Background: an optimization exercise with open tools, aiming at a short achievable clock period and few clock cycles. Do not read the settings as production practice. Function was checked by simulation only, so behaviour that the tests miss may differ from the original. Some runs may be left out. An edit can pass the tests and still lose a function that they never use. No activity file was given, so power comes from the tool's default toggle rates.

==> design.v <==
module Extend1to32(in, out);
	input wire in;
	output wire [31:0] out;
	assign out = {{31{1'b0}}, {in}};
endmodule
module Extend26to28(in, out);
	input wire [25:0] in;
	output wire [27:0] out;
	assign out = {{2{1'b0}}, {in}};
endmodule
module Extend8to32(in, out);
	input wire [7:0] in;
	output wire [31:0] out;
	assign out = {{24{1'b0}}, {in}};
endmodule
module Load(mem_data, load_type, out_data);
  input wire [1:0] load_type;
  input wire [31:0] mem_data;
  output wire [31:0] out_data;
  assign out_data = (load_type == 2'b00) ? { {24{mem_data[7]}} , mem_data[7:0] } : ((load_type == 2'b01)? { {16{mem_data[15]}} , mem_data[15:0] } : ((load_type == 2'b10)? mem_data : ((load_type == 2'b11)? 32'b0 : 32'b0)));
endmodule
module ShiftLeft2(in,out);
	input wire [31:0] in;
	output wire [31:0] out;
	assign out = in << 2;
endmodule
module SignExtend16to32(in, out);
	input wire [15:0] in;
	output wire [31:0] out;
	assign out = (in[15] == 1'b1) ? {{16{1'b1}}, {in}} : {{16{1'b0}}, {in}};
endmodule
module Store(MemData, B, StoreType, data);
	input wire [1:0] StoreType;
	input wire [31:0] B;
	input wire [31:0] MemData;
	output wire [31:0] data;
	assign data = (StoreType == 2'd0)?{MemData[31:8], B[7:0]}:  
		(StoreType == 2'd1)?{MemData[31:16], B[15:0]}:  
		(StoreType == 2'd2)?{B}: 
		(StoreType == 2'd3); 
endmodule
module mux16(in_0, in_1, in_2, in_3, in_4, in_5, in_6, in_7, in_8, in_9, in_10, in_11, in_12, in_13, in_14, in_15, control, out);
	input wire [31:0] in_0, in_1, in_2, in_3, in_4, in_5, in_6, in_7, in_8, in_9, in_10, in_11, in_12, in_13, in_14, in_15;
	input wire [3:0] control;
	output reg [31:0] out;
	always @(*) begin
		case(control)
			4'b0000: out = in_0;
			4'b0001: out = in_1;
			4'b0010: out = in_2;
			4'b0011: out = in_3;
			4'b0100: out = in_4;
			4'b0101: out = in_5;
			4'b0110: out = in_6;
			4'b0111: out = in_7;
			4'b1000: out = in_8;
			4'b1001: out = in_9;
			4'b1010: out = in_10;
			4'b1011: out = in_11;
			4'b1100: out = in_12;
			4'b1101: out = in_13;
			4'b1110: out = in_14;
			4'b1111: out = in_15;
		endcase
	end
endmodule	
module mux2(in_0, in_1, control, out);
	input wire [31:0] in_0, in_1;
	input wire control;
	output reg [31:0] out;
	always @(*) begin
		case(control)
			0: out = in_0;
			1: out = in_1;
		endcase
	end
endmodule	
module mux4(in_0, in_1, in_2, in_3, control, out);
	input wire [31:0] in_0, in_1, in_2, in_3;
	input wire [1:0] control;
	output reg [31:0] out;
	always @(*) begin
		case(control)
			2'b00: out = in_0;
			2'b01: out = in_1;
			2'b10: out = in_2;
			2'b11: out = in_3;
		endcase
	end
endmodule	
module mux8(in_0, in_1, in_2, in_3, in_4, in_5, in_6, in_7, control, out);
	input wire [31:0] in_0, in_1, in_2, in_3, in_4, in_5, in_6, in_7;
	input wire [2:0] control;
	output reg [31:0] out;
	always @(*) begin
		case(control)
			3'b000: out = in_0;
			3'b001: out = in_1;
			3'b010: out = in_2;
			3'b011: out = in_3;
			3'b100: out = in_4;
			3'b101: out = in_5;
			3'b110: out = in_6;
			3'b111: out = in_7;
		endcase
	end
endmodule	
module Registrador(clk, reset, load, entrada, saida);
	input wire clk, reset, load;
	input wire [31:0] entrada;
	output reg [31:0] saida;
	always @(posedge clk) begin
		if (reset)
			saida <= 32'd0;
		else if (load)
			saida <= entrada;
	end
endmodule
module Instr_Reg(clk, reset, load_ir, entrada, instr31_26, instr25_21, instr20_16, instr15_0);
	input wire clk, reset, load_ir;
	input wire [31:0] entrada;
	output reg [5:0] instr31_26;
	output reg [4:0] instr25_21;
	output reg [4:0] instr20_16;
	output reg [15:0] instr15_0;
	always @(posedge clk) begin
		if (reset) begin
			instr31_26 <= 6'd0;
			instr25_21 <= 5'd0;
			instr20_16 <= 5'd0;
			instr15_0  <= 16'd0;
		end else if (load_ir) begin
			instr31_26 <= entrada[31:26];
			instr25_21 <= entrada[25:21];
			instr20_16 <= entrada[20:16];
			instr15_0  <= entrada[15:0];
		end
	end
endmodule
module Banco_reg(clk, reset, regWrite, readReg1, readReg2, writeReg, writeData, readData1, readData2);
	input wire clk, reset, regWrite;
	input wire [4:0] readReg1, readReg2, writeReg;
	input wire [31:0] writeData;
	output wire [31:0] readData1, readData2;
	reg [31:0] Reg [0:31];
	integer i;
	assign readData1 = Reg[readReg1];
	assign readData2 = Reg[readReg2];
	always @(posedge clk) begin
		if (reset) begin
			for (i = 0; i < 32; i = i + 1)
				Reg[i] <= 32'd0;
		end else if (regWrite) begin
			Reg[writeReg] <= writeData;
		end
	end
endmodule
module RegDesloc(clk, reset, shift, n, entrada, saida);
	input wire clk, reset;
	input wire [2:0] shift;
	input wire [4:0] n;
	input wire [31:0] entrada;
	output wire [31:0] saida;
	reg [31:0] temp;
	assign saida = temp;
	always @(posedge clk) begin
		if (reset)
			temp <= 32'd0;
		else begin
			case (shift)
				3'b001: temp <= entrada;
				3'b010: temp <= temp << n;
				3'b011: temp <= temp >> n;
				3'b100: temp <= $signed(temp) >>> n;
				3'b101: temp <= (temp >> n) | (temp << (6'd32 - {1'b0, n}));
				3'b110: temp <= (temp << n) | (temp >> (6'd32 - {1'b0, n}));
				default: temp <= temp;
			endcase
		end
	end
endmodule
module Ula32(a, b, seletor, s, overflow, negativo, z, igual, maior, menor);
	input wire [31:0] a, b;
	input wire [2:0] seletor;
	output reg [31:0] s;
	output wire overflow, negativo, z, igual, maior, menor;
	reg [31:0] novo_B;
	wire [31:0] soma_temp;
	wire [32:0] carry;
	wire cin = seletor[1];
	always @(*) begin
		case (seletor)
			3'b001: novo_B = b;
			3'b100: novo_B = 32'd1;
			default: novo_B = ~b;
		endcase
	end
	assign carry[0] = cin;
	genvar k;
	generate
		for (k = 0; k < 32; k = k + 1) begin : g_add
			assign soma_temp[k] = a[k] ^ novo_B[k] ^ carry[k];
			assign carry[k+1] = (carry[k] & (a[k] | novo_B[k])) | (a[k] & novo_B[k]);
		end
	endgenerate
	always @(*) begin
		case (seletor)
			3'b000: s = a;
			3'b001: s = soma_temp;
			3'b010: s = soma_temp;
			3'b011: s = a & b;
			3'b110: s = a ^ b;
			3'b101: s = ~a;
			3'b100: s = soma_temp;
			default: s = 32'd0;
		endcase
	end
	assign overflow = carry[32] ^ carry[31];
	assign negativo = s[31];
	assign z = (s == 32'd0);
	assign igual = (soma_temp == 32'd0) ? ~overflow : 1'b0;
	assign maior = ((~soma_temp[31] & ~overflow) | (overflow & ~a[31])) & ~igual;
	assign menor = (soma_temp[31] & ~overflow) | (overflow & a[31]);
endmodule
module mult(clk, rst, mult_start, mult_end, A, B, hi, lo);
input wire clk, rst, mult_start;
input wire signed [31:0] A, B;
output reg [31:0] hi, lo;
output reg mult_end;
reg signed [63:0] ADD, SUB, P;
reg [31:0] mult_control;
reg [4:0] N;
reg diff_bit, do_mult;
always @(posedge clk) begin
	if (rst) begin
		N <= 5'd0;
		P <= 64'd0;
		diff_bit <= 0;
		mult_end <= 1'b0;
		do_mult <= 1'b0;
	end
	else if (~do_mult && mult_start) begin
		ADD <= { {32{A[31]}}, {A[31:0]} };
		SUB <= -{ {32{A[31]}}, {A[31:0]} };
		mult_control <= B;
		P <=  64'b0;
		do_mult <= 1'b1;
		mult_end <= 1'b0;
	end
	else if (do_mult) begin
		if (N!=5'd31) begin
			if (diff_bit!=mult_control[0]) begin
				if (diff_bit) begin
					P <= P + (ADD<<N);
				end
				else begin
					P <= P + (SUB<<N);
				end
			end
			diff_bit <= mult_control[0];
			mult_control <= mult_control >> 1;
			N <= N + 5'b1;
		end
		else begin
			if (diff_bit!=mult_control[0]) begin
				if (diff_bit) begin
					{hi,lo} <= P + (ADD<<N);
					P <= P + (ADD<<N);
				end
				else begin
					{hi,lo} <= P + (SUB<<N);
					P <= P + (SUB<<N);
				end
			end
			else begin
				{hi,lo} <= P;
			end
			do_mult <= 1'b0;
			diff_bit <= 1'b0;
			mult_end <= 1'b1;
			N <= 5'b0;
		end
	end
	else begin
		mult_end <= 1'b0;
	end
end
endmodule
module div(clk, rst, div_start, dividend, divisor, div_end, hi, lo, div_by_zero);
input wire clk, rst, div_start;
input wire signed [31:0] dividend, divisor;
output reg div_end, div_by_zero;
output reg [31:0] hi, lo;
reg signed [63:0] divisor_acc, dividend_acc;
reg signed [31:0] quotient;
reg [4:0] N;
reg do_div, diff_bit;
always @(posedge clk) begin
	if (rst) begin
		do_div = 1'b0;
		div_end <= 1'b0;
		div_by_zero <= 1'b0;
	end
	else if (~do_div && div_start) begin
		if (divisor==32'b0) begin  
			div_by_zero <= 1'b1;
		end else begin
			if (divisor[31]!=dividend[31]) begin  
				divisor_acc <=  { {~divisor[31]}, {-divisor[31:0]}, {31{1'b0}} };
				diff_bit<=1'b1;
			end
			else begin  
				divisor_acc <=  { {divisor[31]}, {divisor[31:0]}, {31{1'b0}} };	
				diff_bit<=1'b0;
			end
			dividend_acc <=  { {32{dividend[31]}} , {dividend[31:0]} };
			quotient <= 32'd0;
			do_div <= 1'b1;
			div_end <= 1'b0;
			N = 5'd31;
		end
	end
	else if (do_div) begin
		if (N!=0) begin
			if ( (dividend_acc>=divisor_acc && ~divisor_acc[63]) || (dividend_acc<=divisor_acc && divisor_acc[63]) ) begin
				dividend_acc <= dividend_acc - divisor_acc;
				quotient <= (diff_bit) ? quotient - (32'b1 << N) : quotient + (32'b1 << N);
			end
			divisor_acc <= divisor_acc >>> 1;
			N <= N-1;
		end
		else begin
			if ((dividend_acc>=divisor_acc && ~divisor_acc[63]) || (dividend_acc<=divisor_acc && divisor_acc[63])) begin
				hi <= (dividend_acc[31:0] - divisor_acc[31:0]);
				lo <= (diff_bit) ? quotient - (32'b1 << N) : quotient + (32'b1 << N);
			end
			else begin
				hi <= dividend_acc[31:0];
				lo <= quotient;
			end
			div_end <= 1'b1;
			N = 5'd31;
			do_div = 1'b0;
		end
	end
	else begin
		div_end <= 1'b0;
		div_by_zero <= 1'b0;
	end
end
endmodule
module controle (next_state, clock, reset, div_zero, overflow, mult_ctrl, div_ctrl, ir_write, reg_write, alu_out_write, write_mem, epc_write, pc_write, pc_write_cond, hi_ctrl, lo_ctrl, load_type, store_type, branch_type, alu_srca, alu_srcb, shift_srca, shift_srcb, alu_op, iord, pc_src, reg_dst, shift, mem_to_reg, mult_end, div_end, funct, opcode);
  input wire clock;
  input wire reset;
  input wire div_zero;
  input wire overflow;
  input wire mult_end;
  input wire div_end;
  input wire [5:0] funct;
  input wire [5:0] opcode;
  output reg mult_ctrl;
  output reg div_ctrl;
  output reg ir_write;
  output reg reg_write;
  output reg alu_out_write;
  output reg write_mem;
  output reg epc_write;
  output reg pc_write;
  output reg pc_write_cond;
  output reg hi_ctrl;
  output reg lo_ctrl;
  output reg [1:0] load_type;
  output reg [1:0] store_type;
  output reg [1:0] branch_type;
  output reg [1:0] alu_srca;
  output reg [1:0] alu_srcb;
  output reg [1:0] shift_srca;
  output reg [1:0] shift_srcb;
  output reg [2:0] alu_op;
  output reg [2:0] iord;
  output reg [2:0] pc_src;
  output reg [2:0] reg_dst;
  output reg [2:0] shift;
  output reg [3:0] mem_to_reg;
  reg opcode_inex;
  reg ovf_en;  
  reg overflow_ctrl;
  reg div_zero_ctrl;
  reg [5:0] wait_counter;
  output reg [5:0] next_state;
  parameter RESET = 6'h0;
  parameter FETCH = 6'h1;
  parameter FETCH_WAIT = 6'h2;
  parameter DECODE = 6'h4;
  parameter ADD = 6'h5;
  parameter AND = 6'h6;
  parameter DIV = 6'h7;
  parameter MULT = 6'h8;
  parameter JR = 6'h9;
  parameter MFHI = 6'hA;
  parameter MFLO = 6'hB;
  parameter SLL = 6'hC;
  parameter SLLV = 6'hD;
  parameter SLT = 6'hE;
  parameter SRA = 6'hF;
  parameter SRAV = 6'h10;
  parameter SRL = 6'h11;
  parameter SUB = 6'h12;
  parameter BREAK = 6'h13;
  parameter RTE = 6'h14;
  parameter ADDI = 6'h15;
  parameter ADDIU = 6'h16;
  parameter BEQ = 6'h17;
  parameter BNE = 6'h18;
  parameter BLE = 6'h19;
  parameter BGT = 6'h1A;
  parameter BEQM = 6'h1B;
  parameter LB = 6'h1C;
  parameter LH = 6'h1D;
  parameter LUI = 6'h1E;
  parameter LW = 6'h1F;
  parameter SB = 6'h20;
  parameter SH = 6'h21;
  parameter SLTI = 6'h22;
  parameter SW = 6'h23;
  parameter J = 6'h24;
  parameter JAL = 6'h25;
  parameter ALU_EXECUTE = 6'h26;
  parameter IMEDIATE_END = 6'h27;
  parameter DIV_WAIT = 6'h28;
  parameter DIV_END = 6'h29;
  parameter MULT_WAIT = 6'h2A;
  parameter MULT_END = 6'h2B;
  parameter SHIFT_END = 6'h2C;
  parameter SLT_2 = 6'h2D;
  parameter SLTI_2 = 6'h2E;
  parameter BEQM_WAIT = 6'h2F;
  parameter BEQM_END = 6'h30;
  parameter LOAD_WAIT = 6'h31;
  parameter LOAD_END = 6'h32;
  parameter STORE_WAIT = 6'h33;
  parameter EXCEPTION = 6'h34;
  parameter OVERFLOW = 6'h35;
  parameter DIV_ZERO = 6'h36;
  parameter OPCODE_INEX = 6'h37;
  parameter EXCEPTION_WAIT = 6'h38;
  parameter EXCEPTION_END = 6'h39;
  parameter SHIFT_INIT = 6'h3A;
  parameter LOAD_STORE_INIT = 6'h3B;
  parameter LOAD_BEFORE_STORE = 6'h3C;
  parameter LOAD_BEFORE_STORE_WAIT = 6'h3D;
  parameter LUI_END = 6'h3E;
  parameter OPCODE_R = 6'h0;
  parameter OPCODE_ADDI = 6'h8;
  parameter OPCODE_ADDIU = 6'h9;
  parameter OPCODE_BEQ = 6'h4;
  parameter OPCODE_BNE = 6'h5;
  parameter OPCODE_BLE = 6'h6;
  parameter OPCODE_BGT = 6'h7;
  parameter OPCODE_BEQM = 6'h1;
  parameter OPCODE_LB = 6'h20;
  parameter OPCODE_LH = 6'h21;
  parameter OPCODE_LUI = 6'hf;
  parameter OPCODE_LW = 6'h23;
  parameter OPCODE_SB = 6'h28;
  parameter OPCODE_SH = 6'h29;
  parameter OPCODE_SLTI = 6'ha;
  parameter OPCODE_SW = 6'h2b;
  parameter OPCODE_J = 6'h2;
  parameter OPCODE_JAL = 6'h3;
  parameter FUNCT_ADD = 6'h20;
  parameter FUNCT_AND = 6'h24;
  parameter FUNCT_DIV = 6'h1a;
  parameter FUNCT_MULT = 6'h18;
  parameter FUNCT_JR = 6'h8;
  parameter FUNCT_MFHI = 6'h10;
  parameter FUNCT_MFLO = 6'h12;
  parameter FUNCT_SLL = 6'h0;
  parameter FUNCT_SLLV = 6'h4;
  parameter FUNCT_SLT = 6'h2a;
  parameter FUNCT_SRA = 6'h3;
  parameter FUNCT_SRAV = 6'h7;
  parameter FUNCT_SRL = 6'h2;
  parameter FUNCT_SUB = 6'h22;
  parameter FUNCT_BREAK = 6'hd;
  parameter FUNCT_RTE = 6'h13;
  always @ (posedge clock)
    begin: control
      ovf_en <= 1'b0;
      if (reset == 1'b1) begin
        overflow_ctrl <= 1'b0;
        div_zero_ctrl <= 1'b0;
        opcode_inex <= 1'b0;
        wait_counter <= 6'd0;
        iord <= 1'b0;
        write_mem <= 1'b0;
        ir_write <= 1'b0;
        alu_srca <= 2'b00;
        alu_srcb <= 2'b00;
        alu_op <= 3'b000;
        pc_src <= 3'b001;
        pc_write <= 1'b0;
        mult_ctrl <= 1'b0;
        div_ctrl <= 1'b0;
        reg_write <= 1'b0;
        epc_write <= 1'b0;
        pc_write_cond <= 1'b0;
        hi_ctrl <= 1'b0;
        lo_ctrl <= 1'b0;
        load_type <= 2'b0;
        store_type <= 2'b0;
        branch_type <= 2'b0;
        shift_srca <= 2'b0;
        shift_srcb <= 2'b0;
        reg_dst <= 3'b0;
        shift <= 3'b0;
        mem_to_reg <= 4'b0;
        alu_out_write <=1'b0;
        reg_dst <= 3'b100;
        mem_to_reg <= 4'b0110;
        reg_write <= 1'b1;
        next_state <= FETCH;
      end
      else if (overflow_ctrl == 1'b0 && overflow == 1'b1 && ovf_en == 1'b1 || div_zero_ctrl == 1'b0 && div_zero == 1'b1) begin
        div_zero_ctrl <= div_zero;
        overflow_ctrl <= overflow;
        next_state <= EXCEPTION;
      end 
      else begin
         case (next_state)
        FETCH: begin
          iord <= 1'b0;
          write_mem <= 1'b0;
          ir_write <= 1'b0;
          alu_srca <= 2'b00;
          alu_srcb <= 2'b01;
          alu_op <= 3'b001;
          pc_src <= 3'b001;
          pc_write <= 1'b0;
          mult_ctrl <= 1'b0;
          div_ctrl <= 1'b0;
          reg_write <= 1'b0;
          epc_write <= 1'b0;
          pc_write_cond <= 1'b0;
          hi_ctrl <= 1'b0;
          lo_ctrl <= 1'b0;
          load_type <= 2'b0;
          store_type <= 2'b0;
          branch_type <= 2'b0;
          shift_srca <= 2'b0;
          shift_srcb <= 2'b0;
          reg_dst <= 3'b0;
          shift <= 3'b0;
          mem_to_reg <= 4'b0;
          alu_out_write <=1'b1;
          next_state <= FETCH_WAIT;
        end
        FETCH_WAIT: begin
          pc_write <= 1'b0;
          reg_write <= 1'b0;
          ir_write <= 1'b0;
          alu_out_write <=1'b0;
          if(wait_counter==6'd2)begin
            wait_counter=6'd0;
            next_state <= DECODE;
          end 
          else if (wait_counter==6'd1) begin
            ir_write <= 1'b1;
            pc_write <= 1'b1;
            wait_counter <= wait_counter +1;
          end
          else begin
            wait_counter <= wait_counter + 1;
          end  
        end
        DECODE: begin
          iord <= 1'b0;
          write_mem <= 1'b0;
          ir_write <= 1'b0;
          alu_srca <= 2'b00;
          alu_srcb <= 2'b00;
          alu_op <= 3'b000;
          pc_src <= 3'b001;
          pc_write <= 1'b0;
          mult_ctrl <= 1'b0;
          div_ctrl <= 1'b0;
          reg_write <= 1'b0;
          epc_write <= 1'b0;
          pc_write_cond <= 1'b0;
          hi_ctrl <= 1'b0;
          lo_ctrl <= 1'b0;
          load_type <= 2'b0;
          store_type <= 2'b0;
          branch_type <= 2'b0;
          shift_srca <= 2'b0;
          shift_srcb <= 2'b0;
          reg_dst <= 3'b0;
          shift <= 3'b0;
          mem_to_reg <= 4'b0;
          alu_out_write <=1'b0;
          alu_srca <= 2'b00;
          alu_srcb <= 2'b11;
          alu_op <= 3'b001;
          alu_out_write <=1'b1;
          case (opcode)
            OPCODE_R: begin
              case (funct)
                FUNCT_ADD: begin
                  next_state <= ADD;
                end
                FUNCT_AND: begin
                  next_state <= AND;
                end
                FUNCT_SUB: begin
                  next_state <= SUB;
                end
                FUNCT_DIV: begin
                  next_state <= DIV;
                end
                FUNCT_MULT: begin
                  next_state <= MULT;
                end
                FUNCT_MFHI: begin
                  next_state <= MFHI;
                end
                FUNCT_MFLO: begin
                  next_state <= MFLO;
                end
                FUNCT_JR: begin
                  next_state <= JR;
                end
                FUNCT_BREAK: begin
                  next_state <= BREAK;
                end
                FUNCT_RTE: begin
                  next_state <= RTE;
                end
                FUNCT_SLL: begin
                  shift_srca <= 2'b01;
                  shift_srcb <= 2'b00;
                  shift <= 001;
                  next_state <= SHIFT_INIT;
                end
                FUNCT_SLLV: begin
                  shift_srca <= 2'b00;
                  shift_srcb <= 2'b01;
                  shift <= 001;
                  next_state <= SHIFT_INIT;
                end
                FUNCT_SRA: begin
                  next_state <= SHIFT_INIT;
                  shift_srca <= 2'b01;
                  shift_srcb <= 2'b00;
                  shift <= 001;
                end
                FUNCT_SRAV: begin
                  shift_srca <= 2'b00;
                  shift_srcb <= 2'b01;
                  shift <= 001;
                  next_state <= SHIFT_INIT;
                end
                FUNCT_SRL: begin
                  shift_srca <= 2'b01;
                  shift_srcb <= 2'b00;
                  shift <= 001;
                  next_state <= SHIFT_INIT;
                end
                FUNCT_SLT: begin
                  next_state <= SLT;
                end
                default: begin
                  opcode_inex <= 1'b1;
                  next_state <= EXCEPTION;
                end
              endcase
            end
            OPCODE_ADDI: begin
              next_state <= ADDI;
            end
            OPCODE_ADDIU: begin
              next_state <= ADDIU;
            end
            OPCODE_LUI: begin
              shift_srca <= 2'b10;
              shift_srcb <= 2'b10;
              shift <= 001;
              next_state <= SHIFT_INIT;
            end
            OPCODE_SLTI: begin
              next_state <= SLTI;
            end
            OPCODE_BEQ: begin
              next_state <= BEQ;
            end
            OPCODE_BNE: begin
              next_state <= BNE;
            end
            OPCODE_BLE: begin
              next_state <= BLE;
            end
            OPCODE_BGT: begin
              next_state <= BGT;
            end
            OPCODE_BEQM: begin
              next_state <= BEQM;
            end
            OPCODE_LB: begin
              next_state <= LOAD_STORE_INIT;
            end
            OPCODE_LH: begin
              next_state <= LOAD_STORE_INIT;
            end
            OPCODE_LW: begin
              next_state <= LOAD_STORE_INIT;
            end
            OPCODE_SB: begin
              next_state <= LOAD_STORE_INIT;
            end
            OPCODE_SH: begin
              next_state <= LOAD_STORE_INIT;
            end
            OPCODE_SW: begin
              next_state <= LOAD_STORE_INIT;
            end
            OPCODE_J: begin
              next_state <= J;
            end
            OPCODE_JAL: begin
              next_state <= JAL;
            end
            default: begin
              opcode_inex <= 1'b1;
              next_state <= EXCEPTION;
            end
          endcase
        end
        ADD: begin
          iord <= 1'b0;
          write_mem <= 1'b0;
          ir_write <= 1'b0;
          alu_srca <= 2'b00;
          alu_srcb <= 2'b00;
          alu_op <= 3'b000;
          pc_src <= 3'b001;
          pc_write <= 1'b0;
          mult_ctrl <= 1'b0;
          div_ctrl <= 1'b0;
          reg_write <= 1'b0;
          epc_write <= 1'b0;
          pc_write_cond <= 1'b0;
          hi_ctrl <= 1'b0;
          lo_ctrl <= 1'b0;
          load_type <= 2'b0;
          store_type <= 2'b0;
          branch_type <= 2'b0;
          shift_srca <= 2'b0;
          shift_srcb <= 2'b0;
          reg_dst <= 3'b0;
          shift <= 3'b0;
          mem_to_reg <= 4'b0;
          alu_out_write <=1'b0;
          alu_srca <= 2'b01;
          alu_srcb <= 2'b00;
          alu_op <= 3'b001;
          alu_out_write <=1'b1;
          ovf_en <= 1'b1;
          next_state <= ALU_EXECUTE;
        end
        AND: begin
          iord <= 1'b0;
          write_mem <= 1'b0;
          ir_write <= 1'b0;
          alu_srca <= 2'b00;
          alu_srcb <= 2'b00;
          alu_op <= 3'b000;
          pc_src <= 3'b001;
          pc_write <= 1'b0;
          mult_ctrl <= 1'b0;
          div_ctrl <= 1'b0;
          reg_write <= 1'b0;
          epc_write <= 1'b0;
          pc_write_cond <= 1'b0;
          hi_ctrl <= 1'b0;
          lo_ctrl <= 1'b0;
          load_type <= 2'b0;
          store_type <= 2'b0;
          branch_type <= 2'b0;
          shift_srca <= 2'b0;
          shift_srcb <= 2'b0;
          reg_dst <= 3'b0;
          shift <= 3'b0;
          mem_to_reg <= 4'b0;
          alu_out_write <=1'b0;
          alu_srca <= 2'b01;
          alu_srcb <= 2'b00;
          alu_op <= 3'b011;
          alu_out_write <=1'b1;
          next_state <= ALU_EXECUTE;
        end
        SUB: begin
          iord <= 1'b0;
          write_mem <= 1'b0;
          ir_write <= 1'b0;
          alu_srca <= 2'b00;
          alu_srcb <= 2'b00;
          alu_op <= 3'b000;
          pc_src <= 3'b001;
          pc_write <= 1'b0;
          mult_ctrl <= 1'b0;
          div_ctrl <= 1'b0;
          reg_write <= 1'b0;
          epc_write <= 1'b0;
          pc_write_cond <= 1'b0;
          hi_ctrl <= 1'b0;
          lo_ctrl <= 1'b0;
          load_type <= 2'b0;
          store_type <= 2'b0;
          branch_type <= 2'b0;
          shift_srca <= 2'b0;
          shift_srcb <= 2'b0;
          reg_dst <= 3'b0;
          shift <= 3'b0;
          mem_to_reg <= 4'b0;
          alu_out_write <=1'b0;
          alu_srca <= 2'b01;
          alu_srcb <= 2'b00;
          alu_op <= 3'b010;
          alu_out_write <=1'b1;
          ovf_en <= 1'b1;
          next_state <= ALU_EXECUTE;
        end
        ALU_EXECUTE: begin
          iord <= 1'b0;
          write_mem <= 1'b0;
          ir_write <= 1'b0;
          alu_srca <= 2'b00;
          alu_srcb <= 2'b00;
          alu_op <= 3'b000;
          pc_src <= 3'b001;
          pc_write <= 1'b0;
          mult_ctrl <= 1'b0;
          div_ctrl <= 1'b0;
          reg_write <= 1'b0;
          epc_write <= 1'b0;
          pc_write_cond <= 1'b0;
          hi_ctrl <= 1'b0;
          lo_ctrl <= 1'b0;
          load_type <= 2'b0;
          store_type <= 2'b0;
          branch_type <= 2'b0;
          shift_srca <= 2'b0;
          shift_srcb <= 2'b0;
          reg_dst <= 3'b0;
          shift <= 3'b0;
          mem_to_reg <= 4'b0;
          alu_out_write <=1'b0;
          mem_to_reg <= 4'b0000;
          reg_write <= 1'b1;
          reg_dst <= 3'b001;
          next_state <= FETCH;
        end
        DIV: begin
          iord <= 1'b0;
          write_mem <= 1'b0;
          ir_write <= 1'b0;
          alu_srca <= 2'b00;
          alu_srcb <= 2'b00;
          alu_op <= 3'b000;
          pc_src <= 3'b001;
          pc_write <= 1'b0;
          mult_ctrl <= 1'b0;
          div_ctrl <= 1'b0;
          reg_write <= 1'b0;
          epc_write <= 1'b0;
          pc_write_cond <= 1'b0;
          hi_ctrl <= 1'b0;
          lo_ctrl <= 1'b0;
          load_type <= 2'b0;
          store_type <= 2'b0;
          branch_type <= 2'b0;
          shift_srca <= 2'b0;
          shift_srcb <= 2'b0;
          reg_dst <= 3'b0;
          shift <= 3'b0;
          mem_to_reg <= 4'b0;
          alu_out_write <=1'b0;
          div_ctrl <= 1'b1;
          next_state <= DIV_WAIT;
        end
        DIV_WAIT: begin
          div_ctrl <= 1'b0;
          hi_ctrl <= 1'b1;
          lo_ctrl <= 1'b1;
          if (div_end == 1'b1) begin
            next_state <= DIV_END;
          end else begin
            next_state <= DIV_WAIT;
          end
        end
        DIV_END: begin
          iord <= 1'b0;
          write_mem <= 1'b0;
          ir_write <= 1'b0;
          alu_srca <= 2'b00;
          alu_srcb <= 2'b00;
          alu_op <= 3'b000;
          pc_src <= 3'b001;
          pc_write <= 1'b0;
          mult_ctrl <= 1'b0;
          div_ctrl <= 1'b0;
          reg_write <= 1'b0;
          epc_write <= 1'b0;
          pc_write_cond <= 1'b0;
          hi_ctrl <= 1'b0;
          lo_ctrl <= 1'b0;
          load_type <= 2'b0;
          store_type <= 2'b0;
          branch_type <= 2'b0;
          shift_srca <= 2'b0;
          shift_srcb <= 2'b0;
          reg_dst <= 3'b0;
          shift <= 3'b0;
          mem_to_reg <= 4'b0;
          alu_out_write <=1'b0;
          hi_ctrl <= 1'b1;
          lo_ctrl <= 1'b1;
          next_state <= FETCH;
        end
        MULT: begin
          iord <= 1'b0;
          write_mem <= 1'b0;
          ir_write <= 1'b0;
          alu_srca <= 2'b00;
          alu_srcb <= 2'b00;
          alu_op <= 3'b000;
          pc_src <= 3'b001;
          pc_write <= 1'b0;
          mult_ctrl <= 1'b0;
          div_ctrl <= 1'b0;
          reg_write <= 1'b0;
          epc_write <= 1'b0;
          pc_write_cond <= 1'b0;
          hi_ctrl <= 1'b0;
          lo_ctrl <= 1'b0;
          load_type <= 2'b0;
          store_type <= 2'b0;
          branch_type <= 2'b0;
          shift_srca <= 2'b0;
          shift_srcb <= 2'b0;
          reg_dst <= 3'b0;
          shift <= 3'b0;
          mem_to_reg <= 4'b0;
          alu_out_write <=1'b0;
          mult_ctrl <= 1'b1;
          next_state <= MULT_WAIT;
        end
        MULT_WAIT: begin
          mult_ctrl <= 1'b0;
          hi_ctrl <= 1'b0;
          lo_ctrl <= 1'b0;
          if (mult_end == 1'b1) begin
            next_state <= MULT_END;
          end else begin
            next_state <= MULT_WAIT;
          end
        end
        MULT_END: begin
          iord <= 1'b0;
          write_mem <= 1'b0;
          ir_write <= 1'b0;
          alu_srca <= 2'b00;
          alu_srcb <= 2'b00;
          alu_op <= 3'b000;
          pc_src <= 3'b001;
          pc_write <= 1'b0;
          mult_ctrl <= 1'b0;
          div_ctrl <= 1'b0;
          reg_write <= 1'b0;
          epc_write <= 1'b0;
          pc_write_cond <= 1'b0;
          hi_ctrl <= 1'b0;
          lo_ctrl <= 1'b0;
          load_type <= 2'b0;
          store_type <= 2'b0;
          branch_type <= 2'b0;
          shift_srca <= 2'b0;
          shift_srcb <= 2'b0;
          reg_dst <= 3'b0;
          shift <= 3'b0;
          mem_to_reg <= 4'b0;
          alu_out_write <=1'b0;
          hi_ctrl <= 1'b0;
          lo_ctrl <= 1'b0;
          next_state <= FETCH;
        end
        MFHI: begin
          iord <= 1'b0;
          write_mem <= 1'b0;
          ir_write <= 1'b0;
          alu_srca <= 2'b00;
          alu_srcb <= 2'b00;
          alu_op <= 3'b000;
          pc_src <= 3'b001;
          pc_write <= 1'b0;
          mult_ctrl <= 1'b0;
          div_ctrl <= 1'b0;
          reg_write <= 1'b0;
          epc_write <= 1'b0;
          pc_write_cond <= 1'b0;
          hi_ctrl <= 1'b0;
          lo_ctrl <= 1'b0;
          load_type <= 2'b0;
          store_type <= 2'b0;
          branch_type <= 2'b0;
          shift_srca <= 2'b0;
          shift_srcb <= 2'b0;
          reg_dst <= 3'b0;
          shift <= 3'b0;
          mem_to_reg <= 4'b0;
          alu_out_write <=1'b0;
          reg_dst <= 3'b001;
          mem_to_reg <= 4'b0100;
          reg_write <= 1'b1;
          next_state <= FETCH;
        end
        MFLO: begin
          iord <= 1'b0;
          write_mem <= 1'b0;
          ir_write <= 1'b0;
          alu_srca <= 2'b00;
          alu_srcb <= 2'b00;
          alu_op <= 3'b000;
          pc_src <= 3'b001;
          pc_write <= 1'b0;
          mult_ctrl <= 1'b0;
          div_ctrl <= 1'b0;
          reg_write <= 1'b0;
          epc_write <= 1'b0;
          pc_write_cond <= 1'b0;
          hi_ctrl <= 1'b0;
          lo_ctrl <= 1'b0;
          load_type <= 2'b0;
          store_type <= 2'b0;
          branch_type <= 2'b0;
          shift_srca <= 2'b0;
          shift_srcb <= 2'b0;
          reg_dst <= 3'b0;
          shift <= 3'b0;
          mem_to_reg <= 4'b0;
          alu_out_write <=1'b0;
          reg_dst <= 3'b001;
          mem_to_reg <= 4'b0101;
          reg_write <= 1'b1;
          next_state <= FETCH;
        end
        JR: begin
          iord <= 1'b0;
          write_mem <= 1'b0;
          ir_write <= 1'b0;
          alu_srca <= 2'b00;
          alu_srcb <= 2'b00;
          alu_op <= 3'b000;
          pc_src <= 3'b001;
          pc_write <= 1'b0;
          mult_ctrl <= 1'b0;
          div_ctrl <= 1'b0;
          reg_write <= 1'b0;
          epc_write <= 1'b0;
          pc_write_cond <= 1'b0;
          hi_ctrl <= 1'b0;
          lo_ctrl <= 1'b0;
          load_type <= 2'b0;
          store_type <= 2'b0;
          branch_type <= 2'b0;
          shift_srca <= 2'b0;
          shift_srcb <= 2'b0;
          reg_dst <= 3'b0;
          shift <= 3'b0;
          mem_to_reg <= 4'b0;
          alu_out_write <=1'b0;
          pc_src <= 3'b100;
          pc_write <= 1'b1;
          next_state <= FETCH;
        end
        BREAK: begin
          iord <= 1'b0;
          write_mem <= 1'b0;
          ir_write <= 1'b0;
          alu_srca <= 2'b00;
          alu_srcb <= 2'b00;
          alu_op <= 3'b000;
          pc_src <= 3'b001;
          pc_write <= 1'b0;
          mult_ctrl <= 1'b0;
          div_ctrl <= 1'b0;
          reg_write <= 1'b0;
          epc_write <= 1'b0;
          pc_write_cond <= 1'b0;
          hi_ctrl <= 1'b0;
          lo_ctrl <= 1'b0;
          load_type <= 2'b0;
          store_type <= 2'b0;
          branch_type <= 2'b0;
          shift_srca <= 2'b0;
          shift_srcb <= 2'b0;
          reg_dst <= 3'b0;
          shift <= 3'b0;
          mem_to_reg <= 4'b0;
          alu_out_write <=1'b0;
          alu_srca <= 2'b00;
          alu_srcb <= 2'b01;
          alu_op <= 3'b010;
          pc_src <= 3'b001;
          pc_write <= 1'b1;
          alu_out_write <=1'b1;
          next_state <= FETCH;
        end
        RTE: begin
          iord <= 1'b0;
          write_mem <= 1'b0;
          ir_write <= 1'b0;
          alu_srca <= 2'b00;
          alu_srcb <= 2'b00;
          alu_op <= 3'b000;
          pc_src <= 3'b001;
          pc_write <= 1'b0;
          mult_ctrl <= 1'b0;
          div_ctrl <= 1'b0;
          reg_write <= 1'b0;
          epc_write <= 1'b0;
          pc_write_cond <= 1'b0;
          hi_ctrl <= 1'b0;
          lo_ctrl <= 1'b0;
          load_type <= 2'b0;
          store_type <= 2'b0;
          branch_type <= 2'b0;
          shift_srca <= 2'b0;
          shift_srcb <= 2'b0;
          reg_dst <= 3'b0;
          shift <= 3'b0;
          mem_to_reg <= 4'b0;
          alu_out_write <=1'b0;
          pc_src <= 3'b010;
          pc_write <= 1'b1;
          next_state <= FETCH;
        end
        SHIFT_INIT: begin
          shift <= 3'b001;
          case(opcode)
            OPCODE_R: begin
              case (funct) 
                FUNCT_SLL: begin
                  next_state <= SLL;
                end
                FUNCT_SLLV: begin
                  next_state <= SLLV;
                end
                FUNCT_SRA: begin
                  next_state <= SRA;
                end
                FUNCT_SRAV: begin
                  next_state <= SRAV;
                end
                FUNCT_SRL: begin
                  next_state <= SRL;
                end
              endcase 
            end
            OPCODE_LUI:begin
              next_state <= LUI;
            end
          endcase
        end
        SLL: begin
          iord <= 1'b0;
          write_mem <= 1'b0;
          ir_write <= 1'b0;
          alu_srca <= 2'b00;
          alu_srcb <= 2'b00;
          alu_op <= 3'b000;
          pc_src <= 3'b001;
          pc_write <= 1'b0;
          mult_ctrl <= 1'b0;
          div_ctrl <= 1'b0;
          reg_write <= 1'b0;
          epc_write <= 1'b0;
          pc_write_cond <= 1'b0;
          hi_ctrl <= 1'b0;
          lo_ctrl <= 1'b0;
          load_type <= 2'b0;
          store_type <= 2'b0;
          branch_type <= 2'b0;
          shift_srca <= 2'b0;
          shift_srcb <= 2'b0;
          reg_dst <= 3'b0;
          shift <= 3'b0;
          mem_to_reg <= 4'b0;
          alu_out_write <=1'b0;
          shift_srca <= 2'b01;
          shift_srcb <= 2'b00;
          shift <= 3'b010;
          next_state <= SHIFT_END;
        end
        SLLV: begin
          iord <= 1'b0;
          write_mem <= 1'b0;
          ir_write <= 1'b0;
          alu_srca <= 2'b0;
          alu_srcb <= 2'b0;
          alu_op <= 3'b0;
          pc_src <= 3'b0;
          pc_write <= 1'b0;
          mult_ctrl <= 1'b0;
          div_ctrl <= 1'b0;
          reg_write <= 1'b0;
          epc_write <= 1'b0;
          pc_write_cond <= 1'b0;
          hi_ctrl <= 1'b0;
          lo_ctrl <= 1'b0;
          load_type <= 2'b0;
          store_type <= 2'b0;
          branch_type <= 2'b0;
          reg_dst <= 3'b0;
          mem_to_reg <= 4'b0;
          shift_srca <= 2'b0;
          shift_srcb <= 2'b0;
          shift <= 3'b0;
          alu_out_write <=1'b0;
          shift_srca <= 2'b00;
          shift_srcb <= 2'b01;
          shift <= 3'b010;
          next_state <= SHIFT_END;
        end
        SRA: begin
          iord <= 1'b0;
          write_mem <= 1'b0;
          ir_write <= 1'b0;
          alu_srca <= 2'b0;
          alu_srcb <= 2'b0;
          alu_op <= 3'b0;
          pc_src <= 3'b0;
          pc_write <= 1'b0;
          mult_ctrl <= 1'b0;
          div_ctrl <= 1'b0;
          reg_write <= 1'b0;
          epc_write <= 1'b0;
          pc_write_cond <= 1'b0;
          hi_ctrl <= 1'b0;
          lo_ctrl <= 1'b0;
          load_type <= 2'b0;
          store_type <= 2'b0;
          branch_type <= 2'b0;
          reg_dst <= 3'b0;
          mem_to_reg <= 4'b0;
          shift_srca <= 2'b0;
          shift_srcb <= 2'b0;
          shift <= 3'b0;
          alu_out_write <=1'b0;
          shift_srca <= 2'b01;
          shift_srcb <= 2'b00;
          shift <= 3'b100;
          next_state <= SHIFT_END;
        end
        SRAV: begin
          iord <= 1'b0;
          write_mem <= 1'b0;
          ir_write <= 1'b0;
          alu_srca <= 2'b0;
          alu_srcb <= 2'b0;
          alu_op <= 3'b0;
          pc_src <= 3'b0;
          pc_write <= 1'b0;
          mult_ctrl <= 1'b0;
          div_ctrl <= 1'b0;
          reg_write <= 1'b0;
          epc_write <= 1'b0;
          pc_write_cond <= 1'b0;
          hi_ctrl <= 1'b0;
          lo_ctrl <= 1'b0;
          load_type <= 2'b0;
          store_type <= 2'b0;
          branch_type <= 2'b0;
          reg_dst <= 3'b0;
          mem_to_reg <= 4'b0;
          shift_srca <= 2'b0;
          shift_srcb <= 2'b0;
          shift <= 3'b0;
          alu_out_write <=1'b0;
          shift_srca <= 2'b00;
          shift_srcb <= 2'b01;
          shift <= 3'b100;
          next_state <= SHIFT_END;
        end
        SRL: begin
          iord <= 1'b0;
          write_mem <= 1'b0;
          ir_write <= 1'b0;
          alu_srca <= 2'b0;
          alu_srcb <= 2'b0;
          alu_op <= 3'b0;
          pc_src <= 3'b0;
          pc_write <= 1'b0;
          mult_ctrl <= 1'b0;
          div_ctrl <= 1'b0;
          reg_write <= 1'b0;
          epc_write <= 1'b0;
          pc_write_cond <= 1'b0;
          hi_ctrl <= 1'b0;
          lo_ctrl <= 1'b0;
          load_type <= 2'b0;
          store_type <= 2'b0;
          branch_type <= 2'b0;
          reg_dst <= 3'b0;
          mem_to_reg <= 4'b0;
          shift_srca <= 2'b0;
          shift_srcb <= 2'b0;
          shift <= 3'b0;
          alu_out_write <=1'b0;
          shift_srca <= 2'b01;
          shift_srcb <= 2'b00;
          shift <= 3'b011;
          next_state <= SHIFT_END;
        end
        SHIFT_END: begin
          iord <= 1'b0;
          write_mem <= 1'b0;
          ir_write <= 1'b0;
          alu_srca <= 2'b0;
          alu_srcb <= 2'b0;
          alu_op <= 3'b0;
          pc_src <= 3'b0;
          pc_write <= 1'b0;
          mult_ctrl <= 1'b0;
          div_ctrl <= 1'b0;
          reg_write <= 1'b0;
          epc_write <= 1'b0;
          pc_write_cond <= 1'b0;
          hi_ctrl <= 1'b0;
          lo_ctrl <= 1'b0;
          load_type <= 2'b0;
          store_type <= 2'b0;
          branch_type <= 2'b0;
          reg_dst <= 3'b0;
          mem_to_reg <= 4'b0;
          shift_srca <= 2'b0;
          shift_srcb <= 2'b0;
          shift <= 3'b0;
          alu_out_write <=1'b0;
          mem_to_reg <= 4'b1010;
          reg_dst <= 3'b01;
          reg_write <= 1'b1;
          next_state <= FETCH;
        end
        SLT: begin
          iord <= 1'b0;
          write_mem <= 1'b0;
          ir_write <= 1'b0;
          alu_srca <= 2'b0;
          alu_srcb <= 2'b0;
          alu_op <= 3'b0;
          pc_src <= 3'b0;
          pc_write <= 1'b0;
          mult_ctrl <= 1'b0;
          div_ctrl <= 1'b0;
          reg_write <= 1'b0;
          epc_write <= 1'b0;
          pc_write_cond <= 1'b0;
          hi_ctrl <= 1'b0;
          lo_ctrl <= 1'b0;
          load_type <= 2'b0;
          store_type <= 2'b0;
          branch_type <= 2'b0;
          reg_dst <= 3'b0;
          mem_to_reg <= 4'b0;
          shift_srca <= 2'b0;
          shift_srcb <= 2'b0;
          shift <= 3'b0;
          alu_out_write <=1'b0;
          alu_srca <= 2'b01;
          alu_srcb <= 2'b00;
          alu_op <= 3'b111;
          alu_out_write <=1'b1;
          mem_to_reg <= 4'b0011;
          reg_dst <= 3'b01;
          reg_write <= 1'b1;
          next_state <= FETCH;
        end
        ADDI: begin
          iord <= 1'b0;
          write_mem <= 1'b0;
          ir_write <= 1'b0;
          alu_srca <= 2'b00;
          alu_srcb <= 2'b00;
          alu_op <= 3'b000;
          pc_src <= 3'b001;
          pc_write <= 1'b0;
          mult_ctrl <= 1'b0;
          div_ctrl <= 1'b0;
          reg_write <= 1'b0;
          epc_write <= 1'b0;
          pc_write_cond <= 1'b0;
          hi_ctrl <= 1'b0;
          lo_ctrl <= 1'b0;
          load_type <= 2'b00;
          store_type <= 2'b00;
          branch_type <= 2'b00;
          shift_srca <= 2'b00;
          shift_srcb <= 2'b00;
          reg_dst <= 3'b000;
          shift <= 3'b000;
          mem_to_reg <= 4'b0000;
          alu_out_write <=1'b0;
          alu_srca <= 2'b01;
          alu_srcb <= 2'b10;
          alu_op <= 3'b001;
          alu_out_write <=1'b1;
          ovf_en <= 1'b1;
          next_state <= IMEDIATE_END;
        end
        ADDIU: begin
          iord <= 1'b0;
          write_mem <= 1'b0;
          ir_write <= 1'b0;
          alu_srca <= 2'b00;
          alu_srcb <= 2'b00;
          alu_op <= 3'b000;
          pc_src <= 3'b001;
          pc_write <= 1'b0;
          mult_ctrl <= 1'b0;
          div_ctrl <= 1'b0;
          reg_write <= 1'b0;
          epc_write <= 1'b0;
          pc_write_cond <= 1'b0;
          hi_ctrl <= 1'b0;
          lo_ctrl <= 1'b0;
          load_type <= 2'b00;
          store_type <= 2'b00;
          branch_type <= 2'b00;
          shift_srca <= 2'b00;
          shift_srcb <= 2'b00;
          reg_dst <= 3'b000;
          shift <= 3'b000;
          mem_to_reg <= 4'b0000;
          alu_out_write <=1'b0;
          alu_srca <= 2'b01;
          alu_srcb <= 2'b10;
          alu_op <= 3'b001;
          alu_out_write <=1'b1;
          next_state <= IMEDIATE_END;
        end
        LUI: begin
          iord <= 1'b0;
          write_mem <= 1'b0;
          ir_write <= 1'b0;
          alu_srca <= 2'b00;
          alu_srcb <= 2'b00;
          alu_op <= 3'b000;
          pc_src <= 3'b001;
          pc_write <= 1'b0;
          mult_ctrl <= 1'b0;
          div_ctrl <= 1'b0;
          reg_write <= 1'b0;
          epc_write <= 1'b0;
          pc_write_cond <= 1'b0;
          hi_ctrl <= 1'b0;
          lo_ctrl <= 1'b0;
          load_type <= 2'b00;
          store_type <= 2'b00;
          branch_type <= 2'b00;
          shift_srca <= 2'b00;
          shift_srcb <= 2'b00;
          reg_dst <= 3'b000;
          shift <= 3'b000;
          mem_to_reg <= 4'b0000;
          alu_out_write <=1'b0;
          shift_srca <= 2'b10;
          shift_srcb <= 2'b10;
          shift <= 3'b010;
          next_state <= LUI_END;
        end
        LUI_END: begin
          iord <= 1'b0;
          write_mem <= 1'b0;
          ir_write <= 1'b0;
          alu_srca <= 2'b00;
          alu_srcb <= 2'b00;
          alu_op <= 3'b000;
          pc_src <= 3'b001;
          pc_write <= 1'b0;
          mult_ctrl <= 1'b0;
          div_ctrl <= 1'b0;
          reg_write <= 1'b0;
          epc_write <= 1'b0;
          pc_write_cond <= 1'b0;
          hi_ctrl <= 1'b0;
          lo_ctrl <= 1'b0;
          load_type <= 2'b00;
          store_type <= 2'b00;
          branch_type <= 2'b00;
          shift_srca <= 2'b00;
          shift_srcb <= 2'b00;
          reg_dst <= 3'b000;
          shift <= 3'b000;
          mem_to_reg <= 4'b0000;
          alu_out_write <=1'b0;
          mem_to_reg <= 4'b1010;
          reg_dst <= 3'b000;
          reg_write <= 1'b1;
          next_state <= FETCH;
        end
        IMEDIATE_END: begin
          iord <= 1'b0;
          write_mem <= 1'b0;
          ir_write <= 1'b0;
          alu_srca <= 2'b00;
          alu_srcb <= 2'b00;
          alu_op <= 3'b000;
          pc_src <= 3'b001;
          pc_write <= 1'b0;
          mult_ctrl <= 1'b0;
          div_ctrl <= 1'b0;
          reg_write <= 1'b0;
          epc_write <= 1'b0;
          pc_write_cond <= 1'b0;
          hi_ctrl <= 1'b0;
          lo_ctrl <= 1'b0;
          load_type <= 2'b00;
          store_type <= 2'b00;
          branch_type <= 2'b00;
          shift_srca <= 2'b00;
          shift_srcb <= 2'b00;
          reg_dst <= 3'b000;
          shift <= 3'b000;
          mem_to_reg <= 4'b0000;
          alu_out_write <=1'b0;
          mem_to_reg <= 4'b0000;
          reg_dst <= 3'b000;
          reg_write <= 1'b1;
          next_state <= FETCH;
        end
        SLTI: begin
          iord <= 1'b0;
          write_mem <= 1'b0;
          ir_write <= 1'b0;
          alu_srca <= 2'b00;
          alu_srcb <= 2'b00;
          alu_op <= 3'b000;
          pc_src <= 3'b001;
          pc_write <= 1'b0;
          mult_ctrl <= 1'b0;
          div_ctrl <= 1'b0;
          reg_write <= 1'b0;
          epc_write <= 1'b0;
          pc_write_cond <= 1'b0;
          hi_ctrl <= 1'b0;
          lo_ctrl <= 1'b0;
          load_type <= 2'b00;
          store_type <= 2'b00;
          branch_type <= 2'b00;
          shift_srca <= 2'b00;
          shift_srcb <= 2'b00;
          reg_dst <= 3'b000;
          shift <= 3'b000;
          mem_to_reg <= 4'b0000;
          alu_out_write <=1'b0;
          alu_srca <= 2'b01;
          alu_srcb <= 2'b10;
          alu_op <= 3'b111;
          alu_out_write <=1'b1;
          mem_to_reg <= 4'b0011;
          reg_dst <= 3'b000;
          reg_write <= 1'b1;
          next_state <= FETCH;
        end
        BEQ: begin
          iord <= 1'b0;
          write_mem <= 1'b0;
          ir_write <= 1'b0;
          alu_srca <= 2'b00;
          alu_srcb <= 2'b00;
          alu_op <= 3'b000;
          pc_src <= 3'b001;
          pc_write <= 1'b0;
          mult_ctrl <= 1'b0;
          div_ctrl <= 1'b0;
          reg_write <= 1'b0;
          epc_write <= 1'b0;
          pc_write_cond <= 1'b0;
          hi_ctrl <= 1'b0;
          lo_ctrl <= 1'b0;
          load_type <= 2'b00;
          store_type <= 2'b00;
          branch_type <= 2'b00;
          shift_srca <= 2'b00;
          shift_srcb <= 2'b00;
          reg_dst <= 3'b000;
          shift <= 3'b000;
          mem_to_reg <= 4'b0000;
          alu_out_write <=1'b0;
          alu_srca <= 2'b01;
          alu_srcb <= 2'b00;
          alu_op <= 3'b010;
          alu_out_write <=1'b1;
          pc_src <= 3'b011;
          branch_type <= 2'b10;
          pc_write_cond <= 1'b1;
          next_state <= FETCH;
        end
        BNE: begin
          iord <= 1'b0;
          write_mem <= 1'b0;
          ir_write <= 1'b0;
          alu_srca <= 2'b00;
          alu_srcb <= 2'b00;
          alu_op <= 3'b000;
          pc_src <= 3'b001;
          pc_write <= 1'b0;
          mult_ctrl <= 1'b0;
          div_ctrl <= 1'b0;
          reg_write <= 1'b0;
          epc_write <= 1'b0;
          pc_write_cond <= 1'b0;
          hi_ctrl <= 1'b0;
          lo_ctrl <= 1'b0;
          load_type <= 2'b00;
          store_type <= 2'b00;
          branch_type <= 2'b00;
          shift_srca <= 2'b00;
          shift_srcb <= 2'b00;
          reg_dst <= 3'b000;
          shift <= 3'b000;
          mem_to_reg <= 4'b0000;
          alu_out_write <=1'b0;
          alu_srca <= 2'b01;
          alu_srcb <= 2'b00;
          alu_op <= 3'b010;
          alu_out_write <=1'b1;
          pc_src <= 3'b011;
          branch_type <= 2'b11;
          pc_write_cond <= 1'b1;
          next_state <= FETCH;
        end
        BLE: begin
          iord <= 1'b0;
          write_mem <= 1'b0;
          ir_write <= 1'b0;
          alu_srca <= 2'b00;
          alu_srcb <= 2'b00;
          alu_op <= 3'b000;
          pc_src <= 3'b001;
          pc_write <= 1'b0;
          mult_ctrl <= 1'b0;
          div_ctrl <= 1'b0;
          reg_write <= 1'b0;
          epc_write <= 1'b0;
          pc_write_cond <= 1'b0;
          hi_ctrl <= 1'b0;
          lo_ctrl <= 1'b0;
          load_type <= 2'b00;
          store_type <= 2'b00;
          branch_type <= 2'b00;
          shift_srca <= 2'b00;
          shift_srcb <= 2'b00;
          reg_dst <= 3'b000;
          shift <= 3'b000;
          mem_to_reg <= 4'b0000;
          alu_out_write <=1'b0;
          alu_srca <= 2'b01;
          alu_srcb <= 2'b00;
          alu_op <= 3'b111;
          alu_out_write <=1'b1;
          pc_src <= 3'b011;
          branch_type <= 2'b00;
          pc_write_cond <= 1'b1;
          next_state <= FETCH;
        end
        BGT: begin
          iord <= 1'b0;
          write_mem <= 1'b0;
          ir_write <= 1'b0;
          alu_srca <= 2'b00;
          alu_srcb <= 2'b00;
          alu_op <= 3'b000;
          pc_src <= 3'b001;
          pc_write <= 1'b0;
          mult_ctrl <= 1'b0;
          div_ctrl <= 1'b0;
          reg_write <= 1'b0;
          epc_write <= 1'b0;
          pc_write_cond <= 1'b0;
          hi_ctrl <= 1'b0;
          lo_ctrl <= 1'b0;
          load_type <= 2'b00;
          store_type <= 2'b00;
          branch_type <= 2'b00;
          shift_srca <= 2'b00;
          shift_srcb <= 2'b00;
          reg_dst <= 3'b000;
          shift <= 3'b000;
          mem_to_reg <= 4'b0000;
          alu_out_write <=1'b0;
          alu_srca <= 2'b01;
          alu_srcb <= 2'b00;
          alu_op <= 3'b111;
          alu_out_write <=1'b1;
          pc_src <= 3'b011;
          branch_type <= 2'b01;
          pc_write_cond <= 1'b1;
          next_state <= FETCH;
        end
        BEQM: begin
          iord <= 1'b0;
          write_mem <= 1'b0;
          ir_write <= 1'b0;
          alu_srca <= 2'b00;
          alu_srcb <= 2'b00;
          alu_op <= 3'b000;
          pc_src <= 3'b001;
          pc_write <= 1'b0;
          mult_ctrl <= 1'b0;
          div_ctrl <= 1'b0;
          reg_write <= 1'b0;
          epc_write <= 1'b0;
          pc_write_cond <= 1'b0;
          hi_ctrl <= 1'b0;
          lo_ctrl <= 1'b0;
          load_type <= 2'b00;
          store_type <= 2'b00;
          branch_type <= 2'b00;
          shift_srca <= 2'b00;
          shift_srcb <= 2'b00;
          reg_dst <= 3'b000;
          shift <= 3'b000;
          mem_to_reg <= 4'b0000;
          alu_out_write <=1'b0;
          iord <= 3'b001;
          write_mem <= 1'b0;
          load_type <= 2'b10;
          next_state <= BEQM_WAIT;
        end
        BEQM_WAIT: begin
          if (wait_counter==6'd1) begin
            next_state <= BEQM_END;
            wait_counter <=6'd0;
          end
          else begin
          wait_counter <= wait_counter + 1;
          end
        end
        BEQM_END: begin
          iord <= 1'b0;
          write_mem <= 1'b0;
          ir_write <= 1'b0;
          alu_srca <= 2'b00;
          alu_srcb <= 2'b00;
          alu_op <= 3'b000;
          pc_src <= 3'b001;
          pc_write <= 1'b0;
          mult_ctrl <= 1'b0;
          div_ctrl <= 1'b0;
          reg_write <= 1'b0;
          epc_write <= 1'b0;
          pc_write_cond <= 1'b0;
          hi_ctrl <= 1'b0;
          lo_ctrl <= 1'b0;
          load_type <= 2'b00;
          store_type <= 2'b00;
          branch_type <= 2'b00;
          shift_srca <= 2'b00;
          shift_srcb <= 2'b00;
          reg_dst <= 3'b000;
          shift <= 3'b000;
          mem_to_reg <= 4'b0000;
          alu_out_write <=1'b0;
          alu_srca <= 2'b10;
          alu_srcb <= 2'b00;
          alu_op <= 3'b010;
          alu_out_write <=1'b1;
          pc_src <= 3'b011;
          branch_type <= 2'b10;
          pc_write_cond <= 1'b1;
          next_state <= FETCH;
        end
        LOAD_STORE_INIT: begin
          iord <= 1'b0;
          write_mem <= 1'b0;
          ir_write <= 1'b0;
          alu_srca <= 2'b00;
          alu_srcb <= 2'b00;
          alu_op <= 3'b000;
          pc_src <= 3'b001;
          pc_write <= 1'b0;
          mult_ctrl <= 1'b0;
          div_ctrl <= 1'b0;
          reg_write <= 1'b0;
          epc_write <= 1'b0;
          pc_write_cond <= 1'b0;
          hi_ctrl <= 1'b0;
          lo_ctrl <= 1'b0;
          load_type <= 2'b00;
          store_type <= 2'b00;
          branch_type <= 2'b00;
          shift_srca <= 2'b00;
          shift_srcb <= 2'b00;
          reg_dst <= 3'b000;
          shift <= 3'b000;
          mem_to_reg <= 4'b0000;
          alu_out_write <=1'b0;
          alu_srca <= 2'b01;
          alu_srcb <= 2'b10;
          alu_op <= 3'b001;
          alu_out_write <=1'b1;
          case(opcode)
            OPCODE_LB: begin
              next_state <= LB;
            end
            OPCODE_LH: begin
              next_state <= LH;
            end
            OPCODE_LW: begin
              next_state <= LW;
            end
            OPCODE_SB: begin
              next_state <= LOAD_BEFORE_STORE;
            end
            OPCODE_SH: begin
              next_state <= LOAD_BEFORE_STORE;
            end
            OPCODE_SW: begin
              next_state <= LOAD_BEFORE_STORE;
            end
          endcase
        end
        LB: begin
          iord <= 1'b0;
          write_mem <= 1'b0;
          ir_write <= 1'b0;
          alu_srca <= 2'b00;
          alu_srcb <= 2'b00;
          alu_op <= 3'b000;
          pc_src <= 3'b001;
          pc_write <= 1'b0;
          mult_ctrl <= 1'b0;
          div_ctrl <= 1'b0;
          reg_write <= 1'b0;
          epc_write <= 1'b0;
          pc_write_cond <= 1'b0;
          hi_ctrl <= 1'b0;
          lo_ctrl <= 1'b0;
          load_type <= 2'b00;
          store_type <= 2'b00;
          branch_type <= 2'b00;
          shift_srca <= 2'b00;
          shift_srcb <= 2'b00;
          reg_dst <= 3'b000;
          shift <= 3'b000;
          mem_to_reg <= 4'b0000;
          alu_out_write <=1'b0;
          iord <= 3'b101;
          write_mem <= 1'b0;
          load_type <= 2'b00;
          next_state <= LOAD_WAIT;
        end
        LH: begin
          iord <= 1'b0;
          write_mem <= 1'b0;
          ir_write <= 1'b0;
          alu_srca <= 2'b00;
          alu_srcb <= 2'b00;
          alu_op <= 3'b000;
          pc_src <= 3'b001;
          pc_write <= 1'b0;
          mult_ctrl <= 1'b0;
          div_ctrl <= 1'b0;
          reg_write <= 1'b0;
          epc_write <= 1'b0;
          pc_write_cond <= 1'b0;
          hi_ctrl <= 1'b0;
          lo_ctrl <= 1'b0;
          load_type <= 2'b00;
          store_type <= 2'b00;
          branch_type <= 2'b00;
          shift_srca <= 2'b00;
          shift_srcb <= 2'b00;
          reg_dst <= 3'b000;
          shift <= 3'b000;
          mem_to_reg <= 4'b0000;
          alu_out_write <=1'b0;
          iord <= 3'b101;
          write_mem <= 1'b0;
          load_type <= 2'b01;
          next_state <= LOAD_WAIT;
        end
        LW: begin
          iord <= 1'b0;
          write_mem <= 1'b0;
          ir_write <= 1'b0;
          alu_srca <= 2'b00;
          alu_srcb <= 2'b00;
          alu_op <= 3'b000;
          pc_src <= 3'b001;
          pc_write <= 1'b0;
          mult_ctrl <= 1'b0;
          div_ctrl <= 1'b0;
          reg_write <= 1'b0;
          epc_write <= 1'b0;
          pc_write_cond <= 1'b0;
          hi_ctrl <= 1'b0;
          lo_ctrl <= 1'b0;
          load_type <= 2'b00;
          store_type <= 2'b00;
          branch_type <= 2'b00;
          shift_srca <= 2'b00;
          shift_srcb <= 2'b00;
          reg_dst <= 3'b000;
          shift <= 3'b000;
          mem_to_reg <= 4'b0000;
          alu_out_write <=1'b0;
          iord <= 3'b101;
          write_mem <= 1'b0;
          load_type <= 2'b10;
          next_state <= LOAD_WAIT;
        end
        LOAD_WAIT: begin
          if (wait_counter==6'd1) begin
            next_state <= LOAD_END;
            wait_counter <=6'd0;
          end
          else begin
          wait_counter <= wait_counter + 1;
          end
        end
        LOAD_END: begin
          iord <= 1'b0;
          write_mem <= 1'b0;
          ir_write <= 1'b0;
          alu_srca <= 2'b00;
          alu_srcb <= 2'b00;
          alu_op <= 3'b000;
          pc_src <= 3'b001;
          pc_write <= 1'b0;
          mult_ctrl <= 1'b0;
          div_ctrl <= 1'b0;
          reg_write <= 1'b0;
          epc_write <= 1'b0;
          pc_write_cond <= 1'b0;
          hi_ctrl <= 1'b0;
          lo_ctrl <= 1'b0;
          load_type <= 2'b00;
          store_type <= 2'b00;
          branch_type <= 2'b00;
          shift_srca <= 2'b00;
          shift_srcb <= 2'b00;
          reg_dst <= 3'b000;
          shift <= 3'b000;
          mem_to_reg <= 4'b0000;
          alu_out_write <=1'b0;
          mem_to_reg <= 4'b0001;
          reg_dst <= 3'b000;
          reg_write <= 1'b1;
          next_state <= FETCH;
        end
        LOAD_BEFORE_STORE: begin
          iord <= 1'b0;
          write_mem <= 1'b0;
          ir_write <= 1'b0;
          alu_srca <= 2'b00;
          alu_srcb <= 2'b00;
          alu_op <= 3'b000;
          pc_src <= 3'b001;
          pc_write <= 1'b0;
          mult_ctrl <= 1'b0;
          div_ctrl <= 1'b0;
          reg_write <= 1'b0;
          epc_write <= 1'b0;
          pc_write_cond <= 1'b0;
          hi_ctrl <= 1'b0;
          lo_ctrl <= 1'b0;
          load_type <= 2'b0;
          store_type <= 2'b0;
          branch_type <= 2'b0;
          shift_srca <= 2'b0;
          shift_srcb <= 2'b0;
          reg_dst <= 3'b0;
          shift <= 3'b0;
          mem_to_reg <= 4'b0;
          alu_out_write <=1'b0;
          iord <= 3'b101;
          write_mem <= 1'b0;
          load_type <= 2'b10;
          next_state <= LOAD_BEFORE_STORE_WAIT;
        end
        LOAD_BEFORE_STORE_WAIT: begin
          case(opcode)
            OPCODE_SB: begin
              next_state <= SB;
            end
            OPCODE_SH: begin
              next_state <= SH;
            end
            OPCODE_SW: begin
              next_state <= SW;
            end
          endcase
        end
        SB: begin
          iord <= 1'b0;
          write_mem <= 1'b0;
          ir_write <= 1'b0;
          alu_srca <= 2'b00;
          alu_srcb <= 2'b00;
          alu_op <= 3'b000;
          pc_src <= 3'b001;
          pc_write <= 1'b0;
          mult_ctrl <= 1'b0;
          div_ctrl <= 1'b0;
          reg_write <= 1'b0;
          epc_write <= 1'b0;
          pc_write_cond <= 1'b0;
          hi_ctrl <= 1'b0;
          lo_ctrl <= 1'b0;
          load_type <= 2'b0;
          store_type <= 2'b0;
          branch_type <= 2'b0;
          shift_srca <= 2'b0;
          shift_srcb <= 2'b0;
          reg_dst <= 3'b0;
          shift <= 3'b0;
          mem_to_reg <= 4'b0;
          alu_out_write <=1'b0;
          iord <= 3'b101;
          write_mem <= 1'b1;
          store_type <= 2'b00;
          next_state <= STORE_WAIT;
        end
        SH: begin
          iord <= 1'b0;
          write_mem <= 1'b0;
          ir_write <= 1'b0;
          alu_srca <= 2'b00;
          alu_srcb <= 2'b00;
          alu_op <= 3'b000;
          pc_src <= 3'b001;
          pc_write <= 1'b0;
          mult_ctrl <= 1'b0;
          div_ctrl <= 1'b0;
          reg_write <= 1'b0;
          epc_write <= 1'b0;
          pc_write_cond <= 1'b0;
          hi_ctrl <= 1'b0;
          lo_ctrl <= 1'b0;
          load_type <= 2'b0;
          store_type <= 2'b0;
          branch_type <= 2'b0;
          shift_srca <= 2'b0;
          shift_srcb <= 2'b0;
          reg_dst <= 3'b0;
          shift <= 3'b0;
          mem_to_reg <= 4'b0;
          alu_out_write <=1'b0;
          iord <= 3'b101;
          write_mem <= 1'b1;
          store_type <= 2'b01;
          next_state <= STORE_WAIT;
        end
        SW: begin
          iord <= 1'b0;
          write_mem <= 1'b0;
          ir_write <= 1'b0;
          alu_srca <= 2'b00;
          alu_srcb <= 2'b00;
          alu_op <= 3'b000;
          pc_src <= 3'b001;
          pc_write <= 1'b0;
          mult_ctrl <= 1'b0;
          div_ctrl <= 1'b0;
          reg_write <= 1'b0;
          epc_write <= 1'b0;
          pc_write_cond <= 1'b0;
          hi_ctrl <= 1'b0;
          lo_ctrl <= 1'b0;
          load_type <= 2'b0;
          store_type <= 2'b0;
          branch_type <= 2'b0;
          shift_srca <= 2'b0;
          shift_srcb <= 2'b0;
          reg_dst <= 3'b0;
          shift <= 3'b0;
          mem_to_reg <= 4'b0;
          alu_out_write <=1'b0;
          iord <= 3'b101;
          write_mem <= 1'b1;
          store_type <= 2'b10;
          next_state <= STORE_WAIT;
        end
        STORE_WAIT: begin
          next_state <= FETCH;
        end
        J: begin
          iord <= 1'b0;
          write_mem <= 1'b0;
          ir_write <= 1'b0;
          alu_srca <= 2'b0;
          alu_srcb <= 2'b0;
          alu_op <= 3'b0;
          pc_src <= 3'b0;
          pc_write <= 1'b0;
          mult_ctrl <= 1'b0;
          div_ctrl <= 1'b0;
          reg_write <= 1'b0;
          epc_write <= 1'b0;
          pc_write_cond <= 1'b0;
          hi_ctrl <= 1'b0;
          lo_ctrl <= 1'b0;
          load_type <= 2'b0;
          store_type <= 2'b0;
          branch_type <= 2'b0;
          reg_dst <= 3'b0;
          mem_to_reg <= 4'b0;
          shift_srca <= 2'b0;
          shift_srcb <= 2'b0;
          shift <= 3'b0;
          alu_out_write <=1'b0;
          pc_src <= 3'b101;
          pc_write <= 1'b1;
          next_state <= FETCH;
        end
        JAL: begin
          iord <= 1'b0;
          write_mem <= 1'b0;
          ir_write <= 1'b0;
          alu_srca <= 2'b0;
          alu_srcb <= 2'b0;
          alu_op <= 3'b0;
          pc_src <= 3'b0;
          pc_write <= 1'b0;
          mult_ctrl <= 1'b0;
          div_ctrl <= 1'b0;
          reg_write <= 1'b0;
          epc_write <= 1'b0;
          pc_write_cond <= 1'b0;
          hi_ctrl <= 1'b0;
          lo_ctrl <= 1'b0;
          load_type <= 2'b0;
          store_type <= 2'b0;
          branch_type <= 2'b0;
          reg_dst <= 3'b0;
          mem_to_reg <= 4'b0;
          shift_srca <= 2'b0;
          shift_srcb <= 2'b0;
          shift <= 3'b0;
          alu_out_write <=1'b0;
          mem_to_reg <= 4'b0010;
          reg_dst <= 3'b010;
          reg_write <= 1'b1;
          pc_src <= 3'b101;
          pc_write <= 1'b1;
          next_state <= FETCH;
        end
        EXCEPTION: begin
          iord <= 1'b0;
          write_mem <= 1'b0;
          ir_write <= 1'b0;
          alu_srca <= 2'b0;
          alu_srcb <= 2'b0;
          alu_op <= 3'b0;
          pc_src <= 3'b0;
          pc_write <= 1'b0;
          mult_ctrl <= 1'b0;
          div_ctrl <= 1'b0;
          reg_write <= 1'b0;
          epc_write <= 1'b0;
          pc_write_cond <= 1'b0;
          hi_ctrl <= 1'b0;
          lo_ctrl <= 1'b0;
          load_type <= 2'b0;
          store_type <= 2'b0;
          branch_type <= 2'b0;
          reg_dst <= 3'b0;
          mem_to_reg <= 4'b0;
          shift_srca <= 2'b0;
          shift_srcb <= 2'b0;
          shift <= 3'b0;
          alu_out_write <=1'b0;
          alu_srca <= 2'b00;
          alu_srcb <= 2'b01;
          alu_op <= 3'b010;
          alu_out_write <=1'b1;
          epc_write <= 1'b1;
          if(overflow_ctrl == 1'b1) begin
            next_state <= OVERFLOW;
          end
          else if (div_zero_ctrl == 1'b1) begin
            next_state <= DIV_ZERO;
          end
          else if (opcode_inex == 1'b1) begin
            next_state <= OPCODE_INEX;
          end
        end
        OVERFLOW: begin
          iord <= 1'b0;
          write_mem <= 1'b0;
          ir_write <= 1'b0;
          alu_srca <= 2'b0;
          alu_srcb <= 2'b0;
          alu_op <= 3'b0;
          pc_src <= 3'b0;
          pc_write <= 1'b0;
          mult_ctrl <= 1'b0;
          div_ctrl <= 1'b0;
          reg_write <= 1'b0;
          epc_write <= 1'b0;
          pc_write_cond <= 1'b0;
          hi_ctrl <= 1'b0;
          lo_ctrl <= 1'b0;
          load_type <= 2'b0;
          store_type <= 2'b0;
          branch_type <= 2'b0;
          reg_dst <= 3'b0;
          mem_to_reg <= 4'b0;
          shift_srca <= 2'b0;
          shift_srcb <= 2'b0;
          shift <= 3'b0;
          alu_out_write <=1'b0;
          iord <= 3'b011;
          write_mem <= 1'b0;
          overflow_ctrl <= 1'b0;
          next_state <= EXCEPTION_WAIT;
        end
        DIV_ZERO: begin
          iord <= 1'b0;
          write_mem <= 1'b0;
          ir_write <= 1'b0;
          alu_srca <= 2'b0;
          alu_srcb <= 2'b0;
          alu_op <= 3'b0;
          pc_src <= 3'b0;
          pc_write <= 1'b0;
          mult_ctrl <= 1'b0;
          div_ctrl <= 1'b0;
          reg_write <= 1'b0;
          epc_write <= 1'b0;
          pc_write_cond <= 1'b0;
          hi_ctrl <= 1'b0;
          lo_ctrl <= 1'b0;
          load_type <= 2'b0;
          store_type <= 2'b0;
          branch_type <= 2'b0;
          reg_dst <= 3'b0;
          mem_to_reg <= 4'b0;
          shift_srca <= 2'b0;
          shift_srcb <= 2'b0;
          shift <= 3'b0;
          alu_out_write <=1'b0;
          div_zero_ctrl <= 1'b0;
          iord <= 3'b100;
          write_mem <= 1'b0;
          next_state <= EXCEPTION_WAIT;
        end
        OPCODE_INEX: begin
          iord <= 1'b0;
          write_mem <= 1'b0;
          ir_write <= 1'b0;
          alu_srca <= 2'b00;
          alu_srcb <= 2'b00;
          alu_op <= 3'b000;
          pc_src <= 3'b001;
          pc_write <= 1'b0;
          mult_ctrl <= 1'b0;
          div_ctrl <= 1'b0;
          reg_write <= 1'b0;
          epc_write <= 1'b0;
          pc_write_cond <= 1'b0;
          hi_ctrl <= 1'b0;
          lo_ctrl <= 1'b0;
          load_type <= 2'b0;
          store_type <= 2'b0;
          branch_type <= 2'b0;
          shift_srca <= 2'b0;
          shift_srcb <= 2'b0;
          reg_dst <= 3'b0;
          shift <= 3'b0;
          mem_to_reg <= 4'b0;
          alu_out_write <=1'b0;
          opcode_inex <= 1'b0;
          iord <= 3'b010;
          write_mem <= 1'b0;
          next_state <= EXCEPTION_WAIT;
        end
        EXCEPTION_WAIT: begin
          next_state <= EXCEPTION_END;
        end
        EXCEPTION_END: begin
          iord <= 1'b0;
          write_mem <= 1'b0;
          ir_write <= 1'b0;
          alu_srca <= 2'b00;
          alu_srcb <= 2'b00;
          alu_op <= 3'b000;
          pc_src <= 3'b001;
          pc_write <= 1'b0;
          mult_ctrl <= 1'b0;
          div_ctrl <= 1'b0;
          reg_write <= 1'b0;
          epc_write <= 1'b0;
          pc_write_cond <= 1'b0;
          hi_ctrl <= 1'b0;
          lo_ctrl <= 1'b0;
          load_type <= 2'b0;
          store_type <= 2'b0;
          branch_type <= 2'b0;
          shift_srca <= 2'b0;
          shift_srcb <= 2'b0;
          reg_dst <= 3'b0;
          shift <= 3'b0;
          mem_to_reg <= 4'b0;
          alu_out_write <=1'b0;
          pc_src <= 3'b000;
          pc_write <= 1'b1;
          next_state <= FETCH;
        end
        default: begin
          iord <= 1'b0;
          write_mem <= 1'b0;
          ir_write <= 1'b0;
          alu_srca <= 2'b00;
          alu_srcb <= 2'b00;
          alu_op <= 3'b000;
          pc_src <= 3'b001;
          pc_write <= 1'b0;
          mult_ctrl <= 1'b0;
          div_ctrl <= 1'b0;
          reg_write <= 1'b0;
          epc_write <= 1'b0;
          pc_write_cond <= 1'b0;
          hi_ctrl <= 1'b0;
          lo_ctrl <= 1'b0;
          load_type <= 2'b0;
          store_type <= 2'b0;
          branch_type <= 2'b0;
          shift_srca <= 2'b0;
          shift_srcb <= 2'b0;
          reg_dst <= 3'b0;
          shift <= 3'b0;
          mem_to_reg <= 4'b0;
          alu_out_write <=1'b0;
          ir_write <= 1'b0;
          alu_srca <= 2'b00;
          alu_srcb <= 2'b01;
          alu_op <= 3'b001;
          alu_out_write <=1'b1;
          pc_src <= 3'b001;
          pc_write <= 1'b0;
          reg_dst <= 3'b100;
          mem_to_reg <= 4'b0110;
          reg_write <= 1'b1;
          next_state <= FETCH_WAIT;
        end
      endcase
      end 
    end
endmodule
module cpu(clk, rst, mem_addr, mem_wdata, mem_we, mem_rdata);
input wire clk, rst;
output wire [31:0] mem_addr;
output wire [31:0] mem_wdata;
output wire mem_we;
input wire [31:0] mem_rdata;
wire div_zero, overflow, mult_ctrl, div_ctrl, ir_write, reg_write, alu_out_write, write_mem, epc_write, pc_write, pc_write_cond, hi_ctrl, lo_ctrl, mult_end, div_end;
wire [1:0] alu_srca, alu_srcb, branch_type, shift_srca, shift_srcb, store_type, load_type;
wire [2:0] iord, pc_src, alu_op, shift, reg_dst;
wire [3:0] mem_to_reg;
wire out_PCWrite, out_PCWriteCond, out_NotEqual, out_LessOrEqual;
wire [5:0] out_IR_31_26;  
wire [4:0] out_IR_25_21;  
wire [4:0] out_IR_20_16;  
wire [15:0] out_IR_15_0;  
wire [4:0] out_IR_15_11;  
wire [4:0] out_IR_10_6;  
wire [5:0] out_IR_5_0;  
wire outZero_ALU, outGT_ALU, outLT_ALU, outET_ALU, outOVF_ALU,
out_BranchType, out_HILOWrite;
wire [4:0] out_RegDst, out_ShiftSrcB;
wire [31:0] out_PCSrc, out_PC, out_IorD, out_Mem, out_Extend8to32, 
out_LoadMem, out_StoreMem, out_MDR, outA_RegBank, outB_RegBank, 
out_JumpAddress, out_AluSrcA, out_AluSrcB, out_SignExtend16to32, 
out_BranchAddress, out_ALU, out_SetLessThanBit, out_ALUout, out_EPC, 
out_MemToReg, out_ShiftSrcA, out_Shifter, outHi_Mult, outLo_Mult, 
outHi_Div, outLo_Div, out_HICtrl, out_LOCtrl, out_HI, out_LO;
parameter OPCODE_INEX_HANDLER = 32'd253;
parameter OPCODE_INEX_CODE = 32'd1;
parameter OVERFLOW_HANDLER = 32'd254;
parameter OVERFLOW_CODE = 32'd2;
parameter DIV_ZERO_HANDLER = 32'd255;
parameter DIV_ZERO_CODE = 32'd3;
parameter REG_31 = 5'd31;
parameter REG_30 = 5'd30;
parameter REG_29 = 5'd29;
parameter STACK_TOP_ADDRESS = 32'd227;
parameter NULL = 0;
wire [5:0] next_state;
controle Controle (
	.clock(clk),  
	.reset(rst),
	.opcode(out_IR_31_26),
	.funct(out_IR_15_0[5:0]),
	.next_state(next_state),
	.div_zero(div_zero), 
	.overflow(overflow), 
	.mult_ctrl(mult_ctrl), 
	.div_ctrl(div_ctrl), 
	.ir_write(ir_write), 
	.reg_write(reg_write), 
	.alu_out_write(alu_out_write), 
	.write_mem(write_mem), 
	.epc_write(epc_write), 
	.pc_write(pc_write), 
	.pc_write_cond(pc_write_cond), 
	.hi_ctrl(hi_ctrl), 
	.lo_ctrl(lo_ctrl), 
	.load_type(load_type), 
	.store_type(store_type), 
	.branch_type(branch_type), 
	.alu_srca(alu_srca), 
	.alu_srcb(alu_srcb), 
	.shift_srca(shift_srca), 
	.shift_srcb(shift_srcb), 
	.alu_op(alu_op), 
	.iord(iord), 
	.pc_src(pc_src), 
	.reg_dst(reg_dst), 
	.shift(shift), 
	.mem_to_reg(mem_to_reg),
	.mult_end(mult_end), 
	.div_end(div_end)
	); 
Registrador PC( .clk(clk), .reset(rst), .load(out_PCWrite), .entrada(out_PCSrc), .saida(out_PC));
mux8 IorD(.in_0(out_PC), .in_1(outA_RegBank), .in_2(OPCODE_INEX_HANDLER), .in_3(OVERFLOW_HANDLER), .in_4(DIV_ZERO_HANDLER), .in_5(out_ALUout), .in_6(0), .in_7(0), .control(iord), .out(out_IorD));
assign mem_addr = out_IorD;
assign mem_wdata = out_StoreMem;
assign mem_we = write_mem;
assign out_Mem = mem_rdata;
Extend8to32 ExceptionHandlerAddress(.in(out_Mem[7:0]), .out(out_Extend8to32));
Load LoadMem(.mem_data(out_Mem), .load_type(load_type), .out_data(out_LoadMem));
Store StoreMem(.MemData(out_Mem), .B(outB_RegBank), .StoreType(store_type), .data(out_StoreMem));
Registrador MDR( .clk(clk), .reset(rst), .load(1'b1), .entrada(out_LoadMem), .saida(out_MDR));
Instr_Reg IR(.clk(clk), .reset(rst), .load_ir(ir_write), .entrada(out_Mem), .instr31_26(out_IR_31_26), .instr25_21(out_IR_25_21), .instr20_16(out_IR_20_16), .instr15_0(out_IR_15_0));
mux8 RegDst(.in_0(out_IR_20_16), .in_1(out_IR_15_0[15:11]), .in_2(REG_31), .in_3(REG_30), .in_4(REG_29), .in_5(0), .in_6(0), .in_7(0), .control(reg_dst), .out(out_RegDst));
Banco_reg RegBank(.clk(clk), .reset(rst), .regWrite(reg_write), .readReg1(out_IR_25_21), .readReg2(out_IR_20_16), .writeReg(out_RegDst), .writeData(out_MemToReg), .readData1(outA_RegBank), .readData2(outB_RegBank));
Extend26to28 JumpAddress(.in({ out_IR_25_21, out_IR_20_16, out_IR_15_0 }), .out(out_JumpAddress));
mux4 AluSrcA(.in_0(out_PC), .in_1(outA_RegBank), .in_2(out_MDR), .in_3(0), .control(alu_srca), .out(out_AluSrcA));
mux4 AluSrcB(.in_0(outB_RegBank), .in_1(32'd4), .in_2(out_SignExtend16to32), .in_3(out_BranchAddress), .control(alu_srcb), .out(out_AluSrcB));
SignExtend16to32 ExtendImediate(.in(out_IR_15_0), .out(out_SignExtend16to32));
ShiftLeft2 BranchAddress(.in(out_SignExtend16to32), .out(out_BranchAddress));
Ula32 ALU(.a(out_AluSrcA), .b(out_AluSrcB), .seletor(alu_op), .s(out_ALU), .overflow(overflow), .negativo(), .z(outZero_ALU), .igual(outET_ALU), .maior(outGT_ALU), .menor(outLT_ALU) );
Extend1to32 SetLessThanBit( .in(outLT_ALU), .out(out_SetLessThanBit));
Registrador ALUout( .clk(clk), .reset(rst), .load(alu_out_write), .entrada(out_ALU), .saida(out_ALUout));
Registrador EPC( .clk(clk), .reset(rst), .load(epc_write), .entrada(out_ALU), .saida(out_EPC));
mux8 PCSrc(.in_0(out_Extend8to32), .in_1(out_ALU), .in_2(out_EPC), .in_3(out_ALUout), .in_4(outA_RegBank), .in_5({out_PC[31:28], out_JumpAddress}), .in_6(0), .in_7(0), .control(pc_src), .out(out_PCSrc));
not NotEqual(out_NotEqual, outZero_ALU);
or LessOrEqual(out_LessOrEqual, outLT_ALU, outET_ALU);
mux4 BranchType(.in_0(out_LessOrEqual), .in_1(outGT_ALU), .in_2(outZero_ALU), .in_3(out_NotEqual), .control(branch_type), .out(out_BranchType));
and PCWriteCond(out_PCWriteCond, out_BranchType, pc_write_cond);
or PCWrite(out_PCWrite, pc_write, out_PCWriteCond);
mux16 MemToReg(.in_0(out_ALUout), .in_1(out_MDR), .in_2(out_PC), .in_3(out_SetLessThanBit), .in_4(out_HI), .in_5(out_LO), .in_6(STACK_TOP_ADDRESS), .in_7(OPCODE_INEX_CODE), .in_8(OVERFLOW_CODE), .in_9(DIV_ZERO_CODE), .in_10(out_Shifter), .in_11(0), .in_12(0), .in_13(0), .in_14(0), .in_15(0), .control(mem_to_reg), .out(out_MemToReg));
mux4 ShiftSrcA(.in_0(outA_RegBank), .in_1(outB_RegBank), .in_2(out_SignExtend16to32), .in_3(0), .control(shift_srca), .out(out_ShiftSrcA));
mux4 ShiftSrcB(.in_0(out_IR_15_0[10:6]), .in_1(outB_RegBank[4:0]), .in_2(5'd16), .in_3(0), .control(shift_srcb), .out(out_ShiftSrcB));
RegDesloc Shifter(.clk(clk), .reset(rst), .shift(shift), .n(out_ShiftSrcB), .entrada(out_ShiftSrcA), .saida(out_Shifter));
mult Mult(.clk(clk), .rst(rst), .mult_start(mult_ctrl), .mult_end(mult_end), .A(outA_RegBank), .B(outB_RegBank), .hi(outHi_Mult), .lo(outLo_Mult));
div Div(.clk(clk), .rst(rst), .div_start(div_ctrl), .dividend(outA_RegBank), .divisor(outB_RegBank), .div_end(div_end), .hi(outHi_Div), .lo(outLo_Div), .div_by_zero(div_zero));
mux2 HICtrl(.in_0(outHi_Mult), .in_1(outHi_Div), .control(hi_ctrl), .out(out_HICtrl));
mux2 LOCtrl(.in_0(outLo_Mult), .in_1(outLo_Div), .control(lo_ctrl), .out(out_LOCtrl));
or HILOWrite(out_HILOWrite, mult_end, div_end);
Registrador HI( .clk(clk), .reset(rst), .load(out_HILOWrite), .entrada(out_HICtrl), .saida(out_HI));
Registrador LO( .clk(clk), .reset(rst), .load(out_HILOWrite), .entrada(out_LOCtrl), .saida(out_LO));
endmodule
==> run.sh <==
#!/bin/bash
# synth_recipe.tcl (not shown) runs the flow's synth.tcl, then flattens the netlist and writes it again
# the make line also repeats each setting of config.mk as NAME=value (left out here)
make -C /OpenROAD-flow-scripts/flow DESIGN_CONFIG=/design/flow/config.mk WORK_HOME=/design/flow/orfs CLKGATE_MAP_FILE= SYNTH_SCRIPT=/design/flow/synth_recipe.tcl finish
==> config.mk <==
export PLATFORM = sky130hd
export DESIGN_NAME = cpu
export DESIGN_NICKNAME = cpu
export VERILOG_FILES = /design/flow/design.v
export SDC_FILE = /design/flow/constraint.sdc
export NUM_CORES = 4
export LEC_CHECK = 0
export CAP_MARGIN = 20
export CORE_MARGIN = 2
export CORE_UTILIZATION = 40
export SLEW_MARGIN = 20
==> constraint.sdc <==
create_clock -name core_clock -period 20.0 [get_ports {clk}]
set_input_delay 4.0000 -clock core_clock [delete_from_list [all_inputs] [get_ports {clk}]]
set_output_delay 4.0000 -clock core_clock [all_outputs]
set_load 0.01 [all_outputs]
==> run_1/pdn.png <==
Pins as bars on the die edge.
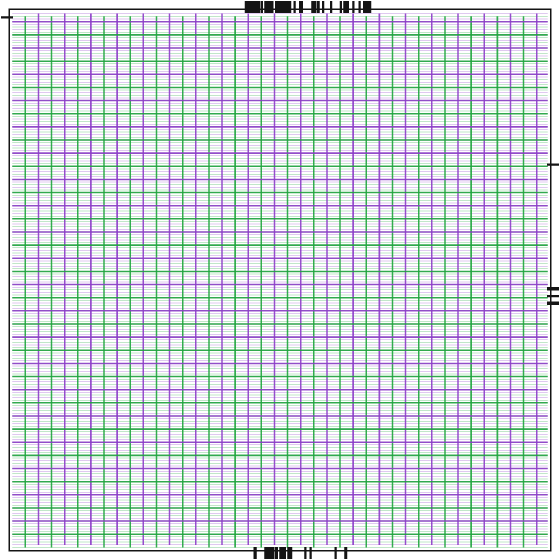
VDD -> purple
VSS -> green
met1 rails = 204
rows = 203
signal pins = 99
met5 straps = 40
met4 straps = 40
Chip Width: 559 microns
maximum vdd ir drop: 0.0779 mV
core area: 306000 sq um

==> run_1/cell_classes.png <==
Scale: 1 px per micron.
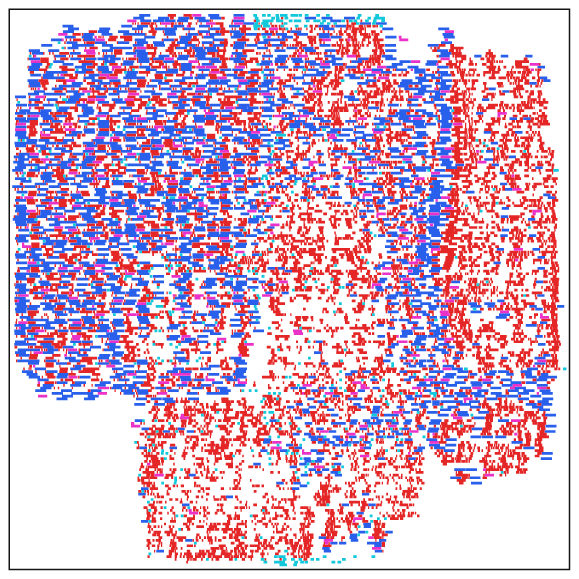
other buffers and delay cells -> cyan  # cells 519, share of their area 3.2%
all other logic -> red  # cells 9504, share of their area 52%
clock drivers and dummy loads -> magenta  # cells 394, share of their area 5.3%
flops -> blue  # cells 1845, share of their area 39%
fraction of area in registers: 38.0%
Placement Rows: 203
Finished Cell Area: 136000 sq um
Layout Utilization: 44.3%

==> impl_metrics.ini, run 1 <==
[detailed_routing]
via_per_inst = 6.69
vias = 109720
drt_iter0_drc = 16891
wire_per_inst_microns = 35.1
wl_met3_microns = 66100
wl_met2_microns = 253000
post-route-drc-count = 0
wl_microns = 576000
dr.pass1.iters = 12
dr.max_layer_used = met5
ant_nets = 0

[cts]
cts-resized-gates = 0
cts_max_level = 4
cts_hold_buf = 0
cts_setup_buffers = 0
root_buffer = clkbuf_16
cts.sinks = 1845
clockBufferDepth = 4
tritoncts = built
clkTransAtPathRegs_ns = 0.06

[worst_hold_path]
holdCritStartpoint = Controle.hi_ctrl$_SDFFE_PP0P_
hold_path.class = reg -> reg
hold_depth = 2

[setup_path]
endpoint_kind = register
worstSetupPathType = reg -> reg
crit_cells = 54
crit_path_end = Controle.reg_dst[1]$_SDFFE_PP0P_
critPathArrivalTime_ns = 20.07
cp_max_fo = 43
worstSetupStartpointType = register
worst-r2r-cell-count = 54
worst_r2r_endpoint = Controle.reg_dst[1]$_SDFFE_PP0P_
reg2reg_slack_ns = 0.74
cpPeakStageDelay_ns = 0.87
crit_path_frequent_cell = fa_1
cp_top_family = adder cells
critical_path_buf_inv_count = 5
crit_required_ns = 20.81

[global_route]
grt_overflow = 0
grtUsageMet1_pct = 44.2
grt_max_degree = 131
grt_usage_pct = 35.8
antenna_found_initial = 37
grt_util_met2_pct = 54.5
grt_pass1_vias = 103565
grt_pass1_wl_microns = 796000
busiest_layer = met2

[placement]
placed_area_sq_um = 129000
place_ws_ns = 1.07
dp.cells = 15967
gp_congestion = 1.04
hpwl_microns = 396000
portBuffers = 98

[power_and_ir_drop]
maxPowerGroup = combinational cells
p_switching_uw = 6530
p_int_uw = 8720
leakage_uw = 0.0466
powerDensity_nw_per_um2 = 112
total_power_uw = 15300
switching_share_pct = 42.8
pg_comb_uw = 6500
share_comb_of_total_power_pct = 42.6

[die]
io_pins = 99
taps = 4100
initial_utilization_pct = 40.2

[synth]
yosysWarnings = 25
synth_top_cell_area_share_pct = 35.2
syn_nets = 12793
synth.most_common_cell = nor2_1
ys_seq_area_share_pct = 41.7
synth_cell_type_count = 101
synth_compound_area_share_pct = 15.9
synth_ff_type = edfxtp_1
synth_seq_cells = 1845
async_flop_share_pct = 0
synth_edf_count = 1445
synth_area_sq_um = 123000
syn-instance-count = 12455
syn_area_per_cell_sq_um = 9.89
synth-simple-area-share_pct = 14.2
synth_mux_area_share_pct = 18.3
synthXorXnorAreaFrac_pct = 2.01
synth_area_leaders = edfxtp_1 (35%), mux4_2 (9.3%), mux2i_1 (7.6%)

[sta]
worstMarginPinSlew_ns = 1.31
tns_ns = 0
fmax_ghz = 0.0519
finalSetupViolCount = 0
rsz0062_at_grt = no
whs_ns = 0.482
slew_viol_final = 0
hold_viol = 0
slew_headroom_pct = 12.0
min_period_ns = 19.26

[cells_and_area]
most-common-layout-cells = nor2_1 (2044), edfxtp_1 (1445), mux2i_1 (924)
bufAreaShareNonClock_pct = 3.11
clock_buffers = 275
drive_gt1_share_pct = 13.8
largest_register_ff_count = 1024
antennaDiodeCount = 28
fin_cells = 16390
final_common_cell = nor2_1
largest_register = RegBank.Reg
final.fill_count = 28964
non_clock_inverter_count = 240
multi_input_area_share_pct = 49.3
dominant_cells = multi-input combinational cells
multi_input_comb_cells = 9264

[status]
status = no timing/DRC/antenna violations
Testbench counts for the RTL of run 1, summed over its fixed seeds: cycles 111,466.
==> run_1/clock_map.png <==
Scale: 1 px per micron.
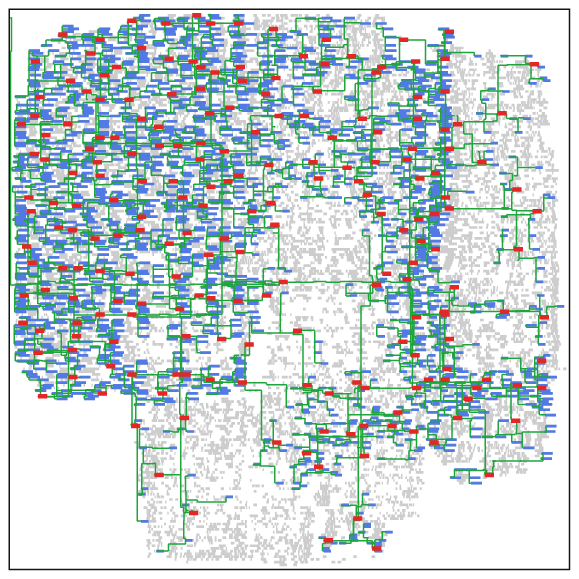
flip-flops -> blue  # count 1845
cells driving clock nets -> red  # count 213
clock wires -> green  # length 27.0 mm
routed clock nets = 214
Clk pwr share: 26.3%
Setup Skew: 0.122 ns
Worst-Skew Late Latency: 0.97 ns
P_clk: 4000 uW

==> run_1/final_routing.png <==
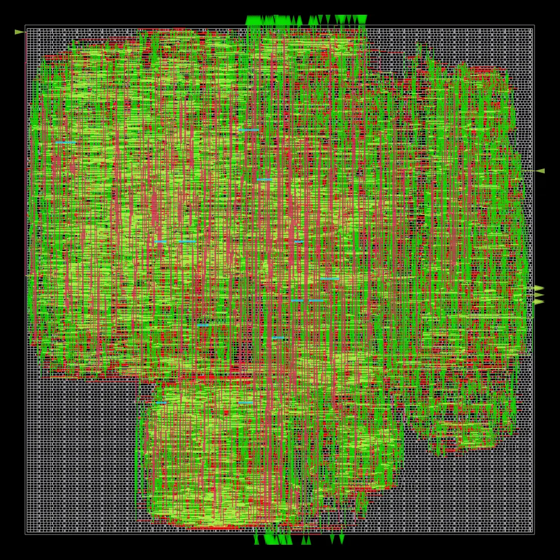

==> inputs of run 2 (changes only) <==
--- a/config.mk
+++ b/config.mk
@@ -8,4 +8,5 @@
 export CAP_MARGIN = 20
 export CORE_MARGIN = 2
 export CORE_UTILIZATION = 40
+export SETUP_SLACK_MARGIN = 5
 export SLEW_MARGIN = 20
==> run_2/final_routing.png <==
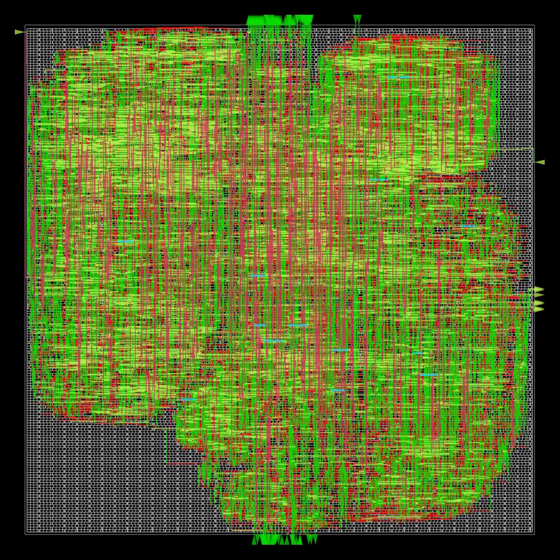
DR top layer: met5
global-route usage over all layers: 37.0%

==> run_2/cell_classes.png <==
Scale: 1 px per micron.
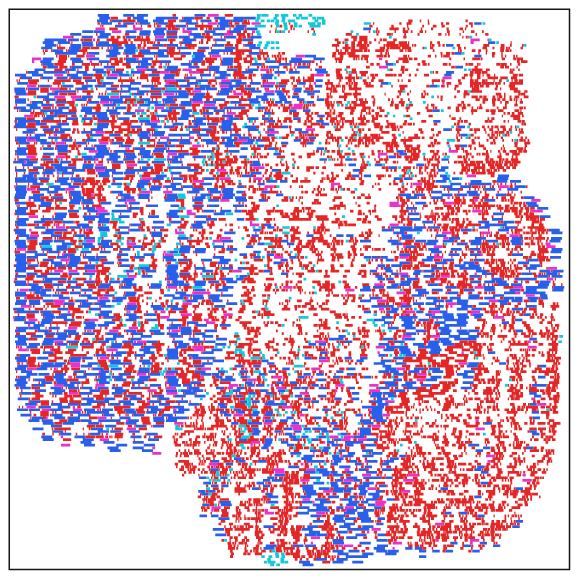
flops -> blue  # cells 1845, share of their area 39%
other buffers and delay cells -> cyan  # cells 585, share of their area 4.0%
all other logic -> red  # cells 9514, share of their area 52%
clock drivers and dummy loads -> magenta  # cells 393, share of their area 5.3%

==> run 2 against run 1 <==
Against the previous run:
- still clean
- count of clock-buffer cells in the layout increased by 1
- flip-flop and latch count unchanged
- setup slack improved by 3.3 ns
- via count increased by 0.42%
- cell area increased by 1.8%
- wire length increased by 3.2%
- critical path type unchanged
- critical endpoint is now PC.saida[12]$_SDFFE_PP0P_
- highest routed layer unchanged
==> impl_metrics.ini, run 2 <==
[cells_and_area]
final_common_cell = nor2_1
fin_util_pct = 45.1
largest_register = RegBank.Reg
drive_gt1_share_pct = 15.7
flops_and_latches = 1845
multiInputGateArea_sq_um = 68000
final_area_sq_um = 138000
nNetsFinal = 12497
clockNetworkAreaShare_pct = 5.12
non_clock_inverter_count = 240
seq_share_pct = 37.3
fin_cells = 16464
largest_register_ff_count = 1024
clock_buffers = 276
multi_input_area_share_pct = 49.3
dominant_cells = multi-input combinational cells
most-common-layout-cells = nor2_1 (2033), edfxtp_1 (1445), mux2i_1 (919)
bufAreaShareNonClock_pct = 3.89
multi_input_comb_cells = 9274
area_growth_pct = 12.1
seq_area_sq_um = 51500
nNonClkBuffers = 585
antennaDiodeCount = 27
final.fill_count = 28632

[setup_path]
cp_max_fo = 26
worstSetupStartpointType = register
crit_required_ns = 20.83
crit_path_frequent_cell = fa_2
crit_path_end = PC.saida[12]$_SDFFE_PP0P_
critPathArrivalTime_ns = 16.77
worst-r2r-cell-count = 51
crit_cells = 51
cpPeakStageDelay_ns = 0.58
worstSetupPathType = reg -> reg
endpoint_kind = register
cp_top_family = adder cells
worst_r2r_endpoint = PC.saida[12]$_SDFFE_PP0P_
reg2reg_slack_ns = 4.06
critical_path_buf_inv_count = 6
slowest_stage = or4_4

[synth]
synth_ff_type = edfxtp_1
synth_area_sq_um = 123000
synth_edf_count = 1445
synth_cell_type_count = 101
synth_top_cell_area_share_pct = 35.2
yosys.area_share.adder_pct = 3.31
synth_top_family_by_area = multiplexers
ys_seq_area_share_pct = 41.7
synth_commonest_cells = nor2_1 (2053), edfxtp_1 (1445), mux2i_1 (937)
synthXorXnorAreaFrac_pct = 2.01
synth.most_common_cell = nor2_1
synth_area_leaders = edfxtp_1 (35%), mux4_2 (9.3%), mux2i_1 (7.6%)
async_flop_share_pct = 0
synth-simple-area-share_pct = 14.2
synth_seq_cells = 1845
yosys.area.top_type = edfxtp_1
synth_mux_area_share_pct = 18.3
yosysWarnings = 25
syn-instance-count = 12455
synth_compound_area_share_pct = 15.9
syn_nets = 12793
syn_area_per_cell_sq_um = 9.89

[die]
die_w_microns = 559
dieArea_sq_um = 312000
taps = 4100
initial_utilization_pct = 40.2
rows = 203
io_pins = 99
die_h_microns = 559
core_sq_um = 306000

[sta]
rsz0062_at_grt = yes
whs_ns = 0.487
fmax_ghz = 0.0627
slew_viol_final = 0
min_period_ns = 15.94
finalSetupViolCount = 0
hold_viol = 0
fin_ws_ns = 4.06
tns_ns = 0
slew_headroom_pct = 14.1
worstMarginPinSlew_ns = 1.28
fin_crit_sh_pct = 79.7

[flow_run]
maxCapViolations = 0

[power_and_ir_drop]
total_power_uw = 15700
clock_power_uw = 4070
maxPowerGroup = combinational cells
ir_drop_mv = 0.0913
powerDensity_nw_per_um2 = 114
p_switching_uw = 6760
seq_cell_power_uw = 4770
switching_share_pct = 43.0
share_comb_of_total_power_pct = 43.7
leakage_uw = 0.0478
pg_comb_uw = 6870
p_seq_share_pct = 30.4
p_int_uw = 8960

[worst_hold_path]
hold_end = EPC.saida[4]$_SDFFE_PP0P_
holdCritStartpoint = EPC.saida[4]$_SDFFE_PP0P_
hold_path.class = reg -> reg
hold_depth = 2

[placement]
portBuffers = 98
place_ws_ns = 2.45
dp.cells = 15939
placed_area_sq_um = 129000
hpwl_microns = 403000
gp_congestion = 1.02

[detailed_routing]
met1_length_microns = 220000
ant_nets = 0
dr.pass1.iters = 10
wl_met2_microns = 255000
wl_met3_microns = 68600
drt_iter0_drc = 17629
via_per_inst = 6.69
post-route-drc-count = 0

[global_route]
use_met3_pct = 9.27
busiest_layer = met2
grt_max_degree = 121
grt_pass1_vias = 103998
antenna_found_initial = 46
grt_pass1_wl_microns = 818000
grt_util_met2_pct = 55.4
grt_overflow = 0
grtUsageMet1_pct = 47.0

[cts]
cts.sinks = 1845
tritoncts = built
clock_latency_ns = 0.97
cts_hold_buf = 0
cts-resized-gates = 144
cts_buffers = 213
root_buffer = clkbuf_16
cts_setup_buffers = 74
clockBufferDepth = 4
cts_max_level = 4
clkTransAtPathRegs_ns = 0.07

[status]
status = no timing/DRC/antenna violations
==> run_2/metal_stack.png <==
Scale: 1 px per micron.
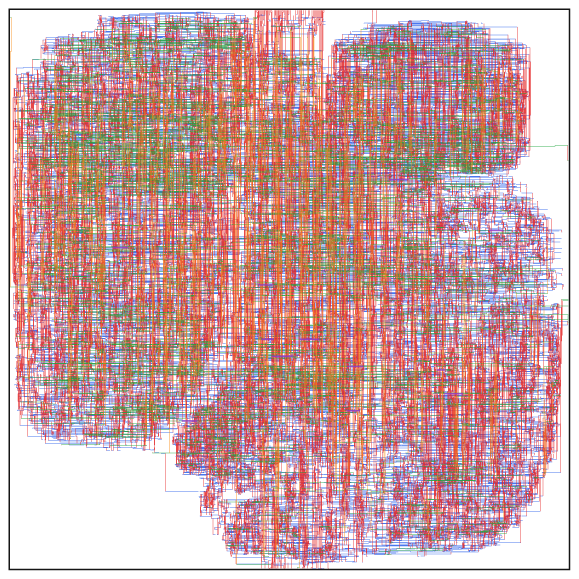
met4 -> orange  # wire length 50.2 mm
met5 -> purple  # wire length 190 microns
met1 -> blue  # wire length 220 mm
met2 -> red  # wire length 255 mm
met3 -> green  # wire length 68.6 mm
drt wl/cell: 36.1 microns
Vias: 110183
wirelength, routed: 594000 microns

==> run_2/clock_map.png <==
Scale: 1 px per micron.
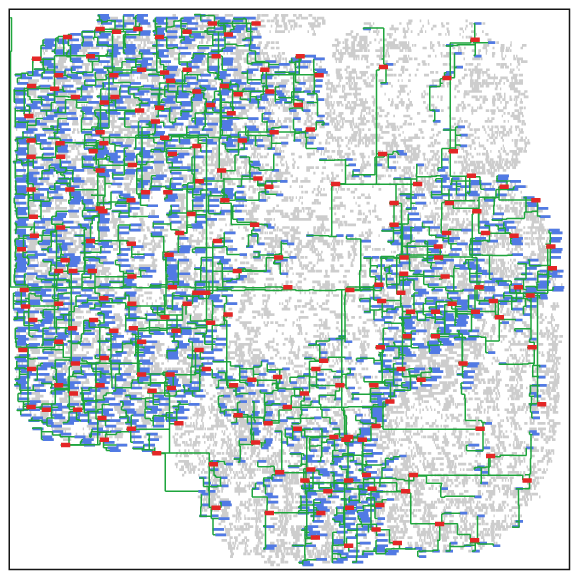
cells driving clock nets -> red  # count 213
flip-flops -> blue  # count 1845
clock wires -> green  # length 27.1 mm
routed clock nets = 214
Setup Skew: 0.114 ns
Clk pwr share: 25.9%

## afterwards: timing with drivers on the ports
How much do the figures lean on ideal ports? The routed layouts below were timed once more, with nothing changed but the port constraints. Step 1: set_driving_cell puts a clkbuf_16 on clk and a buf_2 on each other input, an assumption about the parent block. Step 2 adds t to the input delays and takes it off the output delays; t is the mean of the earliest and latest rising clock arrival at the registers after step 1. Input paths then give back, and output paths get back, about the clock's delay inside the block. a / b / c = ideal ports / drivers / drivers and shift; a / b = the first two.
| run | shift t [ns] | slack for setup (ns) | worst data-port slew with drivers (ns) |
|---|---|---|---|
| run 1 | 1.016 | 0.739 / 0.739 / 0.739 | 0.08 |
| run 2 | 1.025 | 4.061 / 4.061 / 4.061 | 0.15 |
After both steps setup and hold are still met in every run listed.
